Background: an optimization exercise with open tools, aiming at small area, a short achievable clock period and few clock cycles per item. Do not read the settings as production practice.
At most, simulation tests tie the RTL to the original design; equivalence was not proved.
Some runs may be left out. An edit can pass the tests and still lose a function that they never use.
No functional check of the RTL was part of runs 2 to 13.

run_1/met1.png
Supply wires on this layer in grey.
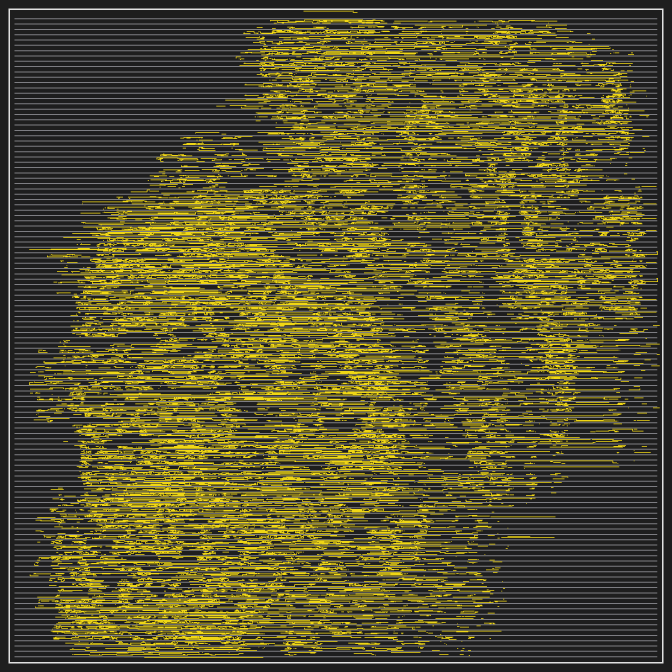
run_1/final_routing.png
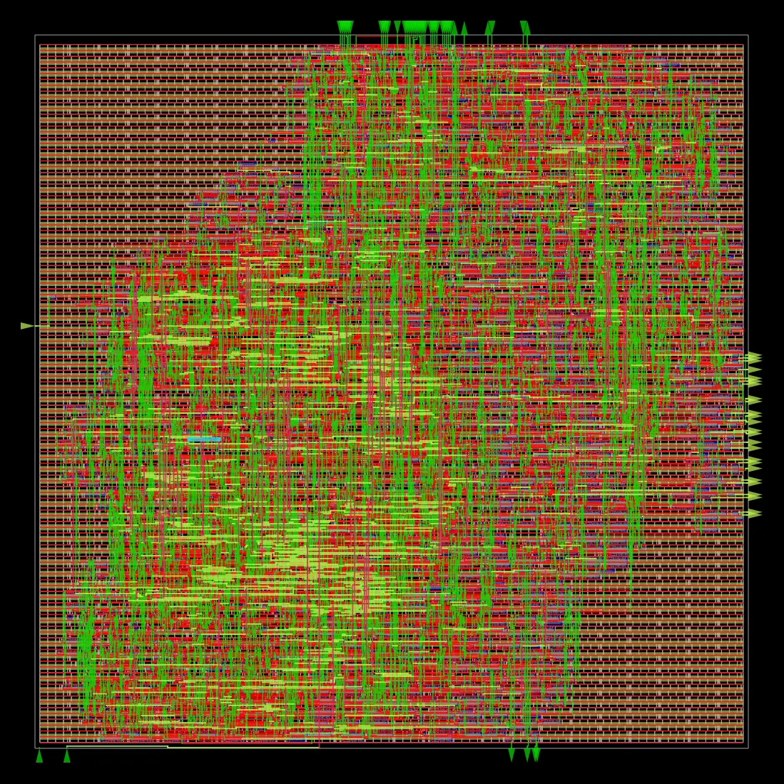
run_1/gate_families.png
Scale bar: 100 µm.
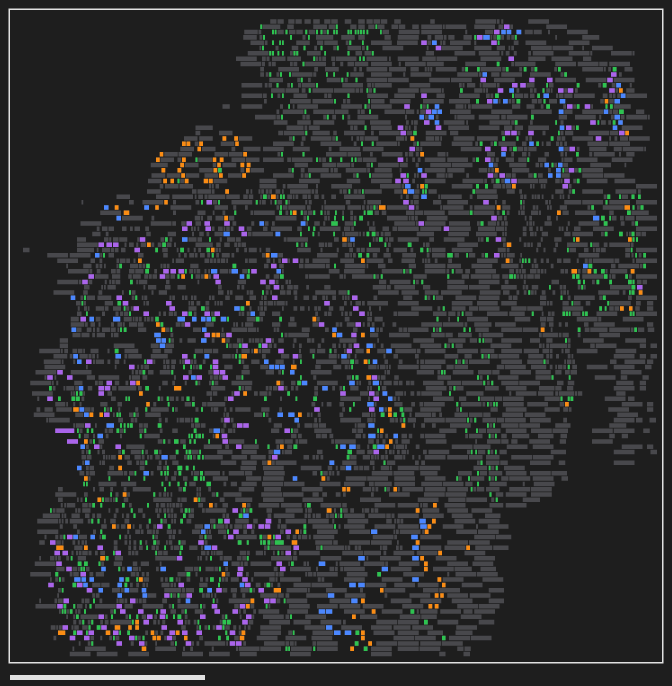
### config.mk
export PLATFORM = sky130hd
export DESIGN_NAME = prng
export DESIGN_NICKNAME = prng
export VERILOG_FILES = /design/flow/design.v
export SDC_FILE = /design/flow/constraint.sdc
export NUM_CORES = 8
export LEC_CHECK = 0
export CAP_MARGIN = 20
export CORE_MARGIN = 2
export CORE_UTILIZATION = 40
export SLEW_MARGIN = 20
### constraint.sdc
create_clock -name core_clock -period 9.0 [get_ports {clk}]
set_input_delay 1.8000 -clock core_clock [delete_from_list [all_inputs] [get_ports {clk}]]
set_output_delay 1.8000 -clock core_clock [all_outputs]
set_load 0.01 [all_outputs]
### design.v
`timescale 1ns / 1ps
module prng (
	input clk,     
	input rst,   
	input [31:0] seed,  
	input start,
	input cont,
	output reg done,
	output reg [31:0] rand_num
);
reg [3:0] state; 
reg [15:0] param_a;
reg [31:0] param_m;
reg [31:0] quot;
reg [31:0] rem;
reg [31:0] y;
reg [31:0] z;
reg [31:0] q;
reg [31:0] r;
reg [31:0] m1;
reg [31:0] m2;
reg [31:0] sub_res;
reg [31:0] int_seed;  
reg [31:0] div_y;
reg [31:0] div_x;
wire [31:0] div_q;
wire [31:0] div_r;
reg div_start;
wire div_done;
reg [31:0] sub_a;
reg [31:0] sub_b;
reg [31:0] sub_out;
reg [31:0] mult_in_a;
reg [31:0] mult_in_b;
reg mult_enable;
wire mult_done;
wire [31:0] mult_out;
div div0 (
	.clk	(clk),
	.rst	(rst),
    .en	(div_start),
    .y	(div_y),
    .x	(div_x),
    .q	(div_q),
    .r	(div_r),
    .done	(div_done)
);
mult #(32) mult0 (
	.data_multiplicand(mult_in_a),
	.data_multiplier(mult_in_b),
	.data_result(mult_out),
	.ctrl_enable(mult_enable),
	.ctrl_done(mult_done),
	.rst(rst),
	.clk(clk)
	);
always @(posedge clk) begin
	if(rst) begin
		q <= 0;
		r <= 0;
		y <= 0;
		z <= 0;
		state <= 0;
		done <= 0;
		int_seed <= 0;
		param_a <= 16'h41a7;  
		param_m <= {{1'b0},{31{1'b1}}};  
		quot <= 127773;
		rem <= 2836;
		div_start <= 0;
		mult_enable <= 0;
	end else begin
		if (div_start == 1) div_start <= 0;
		 if (state == 0) begin   
		 	if (start == 1 && done == 0) begin
		 	  int_seed <= seed;
				div_start <= 1;  
				div_y <= param_m;
				div_x <= param_a;
		 		state <=1;
		 	end 
      else if (start == 0) done <= 0;
		 end
		 if (state == 1) begin 
		 	if (div_done == 1) begin
				q <= div_q;
				r <= div_r;
		 		state <= 2;
		 		div_start <= 1;
				div_y <= int_seed;  
				div_x <= div_q;  
		 	end
		 end
		 if (state == 2) begin 
		 	if (div_done == 1) begin
		 		state <= 3;
				z <= div_q;
				y <= div_r;
				mult_in_a <= param_a;
				mult_in_b <= div_r;
				mult_enable <= 1;
		 	end
		 end
		 if (state == 3) begin
		 	if (mult_done == 1) begin
			 	state <= 4;
			 	mult_enable <= 0;
				m1 <= mult_out;
			end
		 end
		 if (state == 4) begin
				state <= 5;
				mult_enable <= 1;
				mult_in_a <= div_q;
				mult_in_b <= r;
		 end
		 if (state == 5) begin 
		 	if (mult_done == 1) begin
				m2 <= mult_out;
				state <= 6;
				mult_enable <= 0;
			end
		 end
		 if (state == 6) begin 
			state <= 7;
			sub_res <= $signed(m1) - $signed(m2);
		 end
		 if (state == 7) begin 
			state <= 8;
			div_y <= sub_res;
			div_x <= param_m;
	 		div_start <= 1;
		 end
		 if (state == 8) begin 
		 	if (div_done == 1) begin
				rand_num <= div_r;
		 		state <= 0;
        	done <= 1;
		 	end
		 end
	end
end
endmodule
`timescale 1ns / 1ps
module div(
    input clk,
    input rst,
    input en,
    input [31:0] y,
    input [31:0] x,
    output reg [31:0] q,
    output reg [31:0] r,
    output reg done
    );
reg [31:0] orig_x;  
reg [2:0]  state;  
reg [31:0] dividend;  
reg [31:0] divisor;  
reg [5:0] m;  
reg [5:0] n;  
reg [4:0] i;  
reg [4:0] i2;  
reg [31:0] tmp_q;
reg [31:0] tmp2;
reg [4:0] tmp3;
reg trivial;
always @(posedge clk) begin : proc_divide
	if(rst) begin
		state <= 3;
		tmp2 <= 1;
		done <= 0;
	end else if(en) begin  
		state <= 0;
		done <= 0;
		dividend <= y;
		divisor <= x;
		orig_x <= x;
		tmp_q <= 0;
		r <= 0;
		trivial <= 0;
    i <= 0;
		for (i2 = 0; i2 < 31; i2 = i2 +1) begin
		  	if (y[i2] == 1) begin
		  		m <= i2;
		  	end
		  	if (x[i2] == 1) begin
		  		n <= i2;
		  	end
		end
	end else begin
		if (state == 0) begin 
			done <= 0;
			tmp3 <= $signed(m) - $signed(n);
			if ($signed($signed(m) - $signed(n)) < 0) begin
				state <= 3;
			end
			else state <= 1;
			tmp2 <= 0;
		end
		if (state == 1) begin 
			i <= i + 1;
			if (i >= (m - n)) begin
				state <= 2;
			end
			if ($signed(dividend) > 0) begin
				dividend <= dividend - (divisor << (m - n - i));
				tmp_q <= tmp_q + (1 << (m - n - i));
			end else begin
				dividend <= dividend + (divisor << (m - n - i));
				tmp_q <= tmp_q - (1 << (m - n - i));
			end
		end
		if (state == 2) begin 
			if ($signed(dividend) >= $signed(divisor)) begin
				dividend <= ($signed(dividend) - $signed(divisor));
				tmp_q <= ($signed(tmp_q) + 1);
			end
			if ($signed(dividend) < 0) begin
				dividend <= ($signed(dividend) + $signed(divisor));
				tmp_q <= ($signed(tmp_q) - 1);
			end
			state <= 3;
		end
		if (state == 3) begin 
			r <= dividend;
			q <= tmp_q;
			if (tmp2 == 0) begin
				done <= 1;
				tmp2 <= 1;
			end
			else done <= 0;
			state <= 3;  
		end
	end
end
endmodule
`timescale 1ns / 1ps
module mult#(
	parameter in_width = 4,
	parameter out_width = in_width*2)
	(
    input [in_width-1:0] data_multiplicand,
    input [in_width-1:0] data_multiplier,
    output reg [in_width-1:0] data_result,
    input ctrl_enable,
    output reg ctrl_done,
    input rst,
    input clk
    );
	reg [in_width-1:0] a;
	reg [in_width-1:0] b;
	reg [1:0] state;
	integer accum,i,j;
	reg[out_width-1:0] pp;
always @(posedge clk) begin : proc_mult
	if (rst == 1) begin
		state <= 0;
		ctrl_done <= 0;
	end else begin
		if (state == 0) begin
			if(ctrl_enable == 1) begin 
				state <= 1;
			end
		end
		if (state == 1) begin
			a <= data_multiplicand;
			b <= data_multiplier;
			ctrl_done <= 0;
			state <= 2;
			i <= 0;
			accum <= 0;
		end
		if(state == 2) begin
			if (i > 31) begin
				state <= 3;
			end else begin
				if (a[i] != 0) begin
					accum <= accum + (b<<i);
				end
				i <= i + 1;
			end
		end
		if(state == 3) begin
			data_result <= accum[31:0];
			if (ctrl_enable == 0) begin
				state <= 0;
				ctrl_done <= 0;
			end else begin
				ctrl_done <= 1;
			end
		end
	end
end
endmodule
### run.sh
#!/bin/bash
# synth_recipe.tcl (not shown) runs the flow's synth.tcl, then flattens the netlist and writes it again
# the make line also repeats each setting of config.mk as NAME=value (left out here)
make -C /OpenROAD-flow-scripts/flow DESIGN_CONFIG=/design/flow/config.mk WORK_HOME=/design/flow/orfs CLKGATE_MAP_FILE= SYNTH_SCRIPT=/design/flow/synth_recipe.tcl finish
==> flow_summary.ini, run 1 <==
[synthesis]
ys_types = 98
ys_top_cells_by_area = edfxtp_1 41%, ha_1 6.0%, dfxtp_1 5.1%
netlist_instances = 4405
ys_ff_latch = 701
avgSynthCellArea_um2 = 9.865

[global_route]
grt_pass1_vias = 32230
grt_usage = 0.2386
grt.overflow.total = 0
antenna_found_initial = 7

[placement]
pre_cts_ws_ns = 0.9992
place.port_buffers = 67
dp_hpwl_um = 97130

[final_layout]
final_cell_mix = 591 x edfxtp_1, 468 x nand2_1, 371 x a21oi_1
drive_above_1_share = 0.07977
fin_nets = 4626

[timing]
fin_skew_ns = 0.04371
tns_ns = 0
worst_slew_pin_slew_ns = 1.167
min_period_ns = 8.127
min_period_over_period = 0.9030
clock.fmax_mhz = 123.1
setup_viol = 0

[cts]
clk_pin_slew_ns = 0.06
postCtsSetupBuffers = 0
clock_latency_ns = 0.67
numCtsBuffers = 80
clock-sinks = 701
cts_resized = 0
cts_buffer_depth = 3
cts-hold-fix-buffers = 0
cts_root_buf = clkbuf_16

[min_path]
min_path_type = reg2reg

[critical_path]
crit_type = reg2reg
path_max_fanout = 15
cpPeakStageDelay_ns = 0.50
worstPathRequired_ns = 9.37
startpoint_type = flip-flop
crit_arrival_ns = 8.50

[job]
drv_cap = 0

[floorplanning]
coreArea_mm2 = 0.1074
die_width_um = 333.6
io_pins = 69
die_y_um = 333.6
dieArea_mm2 = 0.1113
num_rows = 120

[detailed_routing]
vias_per_cell = 5.950
drt_first_pass_iters = 5
drc = 0

[outcome]
status = complete, no violations
Testbench counts for the RTL of run 1, summed over its fixed seeds: cycles 259,963, items 2,048.
Back to the opening pictures, met1.png:
nets with wire on the layer: 4,393
longest straight run: 110 µm
main direction: horizontal
share of all routed wire: 45%
wire length on this layer: 61.6 mm
vias: 34,760
met1 Use GR: 0.3496
drt total wl: 135,800 µm

Back to the opening pictures, final_routing.png:
Routed wire per std cell: 23.24 µm
Detail Route met3 WL: 10,520 µm
met2 wire length: 58,690 µm
wire length on met1: 61,620 µm
top layer in use: met5

Back to the opening pictures, gate_families.png:
[AND and OR gates] orange | cells: 170 | most used: and2_1
[AND-OR and OR-AND gates] blue | cells: 166 | most used: a21o_1 | where: widely spread
[XOR/XNOR gates] purple | cells: 241 | most used: xnor2_1 | where: widely spread
[NAND gates] green | cells: 686 | most used: nand2_1 | where: widely spread
non-filler cells in the finished layout: 5,842
fraction of area in multi-input gates: 0.4565
most common cell after layout, fill and taps aside: edfxtp_1

==> run 1: final cells by class <==
type / instances / area [µm²] / share of cell area
clock inverters: 43 / 339.1 / 0.007052
inverters: 180 / 683.2 / 0.01421
repair buffers: 137 / 1201 / 0.02498
well taps: 1403 / 1755 / 0.03651
diodes: 1 / 2.502 / 0.00005205
flip-flops and latches: 701 / 19950 / 0.4150
multi-input cells: 3272 / 21950 / 0.4565
clock buffers: 105 / 2198 / 0.04572
==> run 1: metal layers <==
layer	global-route usage	vias up
met3	0.03541	251
li1	-	16320
met4	0.08722	2
met1	0.3496	16790
met5	0	-
met2	0.3562	1396
==> run 1: cell usage after synthesis (55+ instances only) <==
cell type and count:
xor2_1 95, inv_1 180, nand3_1 128, o21ai_0 276
nand2_1 468, nor2b_1 58, xnor2_1 146, clkbuf_1 194
o22ai_1 81, a21oi_1 372, a21o_1 62, mux4_2 55
and2_1 72, nor2_1 341, dfxtp_1 110, nor3_1 108
ha_1 210, edfxtp_1 591
==> run 1: cells by family (layout without fill, tap and decap cells) <==
logic type / count (synthesis) / in the layout / synth area share
adder cells (fa/ha/maj): 218 / 218 / 0.06415
flip-flops: 701 / 701 / 0.4591
buffers and inverters: 432 / 465 / 0.03904
AND/OR/NAND/NOR: 1432 / 1432 / 0.1557
multiplexers: 155 / 155 / 0.05658
XOR/XNOR: 241 / 241 / 0.04857
other: 0 / 1 / 0
AO/OA/AOI/OAI: 1226 / 1226 / 0.1769
==> run 1: path summary, 6_finish.rpt <==
path	from	endpoint	slack, ns	depth (start not counted)
hold / removal	mult_in_b[11]	mult0.b[11]	0.40	0
hold reg to reg	mult_in_b[11]	mult0.b[11]	0.40	0
setup reg to reg	div0.n[0]	div0.dividend[29]	0.87	33
setup / recovery	div0.n[0]	div0.dividend[29]	0.87	33
==> run 1: stage by stage <==
step	util	hold WS (ns)	instance area (µm²)
finish	0.4479	0.4045	48080
global route	0.4478	0.4146	48080
CTS	0.4477	0.4048	48060
global placement	0.4241	0.4016	45520
detailed placement	0.4241	0.4045	45520
floorplan	-	0.4003	43460
run_1/met3.png
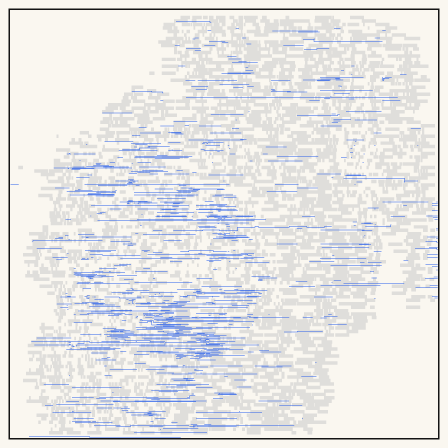

==> run 1 -> run 2 <==
==> design.v (replaced) <==
`timescale 1ns / 1ps
module prng (
	input clk,     
	input rst,   
	input [31:0] seed,
	input start,
	input cont,
	output reg done,
	output [31:0] rand_num
);
reg        busy;       
reg  [2:0] cnt;        
reg [30:0] acc;        
wire [30:0] acc8 = {acc[27:0], acc[30:28]};
wire [31:0] sum  = {1'b0, acc8} + {1'b0, ~acc};
wire [30:0] acc7 = sum[30:0] + {30'd0, sum[31]};
assign rand_num = {1'b0, acc};
always @(posedge clk) begin
	if (rst) begin
		busy <= 1'b0;
		done <= 1'b0;
		cnt  <= 3'd0;
	end else if (busy) begin
		cnt <= cnt + 3'd1;
		if (cnt == 3'd4) begin
			busy <= 1'b0;
			done <= 1'b1;
		end
	end else if (done) begin
		if (!start) done <= 1'b0;
	end else if (start) begin
		busy <= 1'b1;
		cnt  <= 3'd0;
	end
end
always @(posedge clk) begin
	if (busy)
		acc <= acc7;
	else if (!done)
		acc <= seed[30:0];
end
endmodule
run_2/met3.png
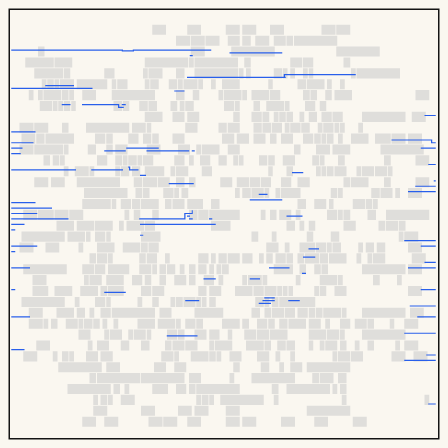
longest straight run: 27.6 µm
main direction: horizontal
nets with wire on the layer: 64
vias: 4,096
GRT met3 Usage: 0.03222
drt total wl: 11,850 µm

run_2/metal_stack.png
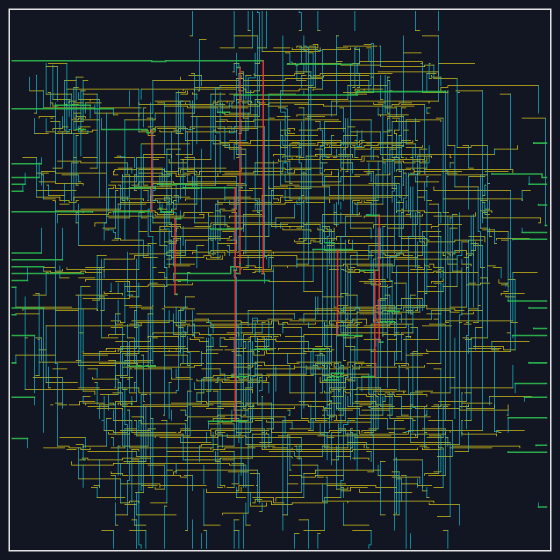
[met3] green | wire length: 457 µm
[met2] cyan | wire length: 5,500 µm
[met4] red | wire length: 223 µm
[met1] yellow | wire length: 5,670 µm
Global Route Usage Sum: 0.2123
Routed wire per std cell: 16.30 µm

run_2/gate_families.png
Scale bar: 20 µm.
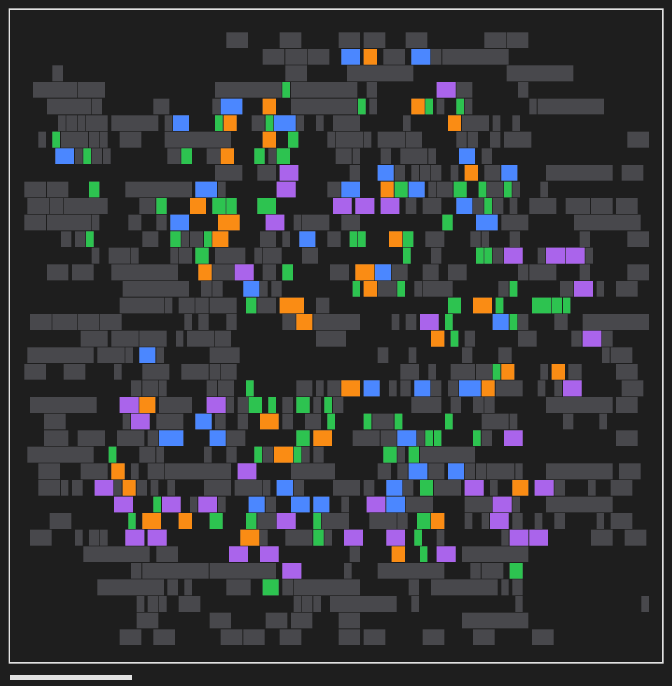
[AND-OR and OR-AND gates] blue | cells: 35 | most used: a21o_1
[AND and OR gates] orange | cells: 36 | most used: and3_1
[XOR/XNOR gates] purple | cells: 40 | most used: xnor2_1
[NAND gates] green | cells: 77 | most used: nand2_1

==> flow_summary.ini, run 2 <==
[cts]
clk_pin_slew_ns = 0.09
postCtsSetupBuffers = 0
cts_root_buf = clkbuf_8
cts_resized = 0

[critical_path]
crit_type = reg2reg
worstPathRequired_ns = 9.15
startpoint_type = flip-flop
path_max_fanout = 7
crit_arrival_ns = 5.38

[detailed_routing]
drt_first_pass_iters = 4

[synthesis]
synth_compound_area_frac = 0.2394
ys_types = 74
synth_most_common_cell = nor2_1
synth-xor-area-share = 0.08264
ys_ff_latch = 36
synthMuxAreaShare = 0.01800

[job]
drv_cap = 0

[final_layout]
fin_nets = 663
stdcell_count = 727

[outcome]
status = complete, no violations

[min_path]
min_path_type = reg2reg

[floorplanning]
io_pins = 69
die_y_um = 106.9

[timing]
min_period_over_period = 0.5818
fin_skew_ns = 0.006410

[global_route]
grt.overflow.total = 0
met2_usage = 0.3571
grt_pass1_vias = 4057
## run 2: changes by cell type after synthesis, moves of 125 or more
cell / previous run / this run
edfxtp_1: 591 / 31
nand2_1: 468 / 45
a21oi_1: 372 / 50
nor2_1: 341 / 57
o21ai_0: 276 / 20
clkbuf_1: 194 / 17
ha_1: 210 / 36
inv_1: 180 / 43
xnor2_1: 146 / 21
## run 2: path summary, 6_finish.rpt
| check | startpoint | end | slack (ns) | cells after the start |
|---|---|---|---|---|
| max | acc[1] | acc[28] | 3.76 | 19 |
| min | done | done | 0.53 | 2 |
| max reg2reg | acc[1] | acc[28] | 3.76 | 19 |
| min reg2reg | done | done | 0.53 | 2 |
## run 2: area by class of cell
class,instances,area [µm²],area share
clock inverters,2,12.51,0.002462
repair buffers,67,665.6,0.1310
flip-flops and latches,36,1032,0.2032
inverters,44,165.2,0.03250
clock buffers,6,93.84,0.01847
well taps,136,170.2,0.03349
multi-input cells,436,2942,0.5789
## run 2: tightest hold or removal path, delay by kind of cell (launching register included)
kind            cells  cell delay [ns]
flops               1             0.35
compound gates      2             0.14
## run 2: metrics by stage
stage                       util  setup WS [ns]  area [µm²]  hold WS, ns
after global placement    0.4819          3.873        4975       0.4978
after global routing      0.4922          3.235        5081       0.5507
final                     0.4922          3.764        5081       0.5265
after floorplan                -          4.799        4239       0.4688
after CTS                 0.4922          3.788        5081       0.5243
after detailed placement  0.4819          3.832        4975       0.5021
## run 2: routing by layer
layer  vias up  share of wire
met2       101           0.46
met4         0          0.019
met5         -              0
met1      1894           0.48
li1       2081              -
met3        20          0.038
## run 2: kinds of logic (layout without fill, tap and decap cells)
kind of cell	count (synthesis)	count (layout)
other	1	1
muxes	7	7
adders and majority gates	37	37
and+or+nand+nor	200	200
DFF	36	36
xor gates and xnor gates	40	40
buffers and inverters	66	119
AOI/OAI and AO/OA	151	151
run_2/final_routing.png
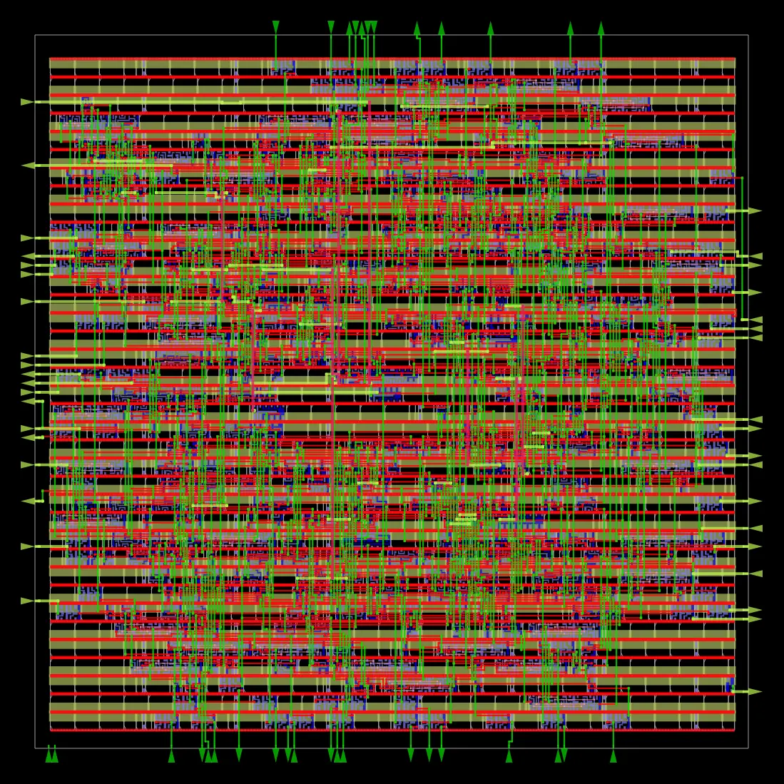

==> run 2 -> run 3 <==
--- a/design.v
+++ b/design.v
@@ -13,5 +13,50 @@
 reg [30:0] acc;        
-wire [30:0] acc8 = {acc[27:0], acc[30:28]};
-wire [31:0] sum  = {1'b0, acc8} + {1'b0, ~acc};
-wire [30:0] acc7 = sum[30:0] + {30'd0, sum[31]};
+wire [30:0] a = acc;
+wire [30:0] b = ~{acc[2:0], acc[30:3]};
+wire [30:0] g0 = a & b;
+wire [30:0] p0 = a ^ b;
+wire [30:0] g1, p1, g2, p2, g3, p3, g4, p4, g5, p5;
+genvar i;
+generate
+	for (i = 0; i < 31; i = i + 1) begin : pfx
+		if (i & 1) begin
+			assign g1[i] = g0[i] | p0[i] & g0[i-1];
+			assign p1[i] = p0[i] & p0[i-1];
+		end else begin
+			assign g1[i] = g0[i];
+			assign p1[i] = p0[i];
+		end
+		if (i & 2) begin
+			assign g2[i] = g1[i] | p1[i] & g1[(i & ~3) + 1];
+			assign p2[i] = p1[i] & p1[(i & ~3) + 1];
+		end else begin
+			assign g2[i] = g1[i];
+			assign p2[i] = p1[i];
+		end
+		if (i & 4) begin
+			assign g3[i] = g2[i] | p2[i] & g2[(i & ~7) + 3];
+			assign p3[i] = p2[i] & p2[(i & ~7) + 3];
+		end else begin
+			assign g3[i] = g2[i];
+			assign p3[i] = p2[i];
+		end
+		if (i & 8) begin
+			assign g4[i] = g3[i] | p3[i] & g3[(i & ~15) + 7];
+			assign p4[i] = p3[i] & p3[(i & ~15) + 7];
+		end else begin
+			assign g4[i] = g3[i];
+			assign p4[i] = p3[i];
+		end
+		if (i & 16) begin
+			assign g5[i] = g4[i] | p4[i] & g4[15];
+			assign p5[i] = p4[i] & p4[15];
+		end else begin
+			assign g5[i] = g4[i];
+			assign p5[i] = p4[i];
+		end
+	end
+endgenerate
+wire        cout = g5[30];
+wire [30:0] c = {g5[29:0] | p5[29:0] & {30{cout}}, cout};
+wire [30:0] sum = p0 ^ c;
 assign rand_num = {1'b0, acc};
@@ -37,5 +82,5 @@
 	if (busy)
-		acc <= acc7;
+		acc <= sum;
 	else if (!done)
-		acc <= seed[30:0];
+		acc <= {seed[15:0], seed[30:16]};
 end
run_3/final_routing.png
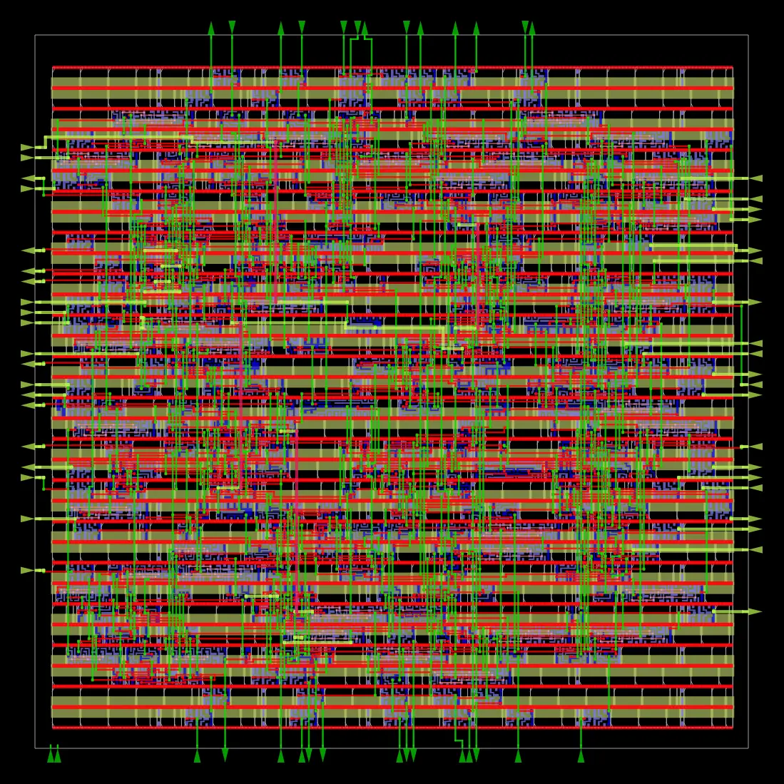
top layer in use: met4
Global Route Usage Sum: 0.1715

run_3/metal_stack.png
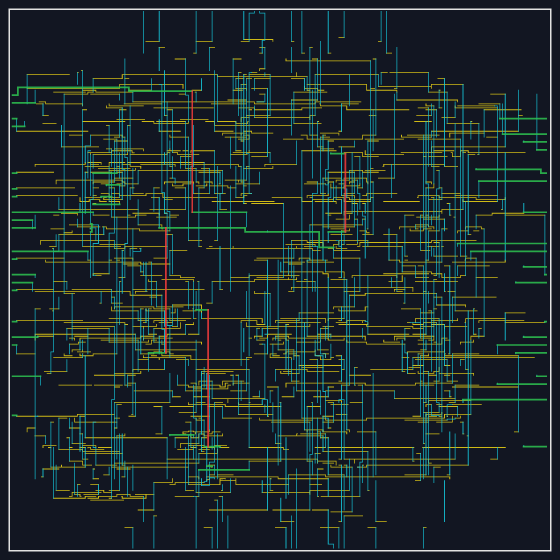
[met3] green | wire length: 315 µm
[met1] yellow | wire length: 3,500 µm
[met4] red | wire length: 80.2 µm
[met2] cyan | wire length: 3,400 µm
vias: 2,703
Routed wire per std cell: 14.16 µm
drt total wl: 7294 µm

==> flow_summary.ini, run 3 <==
[cts]
cts_root_buf = clkbuf_8
numCtsBuffers = 5
cts-hold-fix-buffers = 0
htree_levels = 2
cts_resized = 0
clk_pin_slew_ns = 0.07
postCtsSetupBuffers = 0

[detailed_routing]
drc = 0
drt_first_pass_iters = 4
wl_met1_um = 3496
wl_met2_um = 3402
wl_met3_um = 315

[timing]
drv_slew = 0
worst_slew_pin_slew_ns = 0.8119
worst_slack_ns = 5.907
min_period_over_period = 0.3437
fin_skew_ns = 0.004963
clock.fmax_mhz = 323.3

[critical_path]
crit_type = reg2out
crit_arrival_ns = 1.29
path_buf_inv = 1
rr_worst_depth = 10
cp.depth = 1
startpoint_type = flip-flop
path_max_fanout = 4
worstPathRequired_ns = 7.20

[placement]
pre_cts_ws_ns = 5.897
dp_hpwl_um = 5574

[synthesis]
synth_compound_area_frac = 0.2238
ys_ff_latch = 36
synth-xor-area-share = 0.04861
synth_most_common_cell = inv_1
yosys.area.top_type = edfxtp_1
synthMuxAreaShare = 0.05826
ys_types = 66
synthSimpleGateAreaFrac = 0.1505
seq_area_frac_synth = 0.3179

[floorplanning]
die_width_um = 94.05
io_pins = 69
dieArea_mm2 = 0.008844
die_y_um = 94.05

[outcome]
status = complete, no violations

[job]
drv_cap = 0

[min_path]
min_path_type = reg2reg
hold_depth = 2

[final_layout]
drive_above_1_share = 0.1017
fin_nets = 482
final_cell_mix = 65 x clkdlybuf4s50_1, 48 x inv_1, 33 x ha_1
fill_cells = 782
top_regs = acc (31), cnt (3)

[global_route]
grt.overflow.total = 0
grt_pass1_vias = 2701
grt_pass1_wl_um = 12160
run_3/gate_families.png
Scale bar: 20 µm.
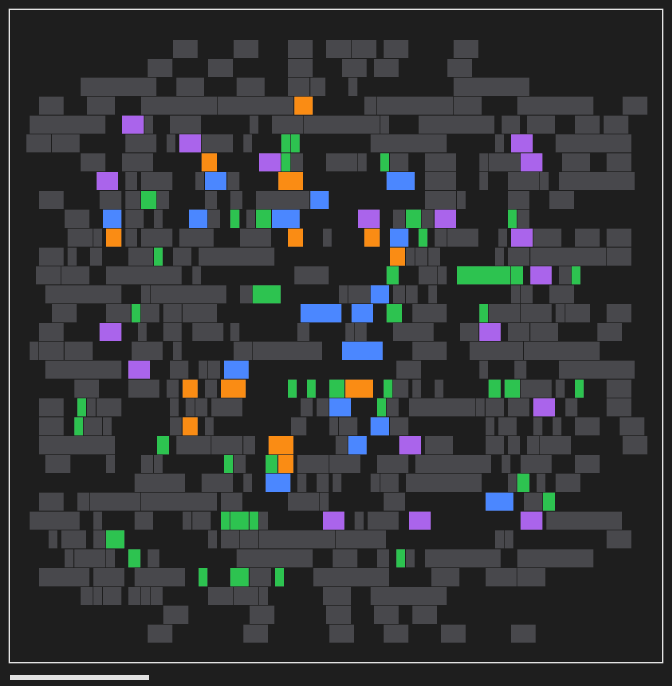
[XOR/XNOR gates] purple | cells: 18 | most used: xnor2_1
[AND-OR and OR-AND gates] blue | cells: 17 | most used: a21o_1
[NAND gates] green | cells: 43 | most used: nand2_1
[AND and OR gates] orange | cells: 13
fraction of area in multi-input gates: 0.4881
non-filler cells in the finished layout: 515
most common cell after layout, fill and taps aside: clkdlybuf4s50_1

## run 3: changes by cell type after synthesis, sizes merged, moves of 6 or more
| cell | before | now |
|---|---|---|
| nor2 | 57 | 21 |
| a21oi | 51 | 22 |
| nand2 | 45 | 25 |
| a21o | 16 | 4 |
| xor2 | 19 | 7 |
| clkbuf | 17 | 6 |
| mux2 | 5 | 15 |
| xnor2 | 21 | 11 |
| and3 | 11 | 2 |
| nor4 | 9 | 1 |
| a31oi | 7 | 0 |
| nand3 | 15 | 8 |
| o31ai | 0 | 6 |
## run 3: per-stage QoR
step | utilization | hold WS (ns) | cell area (µm²) | std cells
2_1_floorplan | - | 0.4515 | 3243 | 346
3_3_place_gp | 0.5125 | 0.4764 | 4001 | 507
3_5_place_dp | 0.5125 | 0.4997 | 4001 | 507
4_1_cts | 0.5240 | 0.5118 | 4091 | 515
5_1_grt | 0.5240 | 0.5359 | 4091 | 515
6_report | 0.5240 | 0.5067 | 4091 | 515
## run 3: final timing paths
check / endpoint / startpoint / slack [ns]
min reg2reg: cnt[2] / cnt[2] / 0.51
min: cnt[2] / cnt[2] / 0.51
max: rand_num[3] / acc[3] / 5.91
max reg2reg: acc[1] / acc[3] / 5.93
## run 3: final cells by class
cell class	count	area, µm²	area share
clock buffers	8	90.09	0.02202
inverters	48	180.2	0.04404
multi-input cells	254	1997	0.4881
flip-flops and latches	36	1031	0.2520
well taps	102	127.6	0.03119
repair buffers	67	665.6	0.1627
## run 3: cells by family after synthesis
kind of cell             after synthesis
flip-flops                            36
XOR/XNOR                              18
AO/OA/AOI/OAI                         93
multiplexers                          17
other                                  1
adder cells (fa/ha/maj)               34
AND/OR/NAND/NOR                       91
buffers and inverters                 56
## run 3: per-layer routing
layer | GRT usage | up-vias
met5 | 0 | -
met1 | 0.2216 | 1229
met2 | 0.2935 | 66
li1 | - | 1400
met3 | 0.03210 | 8
met4 | 0.04469 | 0
run_3/met1.png
Supply wires on this layer in grey.
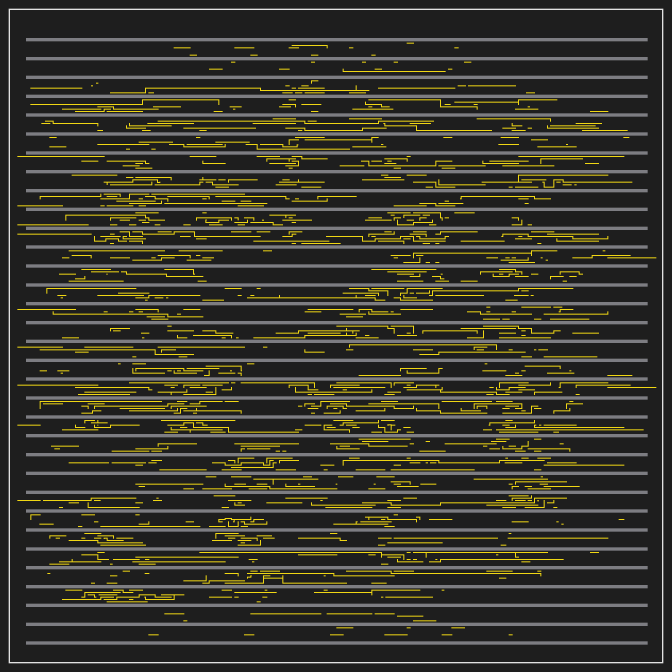

==> run 3 -> run 4 <==
--- a/config.mk
+++ b/config.mk
@@ -7,2 +7,3 @@
 export LEC_CHECK = 0
+export ABC_AREA = 1
 export CAP_MARGIN = 20
run_4/met1.png
Supply wires on this layer in grey.
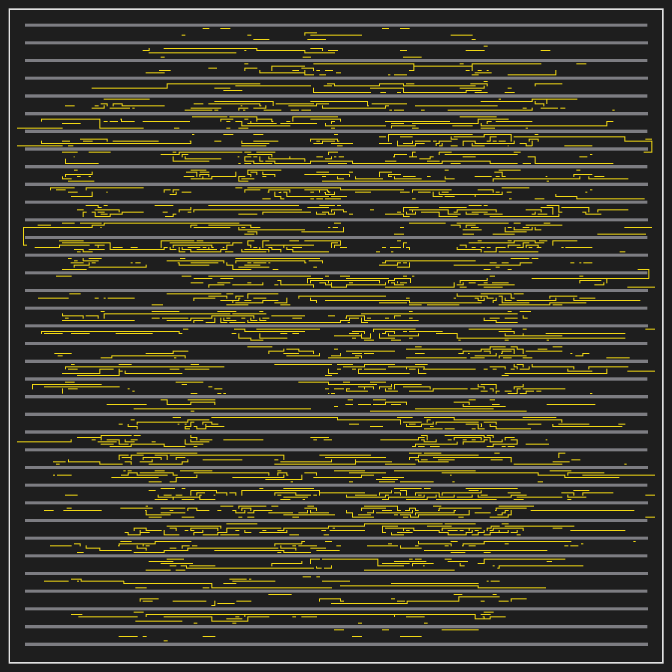
main direction: horizontal
longest straight run: 50.6 µm
wire length on this layer: 4,610 µm
nets with wire on the layer: 662
share of all routed wire: 49%

run_4/met3.png
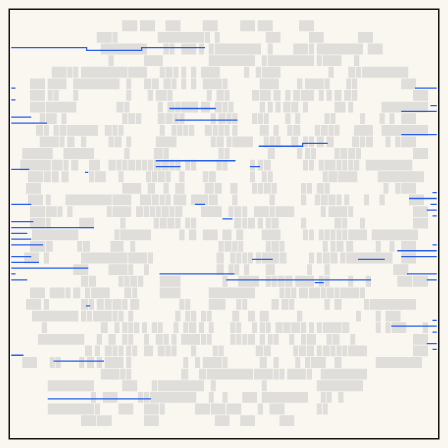
share of all routed wire: 4.1%
main direction: horizontal
longest straight run: 33.6 µm
nets with wire on the layer: 47

run_4/gate_families.png
Scale bar: 20 µm.
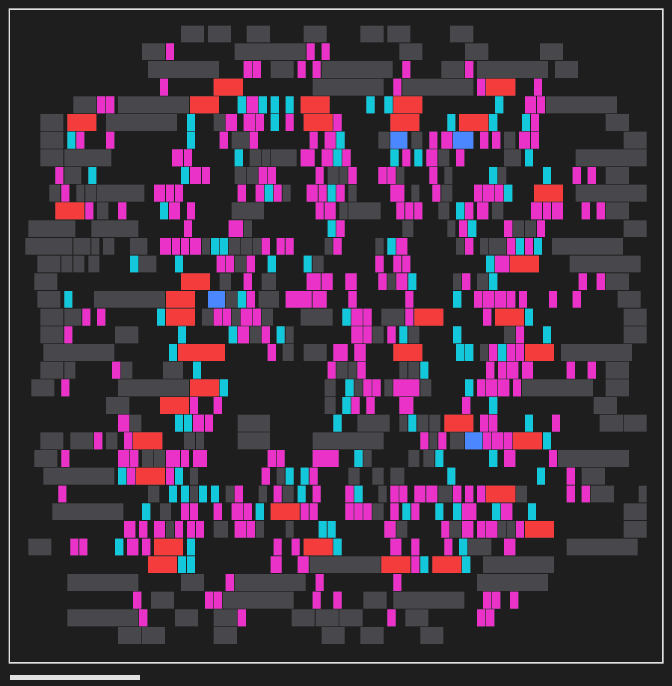
[adder and majority cells] red | cells: 34 | most used: ha_1
[inverters] cyan | cells: 104 | most used: inv_1
[AND-OR and OR-AND gates] blue | cells: 4 | most used: a21o_1
[NAND gates] magenta | cells: 279 | most used: nand2_1

==> flow_summary.ini, run 4 <==
[timing]
clock.fmax_mhz = 322.2
min_period_over_period = 0.3449
holdWs_ns = 0.4940
drv_slew = 0

[synthesis]
ys_types = 34
yosys.area.top_type = edfxtp_1
seq_area_frac_synth = 0.2782

[global_route]
grt.overflow.total = 0
grt_usage = 0.1950

[placement]
dpl_cell_area_mm2 = 0.004446

[min_path]
hold_depth = 2

[floorplanning]
io_pins = 69
die_width_um = 100.3

[critical_path]
worstPathRequired_ns = 7.20
cp.depth = 1
path_max_fanout = 4
rr_worst_depth = 14
startpoint_type = flip-flop

[outcome]
status = complete, no violations

[final_layout]
stdcell_count = 762
top_regs = acc (31), cnt (3)
regArea_mm2 = 0.001031
finish.instance_area_mm2 = 0.004536
multi_input_area_mm2 = 0.002212
fin_nets = 720
final_cell_mix = 209 x nand2_1, 93 x inv_1, 65 x clkdlybuf4s50_1

[detailed_routing]
drt_wl_total_um = 9367
drc = 0
drt_first_pass_iters = 5
wl_per_cell_um = 12.29

[cts]
postCtsSetupBuffers = 0
cts_resized = 0
clk_pin_slew_ns = 0.07

[job]
drv_cap = 0
run 4: logic make-up (layout without fill, tap and decap cells):
family	after synthesis	after routing	synth area share
flops	36	36	0.2782
fa+ha+maj	34	34	0.1168
xor+xnor	1	1	0.002364
compound gates	64	64	0.09453
buf+inv	116	180	0.1249
other cells	1	1	0.001012
simple gates	335	335	0.3822
run 4: layout make-up:
cell class	count	area share
Multi-Input combinational cell	435	0.4877
Timing Repair Buffer	68	0.1484
Inverter	104	0.08607
Tap cell	111	0.03062
Clock buffer	8	0.01986
Sequential cell	36	0.2273
run 4: worst paths after layout:
| path | startpoint | endpoint | slack (ns) |
|---|---|---|---|
| worst max register to register | acc[14] | acc[1] | 5.98 |
| worst max-delay path | acc[3] | rand_num[3] | 5.90 |
| worst min-delay path | cnt[1] | cnt[1] | 0.49 |
| worst min register to register | cnt[1] | cnt[1] | 0.49 |
run 4: metrics by stage:
step | setup WS (ns) | util
floorplan | 6.447 | -
global placement | 5.973 | 0.4880
detailed placement | 5.960 | 0.4880
CTS | 5.866 | 0.4979
global route | 5.772 | 0.4979
finish | 5.896 | 0.4979
run 4: metal layers:
metal / part of all wire / routed length (µm) / GRT usage / up-vias
li1: - / - / - / 1985
met1: 0.49 / 4614 / 0.2652 / 1640
met2: 0.45 / 4258 / 0.3268 / 65
met3: 0.041 / 387 / 0.02994 / 9
met4: 0.011 / 107 / 0.04426 / 0
met5: 0 / 0 / 0 / -
run 4: worst register-to-register path, stage by stage (launching register included):
cell      delay, ns
edfxtp_1       0.43
inv_1          0.07
ha_1           0.34
nand2_1        0.10
nor2_2         0.18
inv_2          0.06
nor3_2         0.17
nand2_2        0.10
nand2_4        0.18
nand2_2        0.10
nand2_4        0.29
inv_2          0.11
fa_1           0.39
xor2_1         0.16
o21ai_0        0.08
run_4/final_routing.png
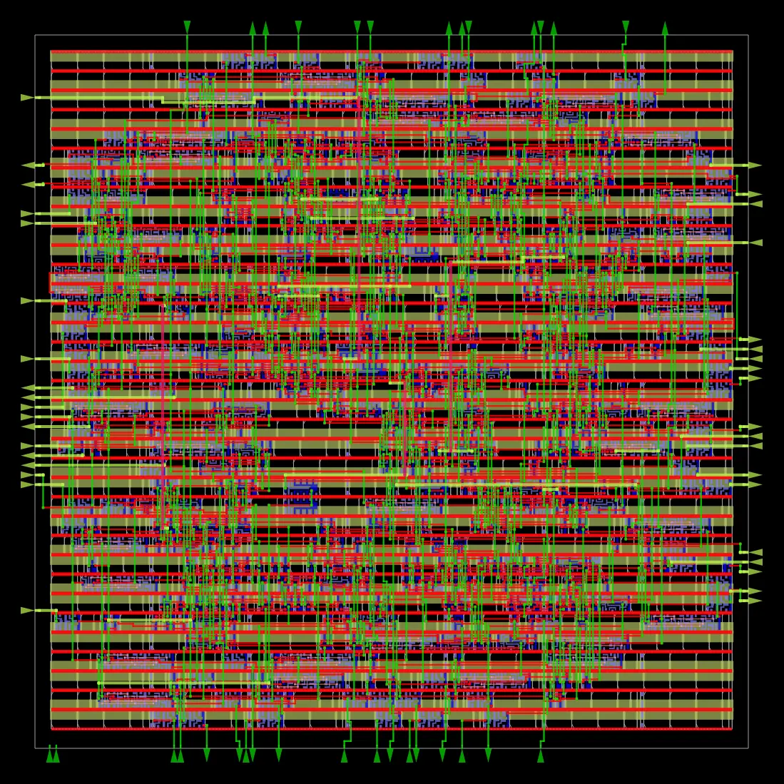

==> run 4 -> run 5 <==
--- a/design.v
+++ b/design.v
@@ -14,3 +14,3 @@
 wire [30:0] a = acc;
-wire [30:0] b = ~{acc[2:0], acc[30:3]};
+wire [30:0] b = ~{acc[2:0], acc[30:3]} & {31{busy}};
 wire [30:0] g0 = a & b;
@@ -81,5 +81,5 @@
 always @(posedge clk) begin
-	if (busy)
+	if (busy || done)
 		acc <= sum;
-	else if (!done)
+	else
 		acc <= {seed[15:0], seed[30:16]};
run_5/final_routing.png
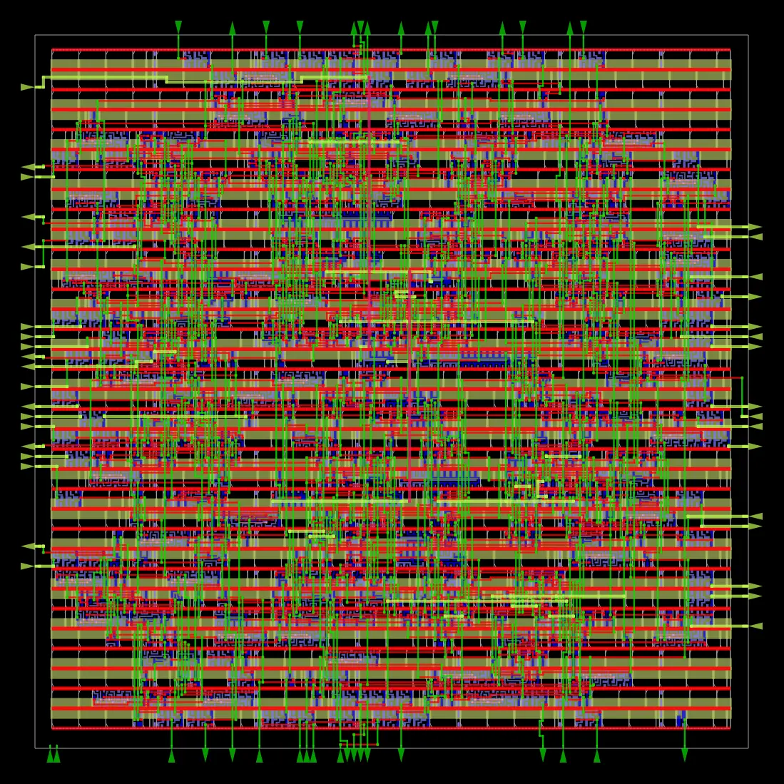
wire length on met1: 4150 µm
Detail Route met3 WL: 402 µm
met2 wire length: 4355 µm

run_5/gate_families.png
Scale bar: 20 µm.
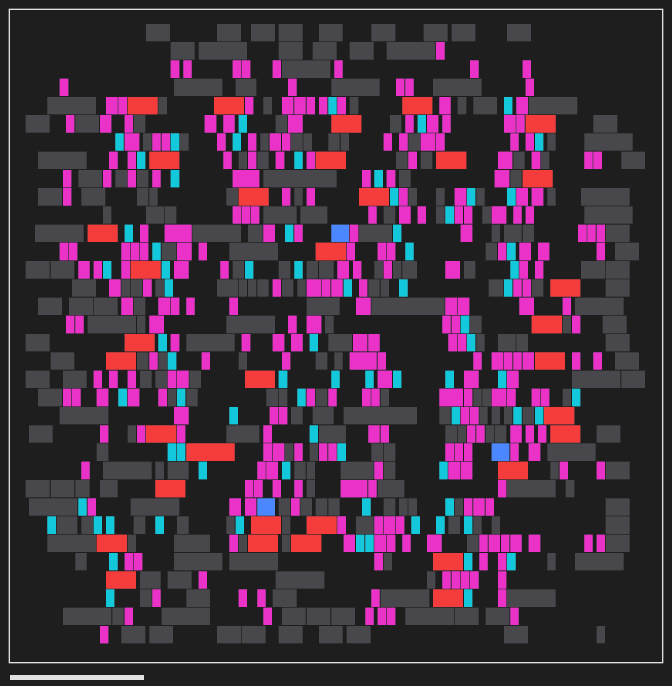
[NAND gates] magenta | cells: 277 | most used: nand2_1 | where: widely spread
[adder and majority cells] red | cells: 34 | most used: ha_1 | where: widely spread
[inverters] cyan | cells: 75 | most used: inv_1
[AND-OR and OR-AND gates] blue | cells: 3 | most used: a21o_1
fraction of area in multi-input gates: 0.5481
most common cell after layout, fill and taps aside: nand2_1
non-filler cells in the finished layout: 761

==> flow_summary.ini, run 5 <==
[final_layout]
multi_input_area_mm2 = 0.002389
regArea_um2 = 720.7
fin_nets = 722
final_cell_mix = 200 x nand2_1, 71 x inv_1, 69 x nor2_1
finish.instance_area_mm2 = 0.004358

[cts]
clk_pin_slew_ns = 0.09
cts_resized = 0
postCtsSetupBuffers = 0

[placement]
pre_cts_ws_ns = 5.030
dpl_cell_area_mm2 = 0.004184

[critical_path]
startpoint_type = flip-flop
crit_family = simple AND/OR/NAND/NOR gates
worstPathCellList = clkinv_1 -> buf_8 -> nor2_1 -> ha_1 -> nand2_1 -> nor2_1 -> nand2_1 -> inv_1 -> nand2_1 -> nand2_2 -> nand2_2 -> nand2_4 -> inv_2 -> fa_1 -> xor2_1 -> o21ai_0
worstPathRequired_ns = 9.23

[timing]
worst_slack_ns = 5.209
clock.fmax_mhz = 263.8
min_period_ns = 3.791
drv_slew = 0
fin_skew_ns = 0.009352
min_period_over_period = 0.4213

[synthesis]
seq_area_frac_synth = 0.2073
yosys.area.top_type = nand2_1
ys_types = 35
ys_top_cells_by_area = nand2_1 22%, dfxtp_1 21%, ha_1 12%

[floorplanning]
io_pins = 69
die_width_um = 97.22

[job]
drv_cap = 0

[outcome]
status = complete, no violations

[detailed_routing]
wl_per_cell_um = 11.80
drc = 0
drt_first_pass_iters = 4

[global_route]
grt_usage = 0.1940
grt.overflow.total = 0
run_5/met1.png
Supply wires on this layer in grey.
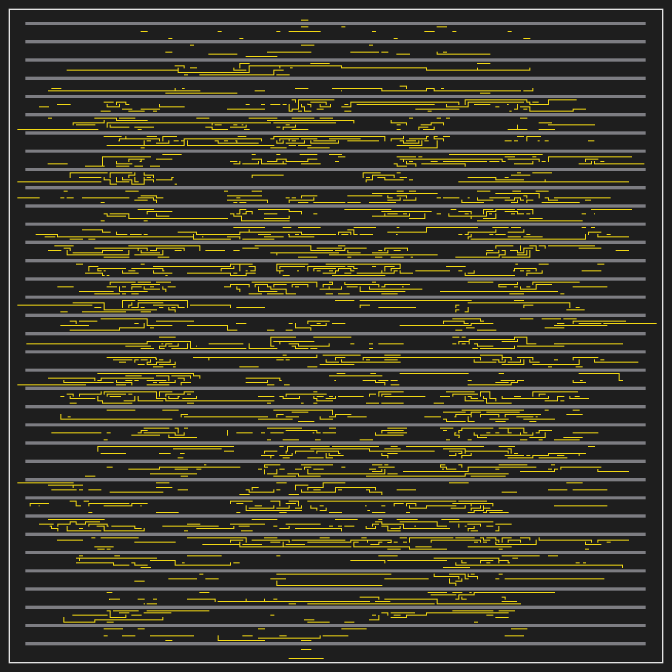
nets with wire on the layer: 654
wire length on this layer: 4,150 µm
share of all routed wire: 46%
longest straight run: 25.3 µm
drt total wl: 8976 µm
vias: 3,753
met1 Use GR: 0.2460

## run 5: path summary, 6_finish.rpt
| path | startpoint | endpoint | slack (ns) | cells after the start |
|---|---|---|---|---|
| worst max-delay path | busy | acc[1] | 5.21 | 16 |
| worst max register to register | busy | acc[1] | 5.21 | 16 |
| worst min register to register | cnt[1] | cnt[1] | 0.49 | 2 |
| worst min-delay path | cnt[1] | cnt[1] | 0.49 | 2 |
## run 5: final cells by class
cell class,count,area share
inverters,75,0.06460
multi-input cells,467,0.5481
well taps,108,0.03101
clock buffers,5,0.01579
repair buffers,67,0.1545
clock inverters,3,0.02067
flip-flops and latches,36,0.1654
## run 5: metrics by stage
| step | hold WS, ns | std cells | utilization |
|---|---|---|---|
| after floorplan | 0.4497 | 591 | - |
| after global placement | 0.4691 | 752 | 0.4893 |
| final | 0.4875 | 761 | 0.5097 |
| after detailed placement | 0.4774 | 752 | 0.4893 |
| after CTS | 0.4895 | 760 | 0.5079 |
| after global routing | 0.5321 | 761 | 0.5097 |
## run 5: kinds of logic after synthesis
family          after synthesis  share of synthesized area
compound gates               63                     0.1004
xor+xnor                      2                   0.005041
fa+ha+maj                    34                     0.1246
buf+inv                      88                     0.1062
flops                        36                     0.2073
other cells                   1                   0.001079
simple gates                367                     0.4554
## run 5: tightest hold or removal path: stages (launching register included)
cell and delay (ns):
dfxtp_1 0.33, nand2_1 0.06, a21oi_1 0.05
## run 5: metal layers
| layer | GRT usage | vias to the layer above |
|---|---|---|
| met3 | 0.03237 | 5 |
| li1 | - | 1986 |
| met2 | 0.3456 | 76 |
| met1 | 0.2460 | 1686 |
| met5 | 0 | - |
| met4 | 0.04274 | 0 |
run_5/met3.png
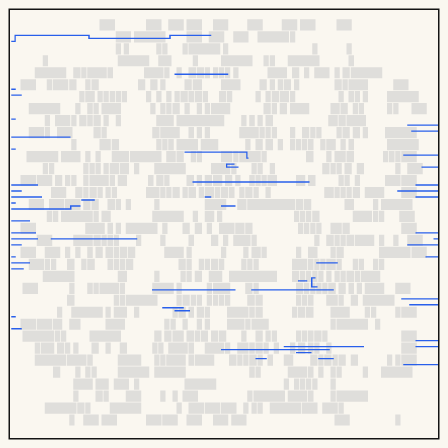

==> run 5 -> run 6 <==
--- a/config.mk
+++ b/config.mk
@@ -7,3 +7,2 @@
 export LEC_CHECK = 0
-export ABC_AREA = 1
 export CAP_MARGIN = 20
run_6/met3.png
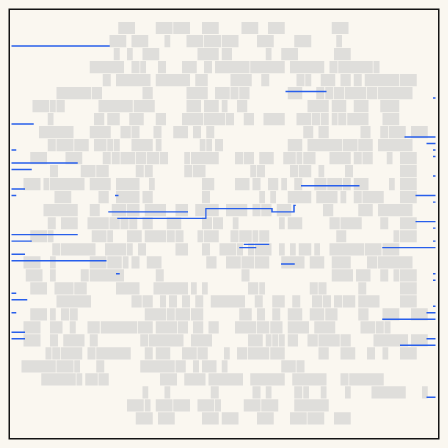
wire length on this layer: 236 µm
longest straight run: 20.2 µm
nets with wire on the layer: 41
share of all routed wire: 3.5%

run_6/gate_families.png
Scale bar: 20 µm.
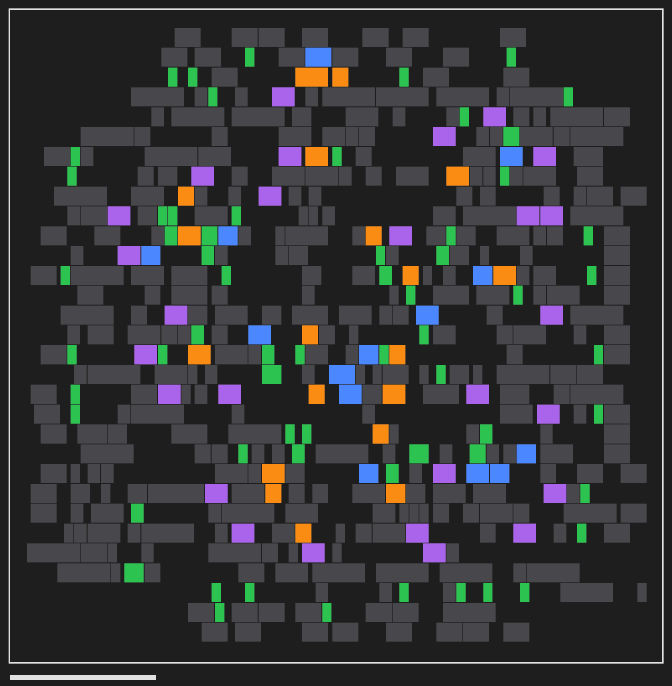
[NAND gates] green | cells: 62 | most used: nand2_1 | where: widely spread
[XOR/XNOR gates] purple | cells: 27 | most used: xor2_1
[AND and OR gates] orange | cells: 19 | most used: and4_1
[AND-OR and OR-AND gates] blue | cells: 14

==> flow_summary.ini, run 6 <==
[synthesis]
yosys.area.top_type = dfxtp_1
ys_top_cells_by_area = dfxtp_1 25%, ha_1 14%, nor2b_1 7.1%
seq_area_frac_synth = 0.2468

[critical_path]
worstPathCellList = nor2b_1 -> ha_1 -> a211o_1 -> a21oi_1 -> a211oi_1 -> nor2_2 -> a21oi_1 -> o41ai_2 -> nor4b_1 -> or3_1
worstReg2RegStart = busy
startpoint_type = flip-flop
worstPathRequired_ns = 9.18
reg2reg_to = acc[15]
rrSetupSlack_ns = 5.63

[detailed_routing]
vias = 2763
drt_first_pass_iters = 4
drt_wl_total_um = 6714
wl_per_cell_um = 12.64

[final_layout]
final_core_util = 0.5228
final_common_cell = clkdlybuf4s50_1
fin_nets = 501

[global_route]
grt_usage = 0.1751
grt.overflow.total = 0

[outcome]
status = complete, no violations

[cts]
cts_resized = 0

[min_path]
worst_hold_path.endpoint = cnt[2]

[timing]
fin_skew_ns = 0.005828
min_period_ns = 3.366
drv_slew = 0
min_period_over_period = 0.3740

[floorplanning]
io_pins = 69
die_width_um = 89.45

[job]
drv_cap = 0
run_6/met1.png
Supply wires on this layer in grey.
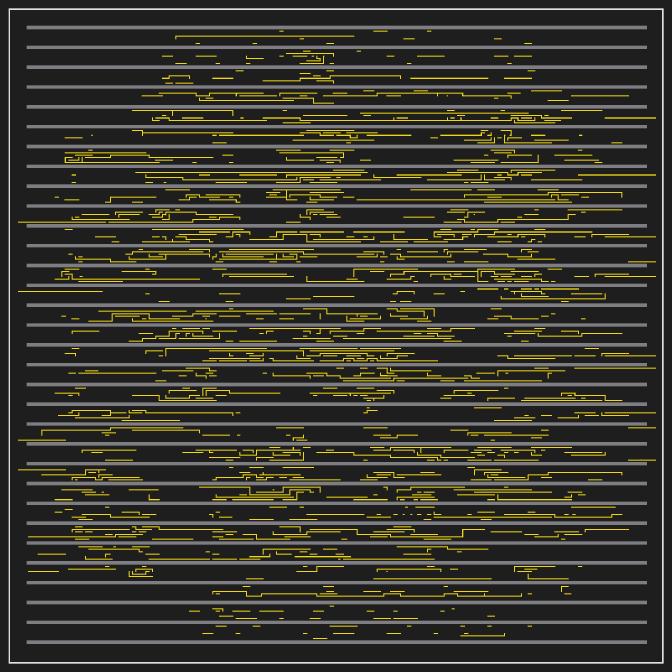
longest straight run: 31.7 µm
main direction: horizontal
wire length on this layer: 3,400 µm
share of all routed wire: 51%
nets with wire on the layer: 464

[run 6: cell count changes after synthesis, moves of 12 or more]
cell | previous run | this run
nand2_2 | 19 | 0
nand3_1 | 52 | 10
nor2b_1 | 0 | 33
nand2_1 | 200 | 46
nor2_1 | 70 | 13
xnor2_1 | 0 | 12
a21oi_1 | 45 | 26
inv_1 | 72 | 11
o21ai_0 | 5 | 30
xor2_1 | 2 | 15
[run 6: how the worst max path moves through the flow]
stage / to / slack (ns) / depth (start not counted) / start
3_5_place_dp: acc[15] / 5.68 / 10 / busy
2_1_floorplan: acc[19] / 5.91 / 12 / busy
3_3_place_gp: acc[30] / 5.27 / 10 / busy
4_1_cts: acc[15] / 5.67 / 10 / busy
6_report: acc[15] / 5.63 / 10 / busy
5_1_grt: acc[30] / 5.36 / 10 / busy
[run 6: worst max-delay path, delay by kind of cell, from the launching register on]
family / cells / cell delay [ns]
compound gates: 5 / 1.29
simple gates: 4 / 0.92
flops: 1 / 0.74
fa+ha+maj: 1 / 0.30
[run 6: cell families (layout without fill, tap and decap cells)]
family / Yosys count / after routing / share of synthesized area
simple gates: 139 / 139 / 0.2511
compound gates: 107 / 107 / 0.2292
flops: 36 / 36 / 0.2468
fa+ha+maj: 34 / 34 / 0.1482
xor+xnor: 27 / 27 / 0.08098
buf+inv: 23 / 85 / 0.03128
mux: 3 / 3 / 0.01114
other cells: 1 / 1 / 0.001284
[run 6: routing by layer]
| layer | global-route usage | vias up | part of all wire |
|---|---|---|---|
| li1 | - | 1449 | - |
| met1 | 0.2309 | 1257 | 0.51 |
| met2 | 0.2956 | 50 | 0.45 |
| met3 | 0.03324 | 7 | 0.035 |
| met4 | 0.04071 | 0 | 0.0091 |
| met5 | 0 | - | 0 |
[run 6: cell type report]
class	instances	area, µm²
multi-input cells	311	2116
well taps	99	123.9
repair buffers	66	658.1
flip-flops and latches	36	721.9
clock buffers	8	90.09
fillers	695	3425
inverters	11	41.29
[run 6: through the flow]
stage / instances / cell area (µm²) / hold WS (ns) / worst slack [ns]
4_1_cts: 531 / 3751 / 0.5018 / 5.667
2_1_floorplan: 370 / 2920 / 0.4515 / 5.910
3_3_place_gp: 523 / 3660 / 0.4700 / 5.269
5_1_grt: 531 / 3751 / 0.5135 / 5.364
6_report: 531 / 3751 / 0.5041 / 5.634
3_5_place_dp: 523 / 3661 / 0.4860 / 5.675
run_6/final_routing.png
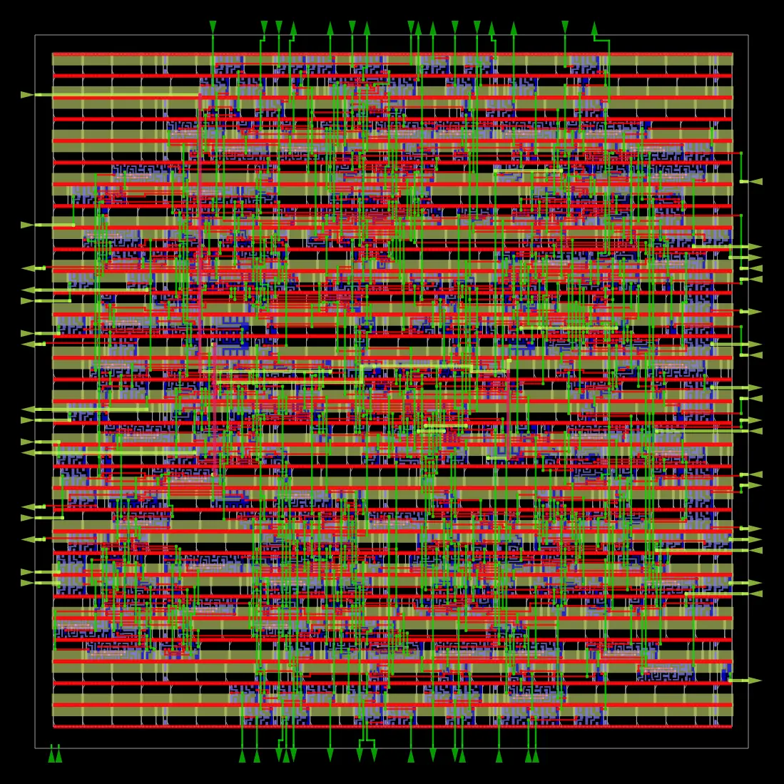

==> run 6 -> run 7 <==
--- a/config.mk
+++ b/config.mk
@@ -10,2 +10,2 @@
 export CORE_UTILIZATION = 40
-export SLEW_MARGIN = 20
+export SLEW_MARGIN = 70
run_7/final_routing.png
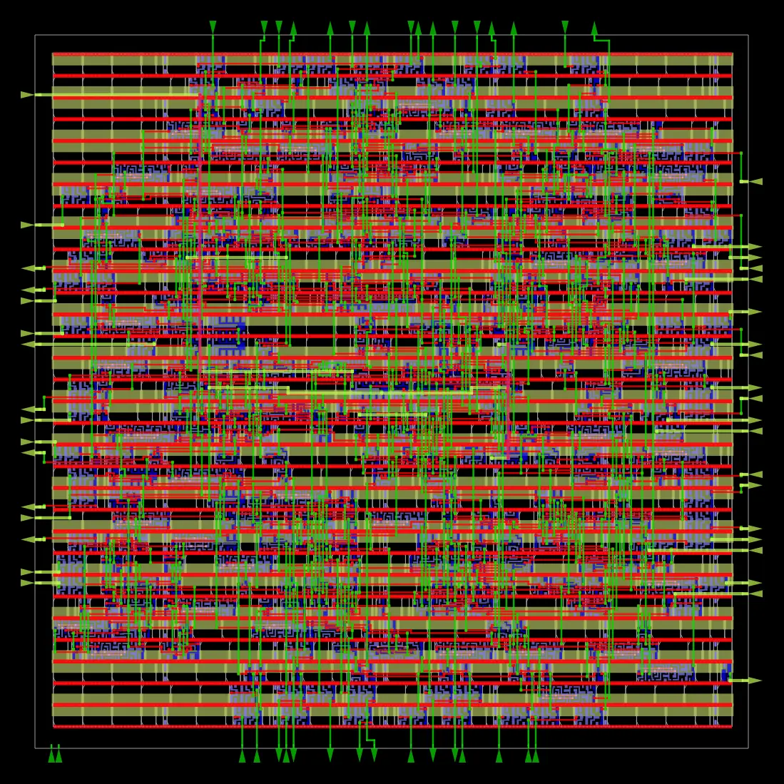
vias: 2,759
wire length on met1: 3513 µm
Detail Route met3 WL: 217 µm

run_7/metal_stack.png
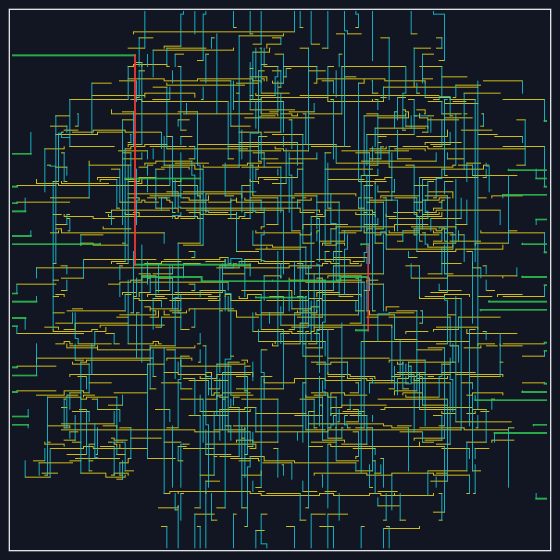
[met2] cyan | wire length: 3,090 µm
[met3] green | wire length: 218 µm
[met1] yellow | wire length: 3,510 µm
[met4] red | wire length: 49.0 µm

run_7/met3.png
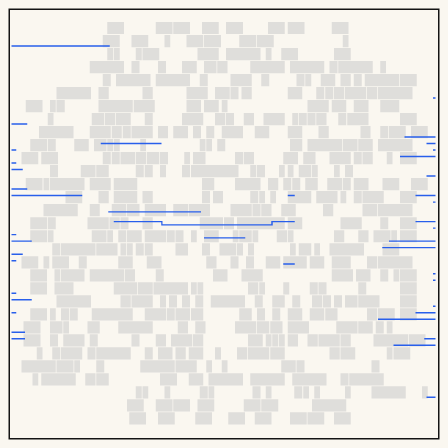
main direction: horizontal
wire length on this layer: 218 µm
share of all routed wire: 3.2%
drt total wl: 6871 µm
GRT met3 Usage: 0.02955

==> flow_summary.ini, run 7 <==
[floorplanning]
die_width_um = 89.45
coreArea_mm2 = 0.007176
num_rows = 31
io_pins = 69

[final_layout]
final_core_util = 0.5303
largest_reg_flops = 31
final_common_cell = clkdlybuf4s50_1
top_regs = acc (31), cnt (3)
fill_cells = 712
regArea_um2 = 724.4
fin_nets = 501
multi_input_area_mm2 = 0.002161

[synthesis]
ys_types = 56
ys_ff_latch = 36
synth_fp_nets = 440
synthArstFlopShare = 0
ys_top_cells_by_area = dfxtp_1 25%, ha_1 14%, nor2b_1 7.1%
synth_ff_type = dfxtp_1
synth_edf_count = 0
seq_area_frac_synth = 0.2468
synth_most_common_cell = nand2_1
yosys.area.top_type = dfxtp_1

[outcome]
status = complete, no violations

[timing]
setup_viol = 0
rsz0062_at_grt = false
clock.fmax_mhz = 315.8
fin_skew_ns = 0.006877
worst_slack_ns = 5.833
min_period_over_period = 0.3519
hold_viol_final = 0
min_period_ns = 3.167
tns_ns = 0
holdWs_ns = 0.4968
drv_slew = 0

[global_route]
grt_usage = 0.1801
grt.overflow.total = 0

[detailed_routing]
drt_first_pass_iters = 4
wl_per_cell_um = 12.94
ant_nets = 0

[critical_path]
path_buf_inv = 0
startpoint_type = flip-flop
crit_path_end_kind = flip-flop
crit_family = compound AO/OA/AOI/OAI gates
rrSetupSlack_ns = 5.83
worstPathCellList = nor2b_1 -> ha_1 -> a211o_1 -> a21oi_1 -> a21oi_1 -> a21o_1 -> a211o_1 -> o31a_1 -> xor2_1 -> mux2_2
path_max_fanout = 40
worstPathRequired_ns = 9.18

[cts]
clock-sinks = 36
cts_tree = built
clock_latency_ns = 0.29
numCtsBuffers = 5
cts_root_buf = clkbuf_8
cts_resized = 0

[placement]
gp_congestion = 0.7805
pre_cts_ws_ns = 5.873

[job]
drv_cap = 0
[run 7: cell types whose count changed in the layout (fill, tap and decap cells not counted), sizes merged]
cell    previous run  this run
buf                1         0
clkbuf             8         9
[run 7: cells by family (layout without fill, tap and decap cells)]
family	count (synthesis)	in the layout	synth area share
other	1	1	0.001284
AND/OR/NAND/NOR	139	139	0.2511
multiplexers	3	3	0.01114
AO/OA/AOI/OAI	107	107	0.2292
buffers and inverters	23	85	0.03128
adder cells (fa/ha/maj)	34	34	0.1482
XOR/XNOR	27	27	0.08098
flip-flops	36	36	0.2468
[run 7: worst paths after layout]
path                              from  cells after the start  endpoint
worst max register to register    busy                     10   acc[19]
worst max-delay path              busy                     10   acc[19]
worst min-delay path            cnt[2]                      2    cnt[2]
worst min register to register  cnt[2]                      2    cnt[2]
[run 7: final cells by class]
cell class | count | share of cell area
well taps | 99 | 0.03256
multi-input cells | 311 | 0.5679
flip-flops and latches | 36 | 0.1904
clock buffers | 8 | 0.02368
repair buffers | 66 | 0.1746
inverters | 11 | 0.01085
[run 7: metrics by stage]
stage | area (µm²) | std cells
floorplan | 2920 | 370
global placement | 3660 | 523
detailed placement | 3677 | 523
CTS | 3767 | 531
global route | 3805 | 531
finish | 3805 | 531
[run 7: metal layers]
layer  up-vias  share of wire  wire [µm]  GRT usage
met1      1264           0.51       3513     0.2461
met4         0         0.0070         48    0.04071
li1       1446              -          -          -
met3         5          0.032        217    0.02955
met5         -              0          0          0
met2        44           0.45       3090     0.2976
[run 7: tightest hold or removal path, stage by stage, from the launching register on]
cell and delay (ns):
dfxtp_1 0.32, o21ai_0 0.07, a21oi_1 0.06
run_7/met1.png
Supply wires on this layer in grey.
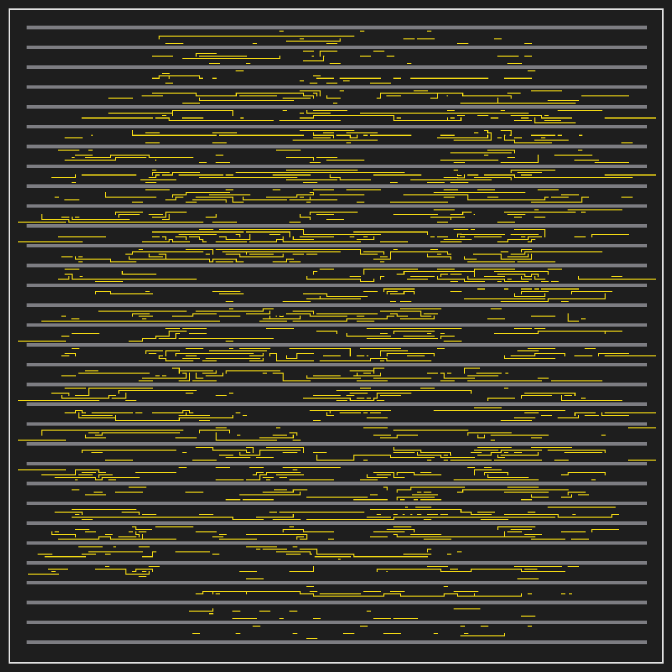

==> run 7 -> run 8 <==
--- a/config.mk
+++ b/config.mk
@@ -7,2 +7,3 @@
 export LEC_CHECK = 0
+export ABC_AREA = 1
 export CAP_MARGIN = 20
run_8/met1.png
Supply wires on this layer in grey.
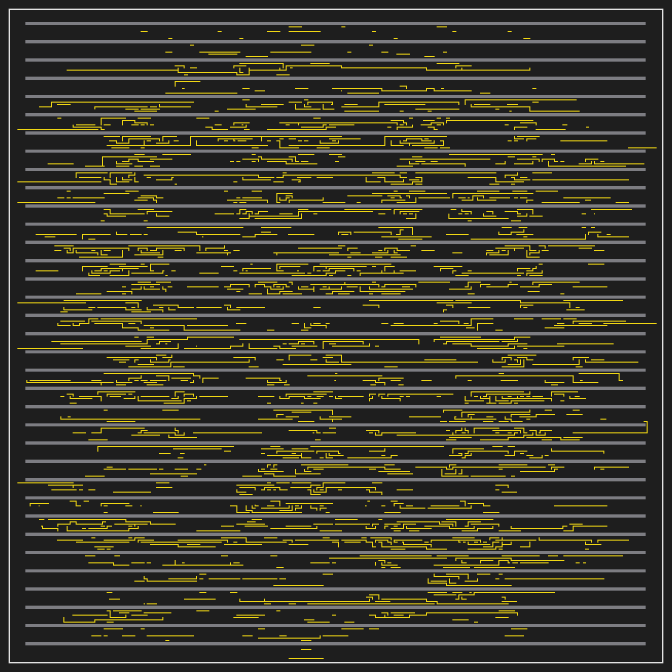
main direction: horizontal
longest straight run: 26.7 µm
wire length on this layer: 4,140 µm
nets with wire on the layer: 656
drt total wl: 8879 µm
met1 Use GR: 0.2418
vias: 3,712

run_8/gate_families.png
Scale bar: 20 µm.
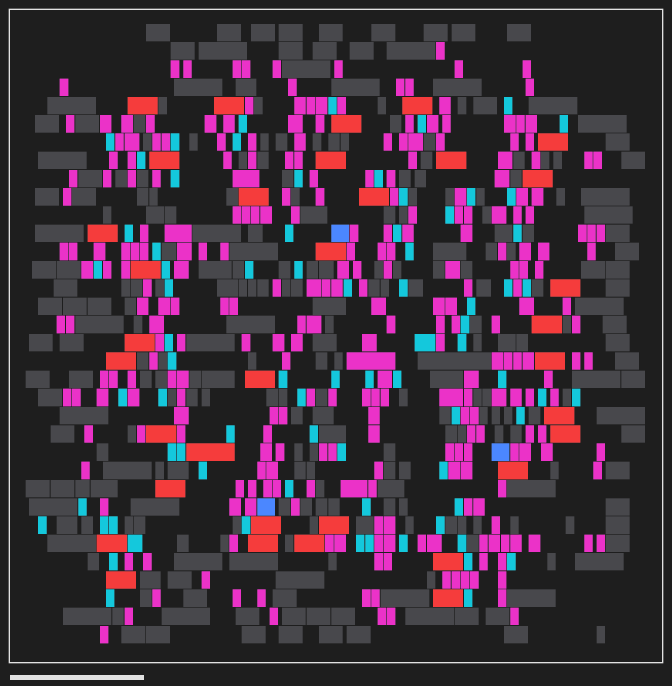
[inverters] cyan | cells: 75 | most used: inv_1 | where: widely spread
[NAND gates] magenta | cells: 277 | most used: nand2_1 | where: widely spread
[adder and majority cells] red | cells: 34 | most used: ha_1 | where: widely spread
[AND-OR and OR-AND gates] blue | cells: 3 | most used: a21o_1
fraction of area in multi-input gates: 0.5560
non-filler cells in the finished layout: 760

==> flow_summary.ini, run 8 <==
[cts]
htree_levels = 2
cts_resized = 0
clock_latency_ns = 0.29
postCtsSetupBuffers = 0
cts_root_buf = clkbuf_8
numCtsBuffers = 5
clock-sinks = 36

[floorplanning]
num_rows = 34
coreArea_mm2 = 0.008551
io_pins = 69
die_width_um = 97.22

[detailed_routing]
wl_met3_um = 331
ant_nets = 0
drt_first_pass_iters = 4
top_layer_used = met4
wl_met2_um = 4370

[timing]
setup_viol = 0
min_period_ns = 3.244
fin_skew_ns = 0.006540
hold_viol_final = 0
holdWs_ns = 0.4859
tns_ns = 0
drv_slew = 0
rsz0062_at_grt = false
clock.fmax_mhz = 308.3
min_period_over_period = 0.3604

[critical_path]
path_max_fanout = 33
startpoint_type = flip-flop
crit_path_end_kind = flip-flop
worstPathRequired_ns = 9.18

[job]
drv_cap = 0

[final_layout]
regArea_um2 = 720.7
final_common_cell = nand2_1
top_regs = acc (31), cnt (3)
top_register = acc
multi_input_area_mm2 = 0.002397
largest_reg_flops = 31

[synthesis]
yosys.area.top_type = nand2_1
seq_area_frac_synth = 0.2073
synthArstFlopShare = 0
ys_ff_latch = 36
ys_top_cells_by_area = nand2_1 22%, dfxtp_1 21%, ha_1 12%
synth_most_common_cell = nand2_1
ys_types = 35
synth_edf_count = 0
synth_fp_nets = 661

[global_route]
grt_usage = 0.1918
grt_pass1_wl_um = 15530
grt.overflow.total = 0

[min_path]
min_path_type = reg2reg

[outcome]
status = complete, no violations

[placement]
gp_congestion = 0.8448
run_8/final_routing.png
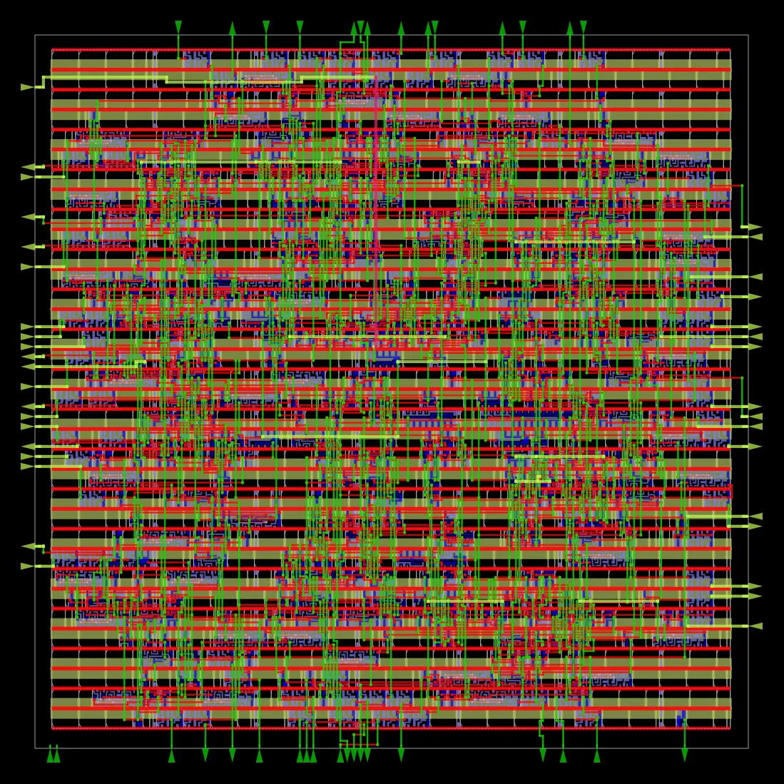
wire length on met1: 4141 µm
Routed wire per std cell: 11.68 µm

-- run 8: changes by cell type in the layout (fill, tap and decap cells not counted), sizes merged, moves of 5 or more --
cell,before,now
xnor2,12,0
nand3,10,53
o21ai,42,8
xor2,15,2
a21oi,26,46
nand2,46,223
a211oi,7,0
inv,11,74
nor2b,33,0
and4,6,0
nor3,8,13
and2,5,0
nor2,14,77
-- run 8: logic make-up after synthesis --
kind of cell             share of synthesized area
flip-flops                                  0.2073
XOR/XNOR                                  0.005041
AND/OR/NAND/NOR                             0.4554
AO/OA/AOI/OAI                               0.1004
other                                     0.001079
buffers and inverters                       0.1062
adder cells (fa/ha/maj)                     0.1246
-- run 8: area by class of cell --
type	count	area share
Multi-Input combinational cell	467	0.5560
Sequential cell	36	0.1672
Timing Repair Buffer	66	0.1535
Tap cell	108	0.03134
Inverter	75	0.06703
Clock buffer	6	0.01683
Clock inverter	2	0.008125
-- run 8: critical path, stage by stage, from the launching register on --
cell,delay [ns]
dfxtp_1,0.40
inv_4,0.32
nor2_1,0.10
ha_1,0.34
nand2_1,0.13
nor2_2,0.17
nand2_2,0.08
nand2_4,0.10
nand2_1,0.07
nand2_2,0.27
nand2_2,0.15
nand2_8,0.24
inv_2,0.10
fa_1,0.41
xor2_1,0.16
o21ai_0,0.08
-- run 8: layer usage --
layer,vias to the layer above,track usage
li1,1990,-
met4,0,0.03739
met3,2,0.02950
met1,1660,0.2418
met2,60,0.3478
met5,-,0
-- run 8: path summary, 6_finish.rpt --
path | slack, ns | from | cells after the start | endpoint
setup / recovery | 5.76 | busy | 15 | acc[1]
hold / removal | 0.49 | cnt[1] | 2 | cnt[1]
setup reg to reg | 5.76 | busy | 15 | acc[1]
hold reg to reg | 0.49 | cnt[1] | 2 | cnt[1]
-- run 8: stage by stage --
step	area, µm²	cells	worst slack, ns	util
CTS	4299	760	5.584	0.5028
finish	4312	760	5.756	0.5042
global route	4312	760	5.435	0.5042
floorplan	3476	591	6.207	-
global placement	4184	752	5.030	0.4893
detailed placement	4192	752	5.599	0.4902
run_8/metal_stack.png
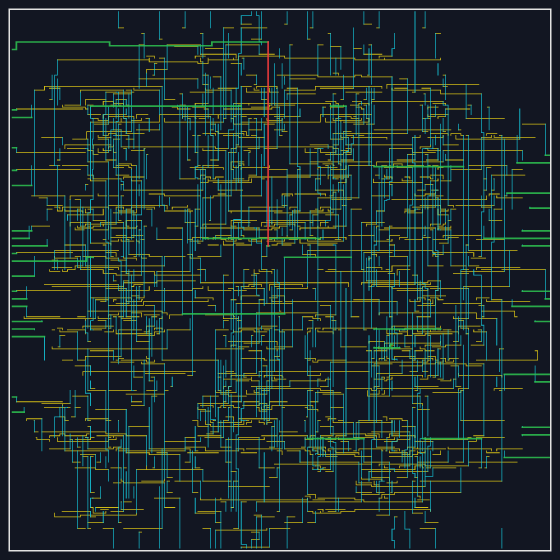

==> run 8 -> run 9 <==
--- a/config.mk
+++ b/config.mk
@@ -7,3 +7,2 @@
 export LEC_CHECK = 0
-export ABC_AREA = 1
 export CAP_MARGIN = 20
@@ -11,2 +10,2 @@
 export CORE_UTILIZATION = 40
-export SLEW_MARGIN = 70
+export SLEW_MARGIN = 85
run_9/metal_stack.png
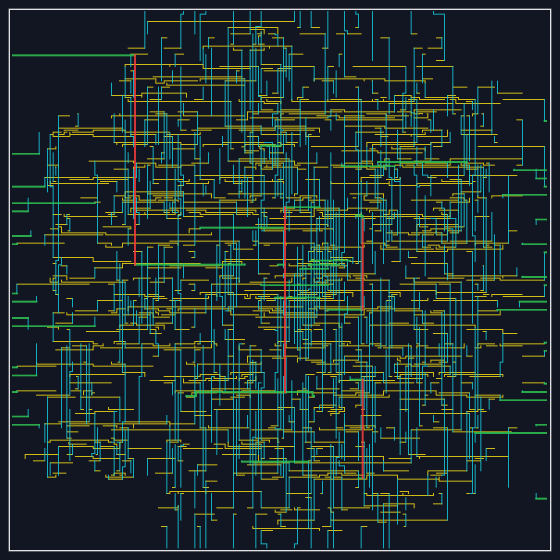
[met4] red | wire length: 96.6 µm
[met3] green | wire length: 291 µm
[met2] cyan | wire length: 3,700 µm
[met1] yellow | wire length: 3,750 µm
Routed wire per std cell: 13.79 µm
vias: 2,995

run_9/met1.png
Supply wires on this layer in grey.
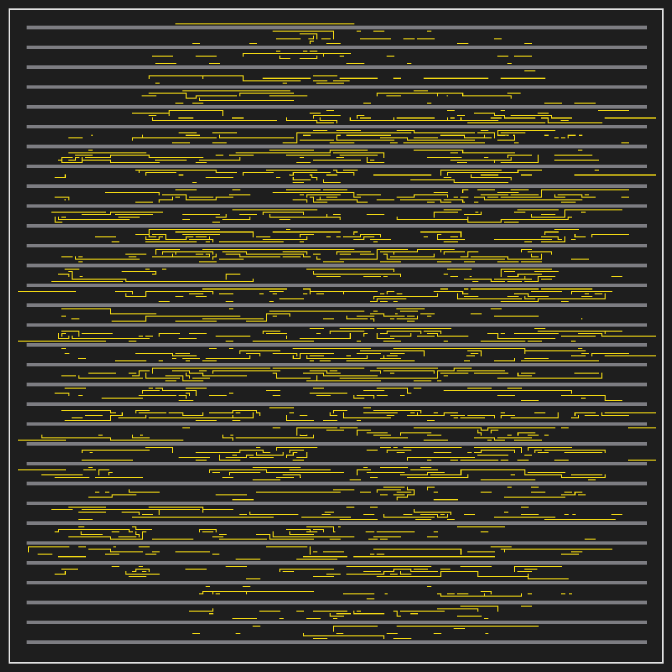
wire length on this layer: 3,750 µm
share of all routed wire: 48%

run_9/met3.png
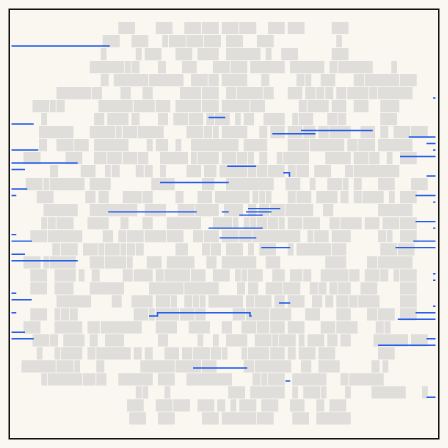
wire length on this layer: 291 µm
main direction: horizontal

==> flow_summary.ini, run 9 <==
[outcome]
status = complete, no violations

[critical_path]
worstReg2RegStart = busy
crit_path_end_kind = flip-flop
reg2reg_to = acc[29]
critPathLaunch = busy
worstPathRequired_ns = 9.19
startpoint_type = flip-flop
worstPathCellList = buf_6 -> nor2b_1 -> ha_2 -> a21oi_1 -> o21ai_0 -> a21o_2 -> or3b_1 -> a2111oi_4 -> clkdlybuf4s50_1 -> clkdlybuf4s50_1 -> clkdlybuf4s50_1 -> clkdlybuf4s50_1 -> clkdlybuf4s50_1 -> clkdlybuf4s50_1 -> clkdlybuf4s50_1 -> clkdlybuf4s50_1 -> clkdlybuf4s50_1 -> nor2_1 -> xnor2_1 -> o21ai_1
rrSetupSlack_ns = 1.71
endpoint = acc[29]
path_max_fanout = 16

[timing]
setup_viol = 0
tns_ns = 0
fin_skew_ns = 0.007698
rsz0062_at_grt = false
clock.fmax_mhz = 137.2
min_period_over_period = 0.8099
worst_slack_ns = 1.711
drv_slew = 0
min_period_ns = 7.289

[job]
drv_cap = 0

[floorplanning]
coreArea_mm2 = 0.007176
io_pins = 69
die_width_um = 89.45
num_rows = 31

[final_layout]
final_common_cell = clkdlybuf4s50_1
top_register = acc
top_regs = acc (31), cnt (3)
largest_reg_flops = 31

[detailed_routing]
ant_nets = 0

[synthesis]
synthArstFlopShare = 0
synth_fp_nets = 440
seq_area_frac_synth = 0.2468
synth_edf_count = 0
ys_types = 56
synth_most_common_cell = nand2_1
ys_top_cells_by_area = dfxtp_1 25%, ha_1 14%, nor2b_1 7.1%

[cts]
htree_levels = 2
clock_latency_ns = 0.29

[global_route]
grt_pass1_wl_um = 12650

[min_path]
hold_depth = 2

[placement]
place_inst = 555
gp_congestion = 0.7805
## run 9: changes by cell type in the layout (fill, tap and decap cells not counted), sizes merged, moves of 20 or more
cell,previous run,this run
nand2,223,46
nand3,53,10
inv,74,11
nor2b,0,33
o21ai,8,42
nor2,77,14
a21oi,46,26
clkdlybuf4s50,65,92
## run 9: cell type report
| type | instances | area [µm²] |
|---|---|---|
| repair buffers | 105 | 1036 |
| fillers | 628 | 2693 |
| multi-input cells | 311 | 2485 |
| clock buffers | 6 | 72.57 |
| flip-flops and latches | 36 | 724.4 |
| well taps | 99 | 123.9 |
| inverters | 11 | 41.29 |
## run 9: kinds of logic (layout without fill, tap and decap cells)
group,after synthesis,in the layout,share of synthesized area
fa+ha+maj,34,34,0.1482
mux,3,3,0.01114
compound gates,107,107,0.2292
xor+xnor,27,27,0.08098
simple gates,139,139,0.2511
flops,36,36,0.2468
buf+inv,23,122,0.03128
other cells,1,1,0.001284
## run 9: metal layers
layer	track usage	vias to the layer above	wire, µm
met2	0.3333	63	3702
li1	-	1527	-
met4	0.05020	0	96
met5	0	-	0
met3	0.03601	10	290
met1	0.2594	1395	3745
## run 9: stage by stage
stage	cell area [µm²]	hold slack [ns]
2_1_floorplan	2920	0.4515
3_3_place_gp	3660	0.4700
3_5_place_dp	4203	0.4878
4_1_cts	4275	0.5021
5_1_grt	4483	0.5139
6_report	4483	0.5015
## run 9: critical path, delay by kind of cell, from the launching register on
family,cells,cell delay (ns)
adder cells (fa/ha/maj),1,0.33
XOR/XNOR,1,0.14
AND/OR/NAND/NOR,3,0.65
buffers and inverters,10,4.62
AO/OA/AOI/OAI,5,1.03
flip-flops,1,0.44
## run 9: worst min-delay path by stage
stage                       from  endpoint  slack, ns
after floorplan           cnt[2]    cnt[2]       0.45
after global placement    cnt[2]    cnt[2]       0.47
after detailed placement  cnt[2]    cnt[2]       0.49
after CTS                 cnt[2]    cnt[2]       0.50
after global routing      cnt[2]    cnt[2]       0.51
final                     cnt[2]    cnt[2]       0.50
run_9/gate_families.png
Scale bar: 20 µm.
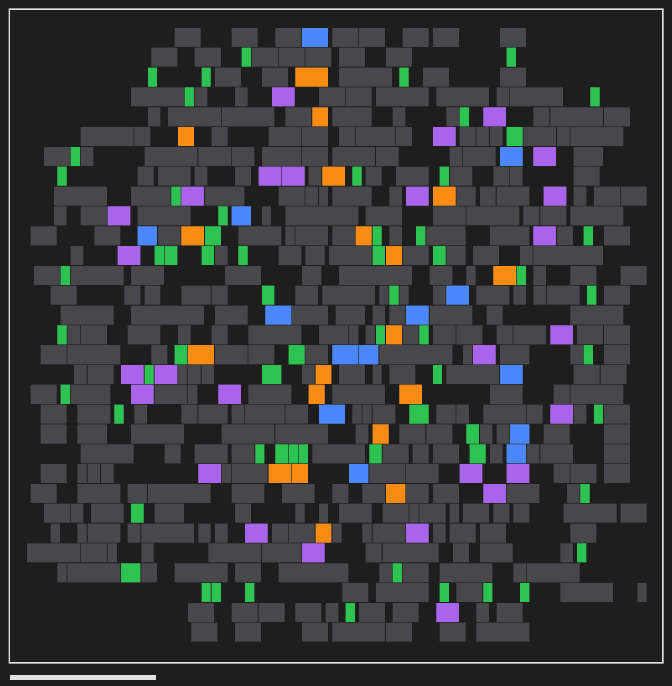

==> run 9 -> run 10 <==
--- a/design.v
+++ b/design.v
@@ -14,3 +14,5 @@
 wire [30:0] a = acc;
-wire [30:0] b = ~{acc[2:0], acc[30:3]} & {31{busy}};
+reg [3:0] en;
+wire [30:0] en_bits = {{7{en[3]}}, {8{en[2]}}, {8{en[1]}}, {8{en[0]}}};
+wire [30:0] b = ~{acc[2:0], acc[30:3]} & en_bits;
 wire [30:0] g0 = a & b;
@@ -64,2 +66,3 @@
 	if (rst) begin
+		en   <= 4'd0;
 		busy <= 1'b0;
@@ -70,2 +73,3 @@
 		if (cnt == 3'd4) begin
+			en   <= 4'd0;
 			busy <= 1'b0;
@@ -76,2 +80,3 @@
 	end else if (start) begin
+		en   <= 4'hf;
 		busy <= 1'b1;
--- a/config.mk
+++ b/config.mk
@@ -10,2 +10,2 @@
 export CORE_UTILIZATION = 40
-export SLEW_MARGIN = 85
+export SLEW_MARGIN = 20
run_10/gate_families.png
Scale bar: 20 µm.
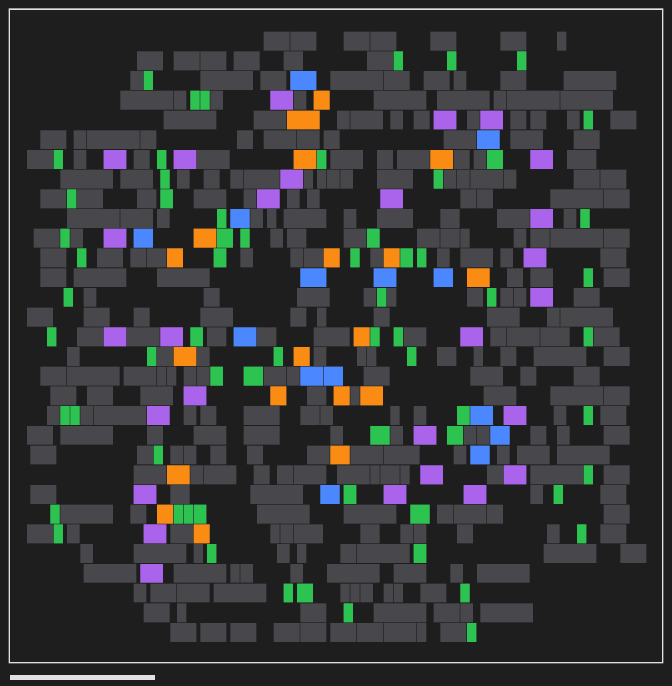
[NAND gates] green | cells: 64 | most used: nand2_1 | where: widely spread
[AND and OR gates] orange | cells: 19 | most used: and4_1
[XOR/XNOR gates] purple | cells: 27 | most used: xor2_1
[AND-OR and OR-AND gates] blue | cells: 14
most common cell after layout, fill and taps aside: clkdlybuf4s50_1
non-filler cells in the finished layout: 536
fraction of area in multi-input gates: 0.5624

run_10/met1.png
Supply wires on this layer in grey.
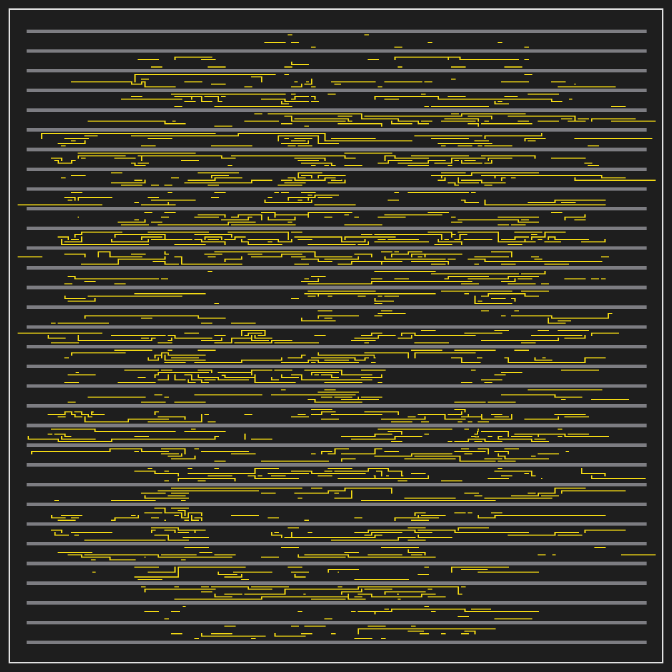
nets with wire on the layer: 453
main direction: horizontal
wire length on this layer: 3,510 µm

run_10/metal_stack.png
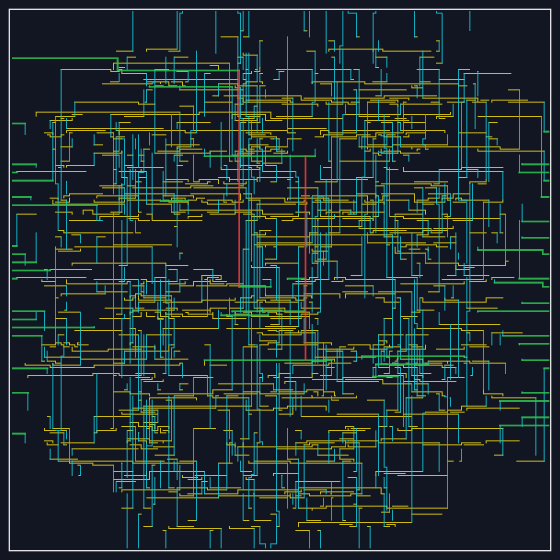
[met1] yellow | wire length: 3,510 µm
[met2] cyan | wire length: 3,100 µm
[met4] red | wire length: 70.0 µm
[met3] green | wire length: 343 µm

==> flow_summary.ini, run 10 <==
[timing]
min_period_ns = 3.494
setup_viol = 0
fin_skew_ns = 0.005706
worst_slack_ns = 5.506
drv_slew = 0
rsz0062_at_grt = false
min_period_over_period = 0.3883

[final_layout]
fill_cells = 749
multi_input_area_mm2 = 0.002136
top_regs = acc (31), cnt (3)
top_register = acc
regArea_um2 = 740.7

[outcome]
status = complete, no violations

[synthesis]
synthArstFlopShare = 0
synth_fp_nets = 445
seq_area_frac_synth = 0.2505
synth_most_common_cell = nand2_1
ys_types = 56
ys_top_cells_by_area = dfxtp_1 25%, ha_1 14%, nor2b_1 7.2%

[placement]
gp_congestion = 0.7914

[detailed_routing]
vias = 2767
ant_nets = 0
wl_per_cell_um = 13.09

[critical_path]
startpoint_type = flip-flop
path_max_fanout = 32
crit_path_end_kind = flip-flop

[floorplanning]
die_width_um = 89.98
coreArea_mm2 = 0.007214

[cts]
htree_levels = 2
clock_latency_ns = 0.29

[global_route]
grt_pass1_wl_um = 11840

[job]
drv_cap = 0
-- run 10: cell count changes after synthesis, sizes merged --
| cell | delta |
|---|---|
| a211oi | -1 |
| dfxtp | +1 |
| inv | -1 |
| nand2 | +1 |
| nand2b | +1 |
| nor2 | +3 |
| nor2b | +1 |
-- run 10: worst max-delay path, delay by kind of cell (launching register included) --
kind | cells | cell delay (ns)
compound gates | 6 | 1.59
fa+ha+maj | 1 | 0.30
mux | 1 | 0.25
simple gates | 1 | 0.22
flops | 1 | 0.87
xor+xnor | 1 | 0.14
-- run 10: final timing paths --
kind / slack [ns] / cells after the start / from / endpoint
setup / recovery: 5.51 / 10 / en[2] / acc[19]
setup reg to reg: 5.51 / 10 / en[2] / acc[19]
hold / removal: 0.50 / 2 / cnt[2] / cnt[2]
hold reg to reg: 0.50 / 2 / cnt[2] / cnt[2]
-- run 10: layout make-up --
cell class | count | share of cell area
Multi-Input combinational cell | 316 | 0.5624
Sequential cell | 37 | 0.1951
Timing Repair Buffer | 66 | 0.1733
Tap cell | 99 | 0.03262
Clock buffer | 7 | 0.02537
Inverter | 10 | 0.009885
Clock inverter | 1 | 0.001318
-- run 10: metrics by stage --
| stage | hold WS [ns] | std cells | utilization | cell area [µm²] |
|---|---|---|---|---|
| after global routing | 0.5401 | 536 | 0.5264 | 3797 |
| final | 0.4980 | 536 | 0.5264 | 3797 |
| after floorplan | 0.4515 | 375 | - | 2957 |
| after global placement | 0.4704 | 528 | 0.5123 | 3696 |
| after detailed placement | 0.4787 | 528 | 0.5123 | 3696 |
| after CTS | 0.4946 | 536 | 0.5264 | 3797 |
-- run 10: layer usage --
metal | up-vias | global-route usage | wire length [µm]
li1 | 1463 | - | -
met1 | 1241 | 0.2433 | 3506
met2 | 58 | 0.2759 | 3096
met3 | 5 | 0.04191 | 343
met4 | 0 | 0.03846 | 70
met5 | - | 0 | 0
-- run 10: cells by family after synthesis --
logic type      Yosys count  synth area share
xor+xnor                 27           0.07998
simple gates            145            0.2573
other cells               1          0.001268
fa+ha+maj                34            0.1464
compound gates          106            0.2239
flops                    37            0.2505
buf+inv                  22           0.02963
mux                       3           0.01100
run_10/met3.png
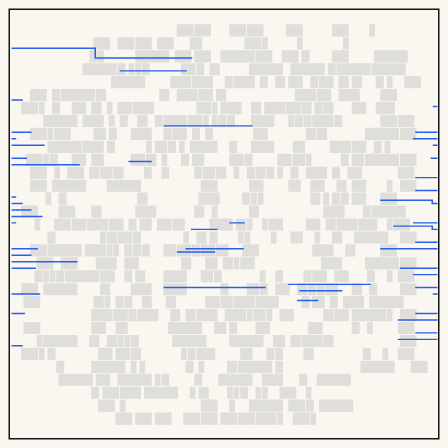

==> run 10 -> run 11 <==
--- a/design.v
+++ b/design.v
@@ -14,5 +14,3 @@
 wire [30:0] a = acc;
-reg [3:0] en;
-wire [30:0] en_bits = {{7{en[3]}}, {8{en[2]}}, {8{en[1]}}, {8{en[0]}}};
-wire [30:0] b = ~{acc[2:0], acc[30:3]} & en_bits;
+wire [30:0] b = ~{acc[2:0], acc[30:3]} & {31{busy}};
 wire [30:0] g0 = a & b;
@@ -66,3 +64,2 @@
 	if (rst) begin
-		en   <= 4'd0;
 		busy <= 1'b0;
@@ -73,3 +70,2 @@
 		if (cnt == 3'd4) begin
-			en   <= 4'd0;
 			busy <= 1'b0;
@@ -80,3 +76,2 @@
 	end else if (start) begin
-		en   <= 4'hf;
 		busy <= 1'b1;
==> flow/run.sh (new file) <==
#!/bin/bash
# The standard layout, with the port buffers made of plain buffers
# (sky130_fd_sc_hd__buf_2) instead of the cell buffer_ports picks by itself.
set -euo pipefail
export BUFFER_PORTS_ARGS="-buffer_cell sky130_fd_sc_hd__buf_2"
bash standard.sh > standard.log 2>&1
==> standard.sh (new file) <==
#!/bin/bash
# synth_recipe.tcl (not shown) runs the flow's synth.tcl, then flattens the netlist and writes it again
# the make line also repeats each setting of config.mk as NAME=value (left out here)
make -C /OpenROAD-flow-scripts/flow DESIGN_CONFIG=/design/flow/config.mk WORK_HOME=/design/flow/orfs CLKGATE_MAP_FILE= SYNTH_SCRIPT=/design/flow/synth_recipe.tcl "${@:-finish}"
--- a/config.mk
+++ b/config.mk
@@ -10,2 +10,2 @@
 export CORE_UTILIZATION = 40
-export SLEW_MARGIN = 20
+export SLEW_MARGIN = 70
removed: run.sh
run_11/met3.png
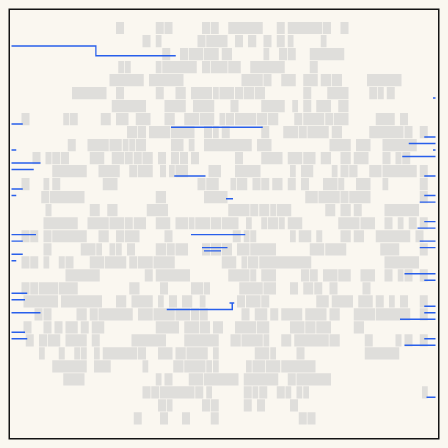
wire length on this layer: 201 µm
nets with wire on the layer: 40
longest straight run: 18.9 µm
share of all routed wire: 3.1%
vias: 2,726
drt total wl: 6522 µm

run_11/final_routing.png
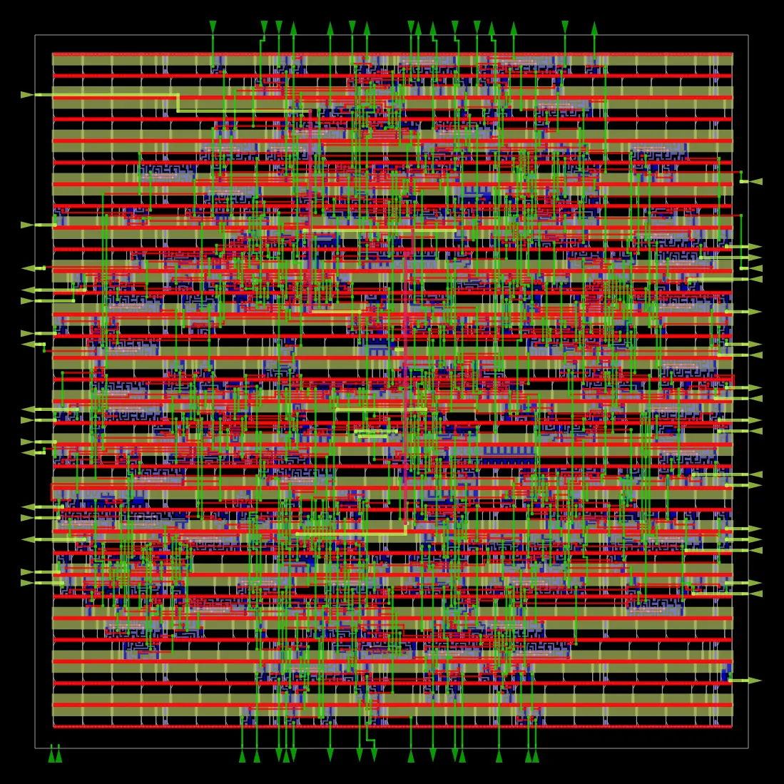
met2 wire length: 2916 µm
Global Route Usage Sum: 0.1643
wire length on met1: 3341 µm

run_11/gate_families.png
Scale bar: 20 µm.
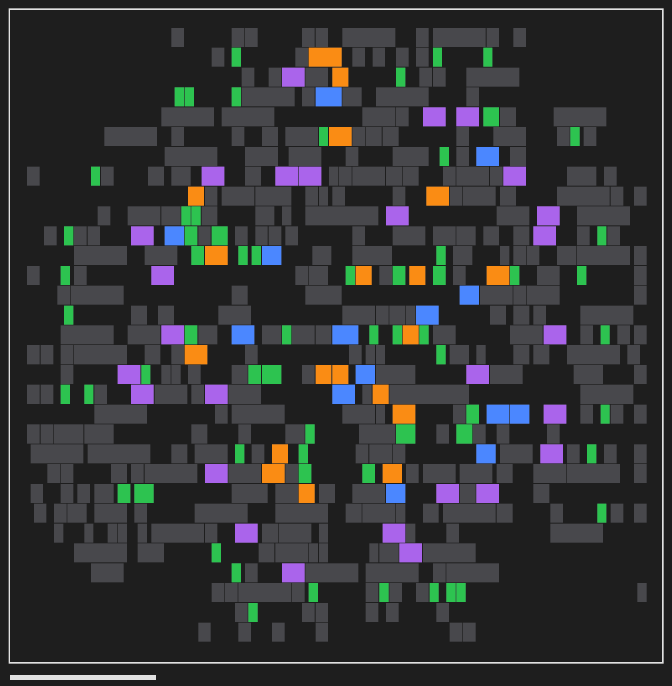
[XOR/XNOR gates] purple | cells: 27 | most used: xor2_1
[AND and OR gates] orange | cells: 19 | most used: and4_1
[NAND gates] green | cells: 62 | most used: nand2_1 | where: widely spread
[AND-OR and OR-AND gates] blue | cells: 14
non-filler cells in the finished layout: 531
most common cell after layout, fill and taps aside: buf_2
fraction of area in multi-input gates: 0.6157

==> flow_summary.ini, run 11 <==
[outcome]
status = complete, no violations

[floorplanning]
coreArea_mm2 = 0.007176
die_y_um = 89.45
start_util = 0.4070
die_width_um = 89.45
dieArea_mm2 = 0.008000

[detailed_routing]
top_layer_used = met4
wl_per_cell_um = 12.28
ant_nets = 0
wl_met3_um = 201

[synthesis]
seq_area_frac_synth = 0.2468
ys_top_cells_by_area = dfxtp_1 25%, ha_1 14%, nor2b_1 7.1%
synth_most_common_cell = nand2_1
yosys_warnings = 1
synthArstFlopShare = 0
avgSynthCellArea_um2 = 7.893
synth_fp_nets = 440
ys_ff_latch = 36
ys_types = 56

[min_path]
min_path_type = reg2reg
hp-start = cnt[2]
worst_hold_path.endpoint = cnt[2]
hold_depth = 2

[timing]
tns_ns = 0
setup_viol = 0
fin_skew_ns = 0.01144
holdWs_ns = 0.5023
min_period_over_period = 0.3493
worst_slack_ns = 5.857
min_period_ns = 3.143
rsz0062_at_grt = false
drv_slew = 0

[critical_path]
worstReg2RegStart = busy
rrSetupSlack_ns = 5.86
crit_type = reg2reg
worstPathRequired_ns = 9.19
crit_arrival_ns = 3.33
rr_worst_depth = 10
crit_path_end_kind = flip-flop
path_max_fanout = 40
reg2reg_to = acc[19]
startpoint_type = flip-flop

[cts]
clock_latency_ns = 0.30
htree_levels = 2
cts_root_buf = clkbuf_8

[final_layout]
fill_cells = 706
fin_nets = 501
multi_input_area_mm2 = 0.002143
top_regs = acc (31), cnt (3)
regArea_um2 = 724.4
finish.instance_area_mm2 = 0.003481
top_register = acc

[placement]
gp_congestion = 0.8401
place.port_buffers = 65
dpl_cell_area_mm2 = 0.003352

[global_route]
grt_pass1_wl_um = 10550

[job]
drv_cap = 0
[run 11: area by class of cell]
type	count	area share
multi-input combinational	311	0.6157
sequential	36	0.2081
timing repair buffer	66	0.09669
tap	99	0.03559
clock buffer	5	0.01977
clock inverter	3	0.01222
inverter	11	0.01186
[run 11: cell families after synthesis]
family	Yosys count	synth area share
AND/OR/NAND/NOR	139	0.2511
other	1	0.001284
multiplexers	3	0.01114
buffers and inverters	23	0.03128
AO/OA/AOI/OAI	107	0.2292
adder cells (fa/ha/maj)	34	0.1482
flip-flops	36	0.2468
XOR/XNOR	27	0.08098
[run 11: worst max path at each step]
stage / start / slack (ns) / cells past startpoint / endpoint
floorplan: busy / 5.91 / 12 / acc[19]
global placement: busy / 5.28 / 10 / acc[30]
detailed placement: busy / 5.87 / 10 / acc[19]
CTS: busy / 5.84 / 10 / acc[19]
global route: busy / 5.68 / 10 / acc[19]
finish: busy / 5.86 / 10 / acc[19]
[run 11: metal layers]
layer  GRT usage  vias to the layer above
li1            -                     1453
met2      0.2620                       47
met5           0                        -
met3     0.02770                        5
met1      0.2297                     1221
met4     0.04206                        0
[run 11: per-stage QoR]
step                      utilization  std cells
after global placement         0.4647        523
after CTS                      0.4827        531
final                          0.4851        531
after detailed placement       0.4671        523
after floorplan                     -        370
after global routing           0.4851        531
[run 11: critical path, cell delays in order (launching register included)]
cell	delay, ns
dfxtp_4	0.57
nor2b_1	0.18
ha_1	0.30
a211o_1	0.28
a21oi_1	0.31
a21oi_1	0.18
a21o_1	0.21
a211o_1	0.32
o31a_1	0.27
xor2_1	0.14
mux2_2	0.25
run_11/metal_stack.png
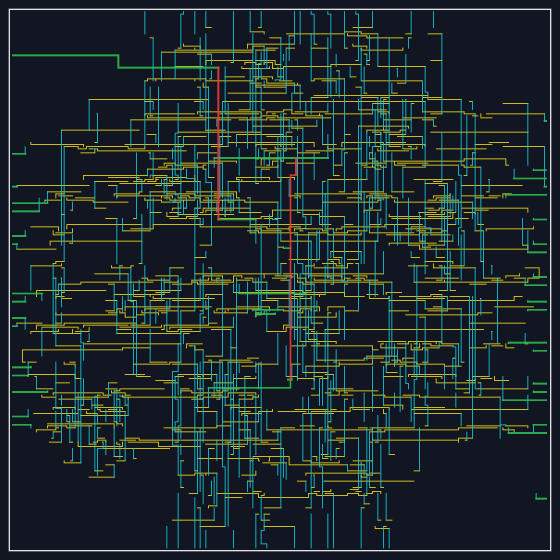

==> run 11 -> run 12 <==
--- a/flow/run.sh
+++ b/flow/run.sh
@@ -5,2 +5,3 @@
 export BUFFER_PORTS_ARGS="-buffer_cell sky130_fd_sc_hd__buf_2"
+export SETUP_SLACK_MARGIN=6.4
 bash standard.sh > standard.log 2>&1
run_12/metal_stack.png
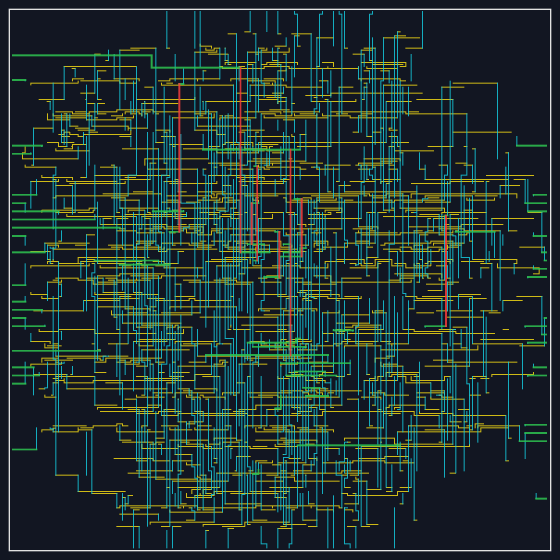
[met2] cyan | wire length: 4,790 µm
[met4] red | wire length: 147 µm
[met3] green | wire length: 363 µm
[met1] yellow | wire length: 3,900 µm

run_12/met1.png
Supply wires on this layer in grey.
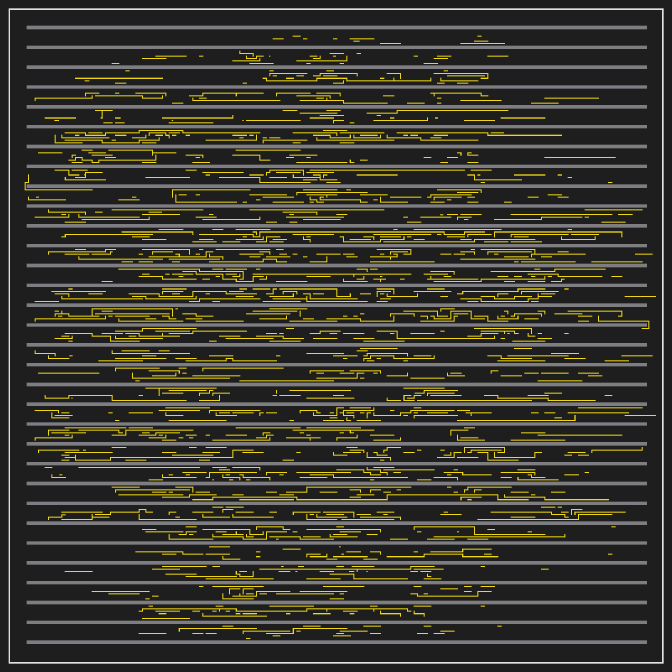
nets with wire on the layer: 505
main direction: horizontal
vias: 3,210
drt total wl: 9207 µm
met1 Use GR: 0.2542

run_12/met3.png
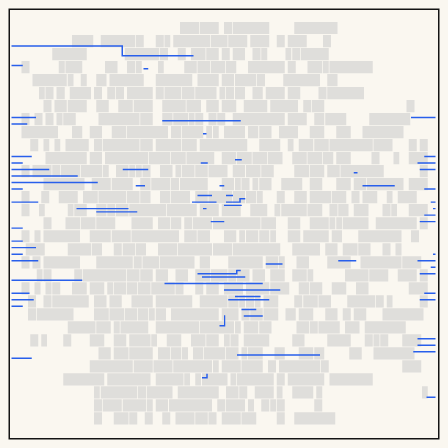
share of all routed wire: 3.9%
wire length on this layer: 363 µm
nets with wire on the layer: 62

==> flow_summary.ini, run 12 <==
[min_path]
min_path_type = reg2reg
hp-start = cnt[2]
worst_hold_path.endpoint = cnt[2]

[placement]
place_inst = 523
place.port_buffers = 65

[critical_path]
reg2reg_to = acc[3]
rr_worst_depth = 12
rrSetupSlack_ns = 6.13
worstReg2RegStart = busy
crit_path_end_kind = flip-flop
worstPathRequired_ns = 9.17
startpoint_type = flip-flop
path_max_fanout = 10
crit_arrival_ns = 3.04

[detailed_routing]
wl_met2_um = 4793
ant_nets = 0
top_layer_used = met4
wl_met1_um = 3904

[final_layout]
fin_nets = 571
fill_cells = 558
stdcell_count = 601
final_core_util = 0.6882
top_regs = acc (31), cnt (3)
top_register = acc

[synthesis]
ys_types = 56
synth_fp_nets = 440
synthArstFlopShare = 0
yosys_warnings = 1
ys_top_cells_by_area = dfxtp_1 25%, ha_1 14%, nor2b_1 7.1%
ys_ff_latch = 36
avgSynthCellArea_um2 = 7.893
synth_most_common_cell = nand2_1
seq_area_frac_synth = 0.2468

[timing]
worst_slack_ns = 6.134
drv_slew = 0
setup_viol = 0
min_period_over_period = 0.3184

[floorplanning]
start_util = 0.4070
die_width_um = 89.45
die_y_um = 89.45

[outcome]
status = complete, no violations

[job]
drv_cap = 0

[global_route]
grt_usage = 0.2144
[run 12: changes by cell type in the layout (fill, tap and decap cells not counted), sizes merged]
cell and delta:
clkbuf +1, buf +69
[run 12: cells by family (layout without fill, tap and decap cells)]
group,Yosys count,after routing,share of synthesized area
flip-flops,36,36,0.2468
XOR/XNOR,27,27,0.08098
AO/OA/AOI/OAI,107,107,0.2292
other,1,1,0.001284
buffers and inverters,23,155,0.03128
adder cells (fa/ha/maj),34,34,0.1482
AND/OR/NAND/NOR,139,139,0.2511
multiplexers,3,3,0.01114
[run 12: per-layer routing]
| layer | vias to the layer above | global-route usage |
|---|---|---|
| li1 | 1592 | - |
| met1 | 1510 | 0.2542 |
| met2 | 91 | 0.3845 |
| met3 | 17 | 0.04524 |
| met4 | 0 | 0.06784 |
| met5 | - | 0 |
[run 12: critical path: stages, from the launching register on]
cell      delay, ns
dfxtp_4        0.41
buf_8          0.15
nor2b_2        0.21
ha_4           0.25
a21oi_2        0.14
o21ai_2        0.09
a21o_2         0.29
or2_1          0.24
a211o_1        0.35
buf_4          0.16
a211oi_2       0.20
xor2_1         0.16
o21ai_0        0.08
[run 12: what timing repair did]
item                                    4_1_cts  5_1_grt
resized for setup                           107       94
pin swaps                                    34       44
buffers inserted                             52       17
endpoints found under the setup margin       61       58
cloned                                        1        0
[run 12: cell type report]
class                      count  area [µm²]  area share
clock buffer                   5       68.82     0.01393
sequential                    36       799.5      0.1619
inverter                      11       41.29    0.008361
timing repair buffer         136        1106      0.2240
multi-input combinational    311        2756      0.5581
clock inverter                 3       42.54    0.008614
tap                           99       123.9     0.02508
[run 12: how the worst max path moves through the flow]
stage          start       to  cells after the start
2_1_floorplan   busy  acc[19]                     12
3_3_place_gp    busy  acc[30]                     10
3_5_place_dp    busy  acc[15]                     10
4_1_cts         busy   acc[3]                     12
5_1_grt         busy   acc[3]                     12
6_report        busy   acc[3]                     12
[run 12: metrics by stage]
stage | hold slack (ns) | cell area (µm²)
after floorplan | 0.4515 | 2990
after global placement | 0.4707 | 3374
after detailed placement | 0.4775 | 3391
after CTS | 0.4941 | 4303
after global routing | 0.5215 | 4938
final | 0.4945 | 4938
run_12/gate_families.png
Scale bar: 20 µm.
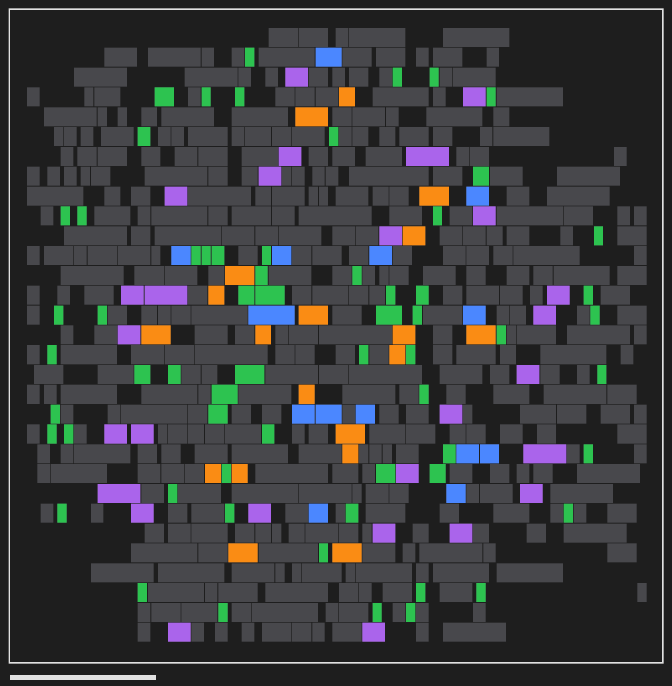

==> run 12 -> run 13 <==
--- a/flow/run.sh
+++ b/flow/run.sh
@@ -5,3 +5,3 @@
 export BUFFER_PORTS_ARGS="-buffer_cell sky130_fd_sc_hd__buf_2"
-export SETUP_SLACK_MARGIN=6.4
+export SETUP_SLACK_MARGIN=6.0
 bash standard.sh > standard.log 2>&1
run_13/gate_families.png
Scale bar: 20 µm.
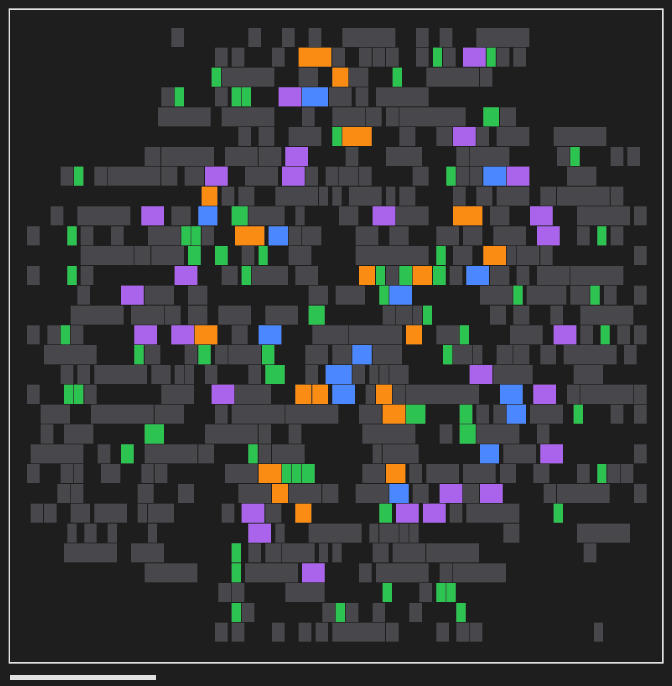
[NAND gates] green | cells: 62 | most used: nand2_1 | where: widely spread
[AND and OR gates] orange | cells: 19 | most used: and2_1
[AND-OR and OR-AND gates] blue | cells: 14 | most used: a211o_1
[XOR/XNOR gates] purple | cells: 27 | most used: xor2_1

run_13/met3.png
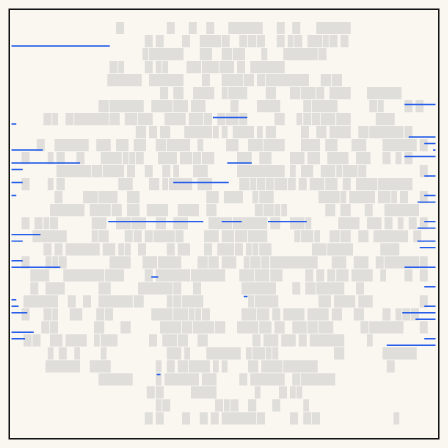
main direction: horizontal
share of all routed wire: 2.8%

==> flow_summary.ini, run 13 <==
[outcome]
status = complete, no violations

[timing]
min_period_over_period = 0.3243
setup_viol = 0
drv_slew = 0

[critical_path]
cpPeakStageDelay_ns = 0.38
startpoint_type = flip-flop
worstPathCellList = buf_12 -> nor2b_1 -> ha_1 -> a211o_1 -> a21oi_4 -> a21oi_2 -> a21o_1 -> a211o_1 -> o31a_1 -> xor2_1 -> mux2_2
path_buf_inv = 1
reg2reg_to = acc[19]
worstReg2RegStart = busy
crit_top_cell = a211o_1
worstPathRequired_ns = 9.18
slowest_stage = dfxtp_4
rr_worst_depth = 11
cp.depth = 11
crit_arrival_ns = 3.10

[synthesis]
synth_most_common_cell = nand2_1
seq_area_frac_synth = 0.2468
avgSynthCellArea_um2 = 7.893
ys_types = 56
yosys_warnings = 1
ys_top_cells_by_area = dfxtp_1 25%, ha_1 14%, nor2b_1 7.1%
ys_ff_latch = 36

[floorplanning]
start_util = 0.4070
die_width_um = 89.45

[job]
drv_cap = 0

[final_layout]
fill_cells = 719
top_regs = acc (31), cnt (3)
finish.instance_area_mm2 = 0.003705
fin_nets = 514

[min_path]
worst_hold_path.endpoint = cnt[2]
hp-start = cnt[2]

[detailed_routing]
vias = 2794
ant_nets = 0

[placement]
place_inst = 523
place.port_buffers = 65

[global_route]
grt_usage = 0.1786
run_13/final_routing.png
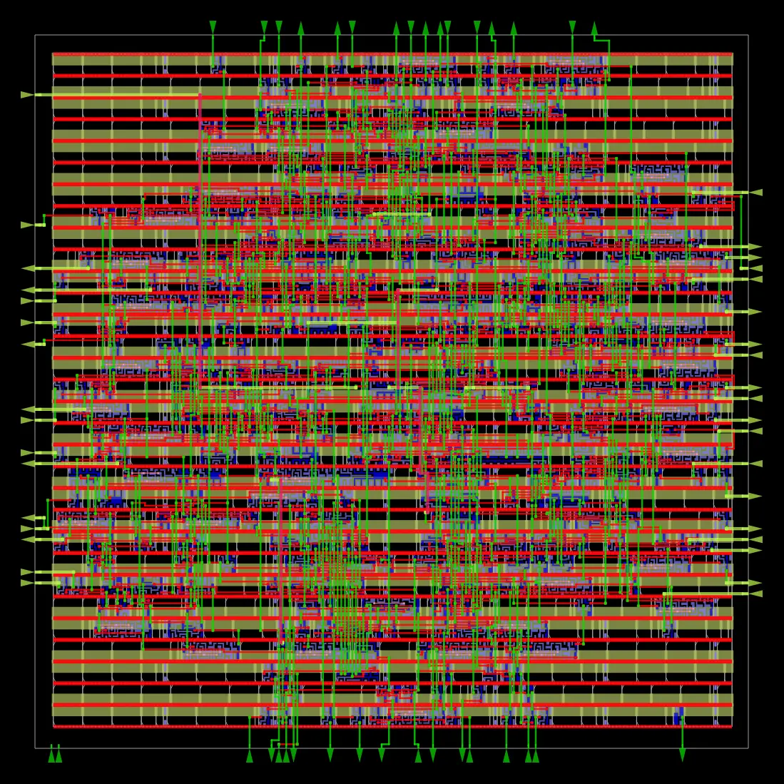
met2 wire length: 3368 µm
Routed wire per std cell: 13.34 µm
Detail Route met3 WL: 205 µm
drt total wl: 7258 µm

[run 13: cells by family (layout without fill, tap and decap cells)]
group	Yosys count	in the layout	share of synthesized area
other	1	1	0.001284
flip-flops	36	36	0.2468
adder cells (fa/ha/maj)	34	34	0.1482
AO/OA/AOI/OAI	107	107	0.2292
AND/OR/NAND/NOR	139	139	0.2511
multiplexers	3	3	0.01114
XOR/XNOR	27	27	0.08098
buffers and inverters	23	98	0.03128
[run 13: per-layer routing]
metal / part of all wire / up-vias / wire (µm) / track usage
met2: 0.46 / 46 / 3368 / 0.2949
met5: 0 / - / 0 / 0
met4: 0.012 / 0 / 85 / 0.05292
li1: - / 1475 / - / -
met3: 0.028 / 9 / 205 / 0.02678
met1: 0.50 / 1264 / 3598 / 0.2402
[run 13: what timing repair did]
item	CTS	global route
gates resized for setup	7	26
setup buffers	5	8
cloned	0	0
pin swaps	2	14
setup endpoints to repair	9	11
[run 13: tightest hold or removal path: cells and delay by family (launching register included)]
kind / cells / cell delay [ns]
AOI/OAI and AO/OA: 2 / 0.13
DFF: 1 / 0.32
[run 13: worst max-delay path by stage]
stage,end,from,slack (ns)
after floorplan,acc[0],busy,6.05
after global placement,acc[30],busy,5.29
after detailed placement,acc[19],busy,5.87
after CTS,acc[19],busy,6.02
after global routing,acc[2],busy,5.96
final,acc[19],busy,6.08
[run 13: final cells by class]
type,instances,area share
Timing Repair Buffer,79,0.1226
Tap cell,99,0.03343
Clock buffer,8,0.02432
Inverter,11,0.01114
Multi-Input combinational cell,311,0.6130
Sequential cell,36,0.1955
[run 13: stage by stage]
step           utilization  setup WS (ns)  hold slack [ns]
6_report            0.5163          6.081           0.4883
5_1_grt             0.5163          5.958           0.5468
4_1_cts             0.4912          6.017           0.4912
3_5_place_dp        0.4671          5.872           0.4783
3_3_place_gp        0.4647          5.289           0.4738
2_1_floorplan            -          6.048           0.4515

afterwards: timing with drivers on the ports:
Ports are ideal in the flow. The routed layouts listed here were re-timed in OpenROAD. Step 1 (the two cells are an assumption about what drives the block):
set clk [get_ports {clk}]
set_driving_cell -lib_cell sky130_fd_sc_hd__clkbuf_16 $clk
set_driving_cell -lib_cell sky130_fd_sc_hd__buf_2 [delete_from_list [all_inputs] $clk]
Step 2 also shifts input and output timing later by t, the mid clock arrival at the registers, as if the neighbouring blocks saw the same clock. Slacks: ideal ports / drivers / drivers and shift; pairs: ideal ports / drivers.
| run | t (ns) | setup slack, ns | hold slack, ns |
|---|---|---|---|
| run 1 | 0.722 | 0.873 / 0.873 / 0.873 | 0.404 / 0.404 / 0.404 |
| run 2 | 0.328 | 3.764 / 3.764 / 3.764 | 0.526 / 0.526 / 0.526 |
| run 3 | 0.311 | 5.907 / 5.879 / 5.889 | 0.507 / 0.507 / 0.507 |
| run 4 | 0.322 | 5.896 / 5.864 / 5.980 | 0.494 / 0.494 / 0.494 |
| run 5 | 0.328 | 5.209 / 5.209 / 5.209 | 0.488 / 0.488 / 0.488 |
| run 6 | 0.316 | 5.634 / 5.634 / 5.634 | 0.504 / 0.504 / 0.504 |
| run 7 | 0.315 | 5.833 / 5.833 / 5.833 | 0.497 / 0.497 / 0.497 |
| run 8 | 0.318 | 5.756 / 5.756 / 5.756 | 0.486 / 0.486 / 0.486 |
| run 9 | 0.318 | 1.711 / 1.711 / 1.711 | 0.502 / 0.502 / 0.502 |
| run 10 | 0.320 | 5.506 / 5.506 / 5.506 | 0.498 / 0.498 / 0.498 |
| run 11 | 0.321 | 5.857 / 5.857 / 5.857 | 0.502 / 0.502 / 0.502 |
| run 12 | 0.326 | 6.134 / 6.134 / 6.134 | 0.495 / 0.495 / 0.495 |
| run 13 | 0.318 | 6.081 / 6.081 / 6.081 | 0.488 / 0.488 / 0.488 |
After both steps every run listed still meets setup and hold. The setup slack of run 3, which loses most, moves by -0.028 ns with the drivers and by -0.018 ns with both steps.
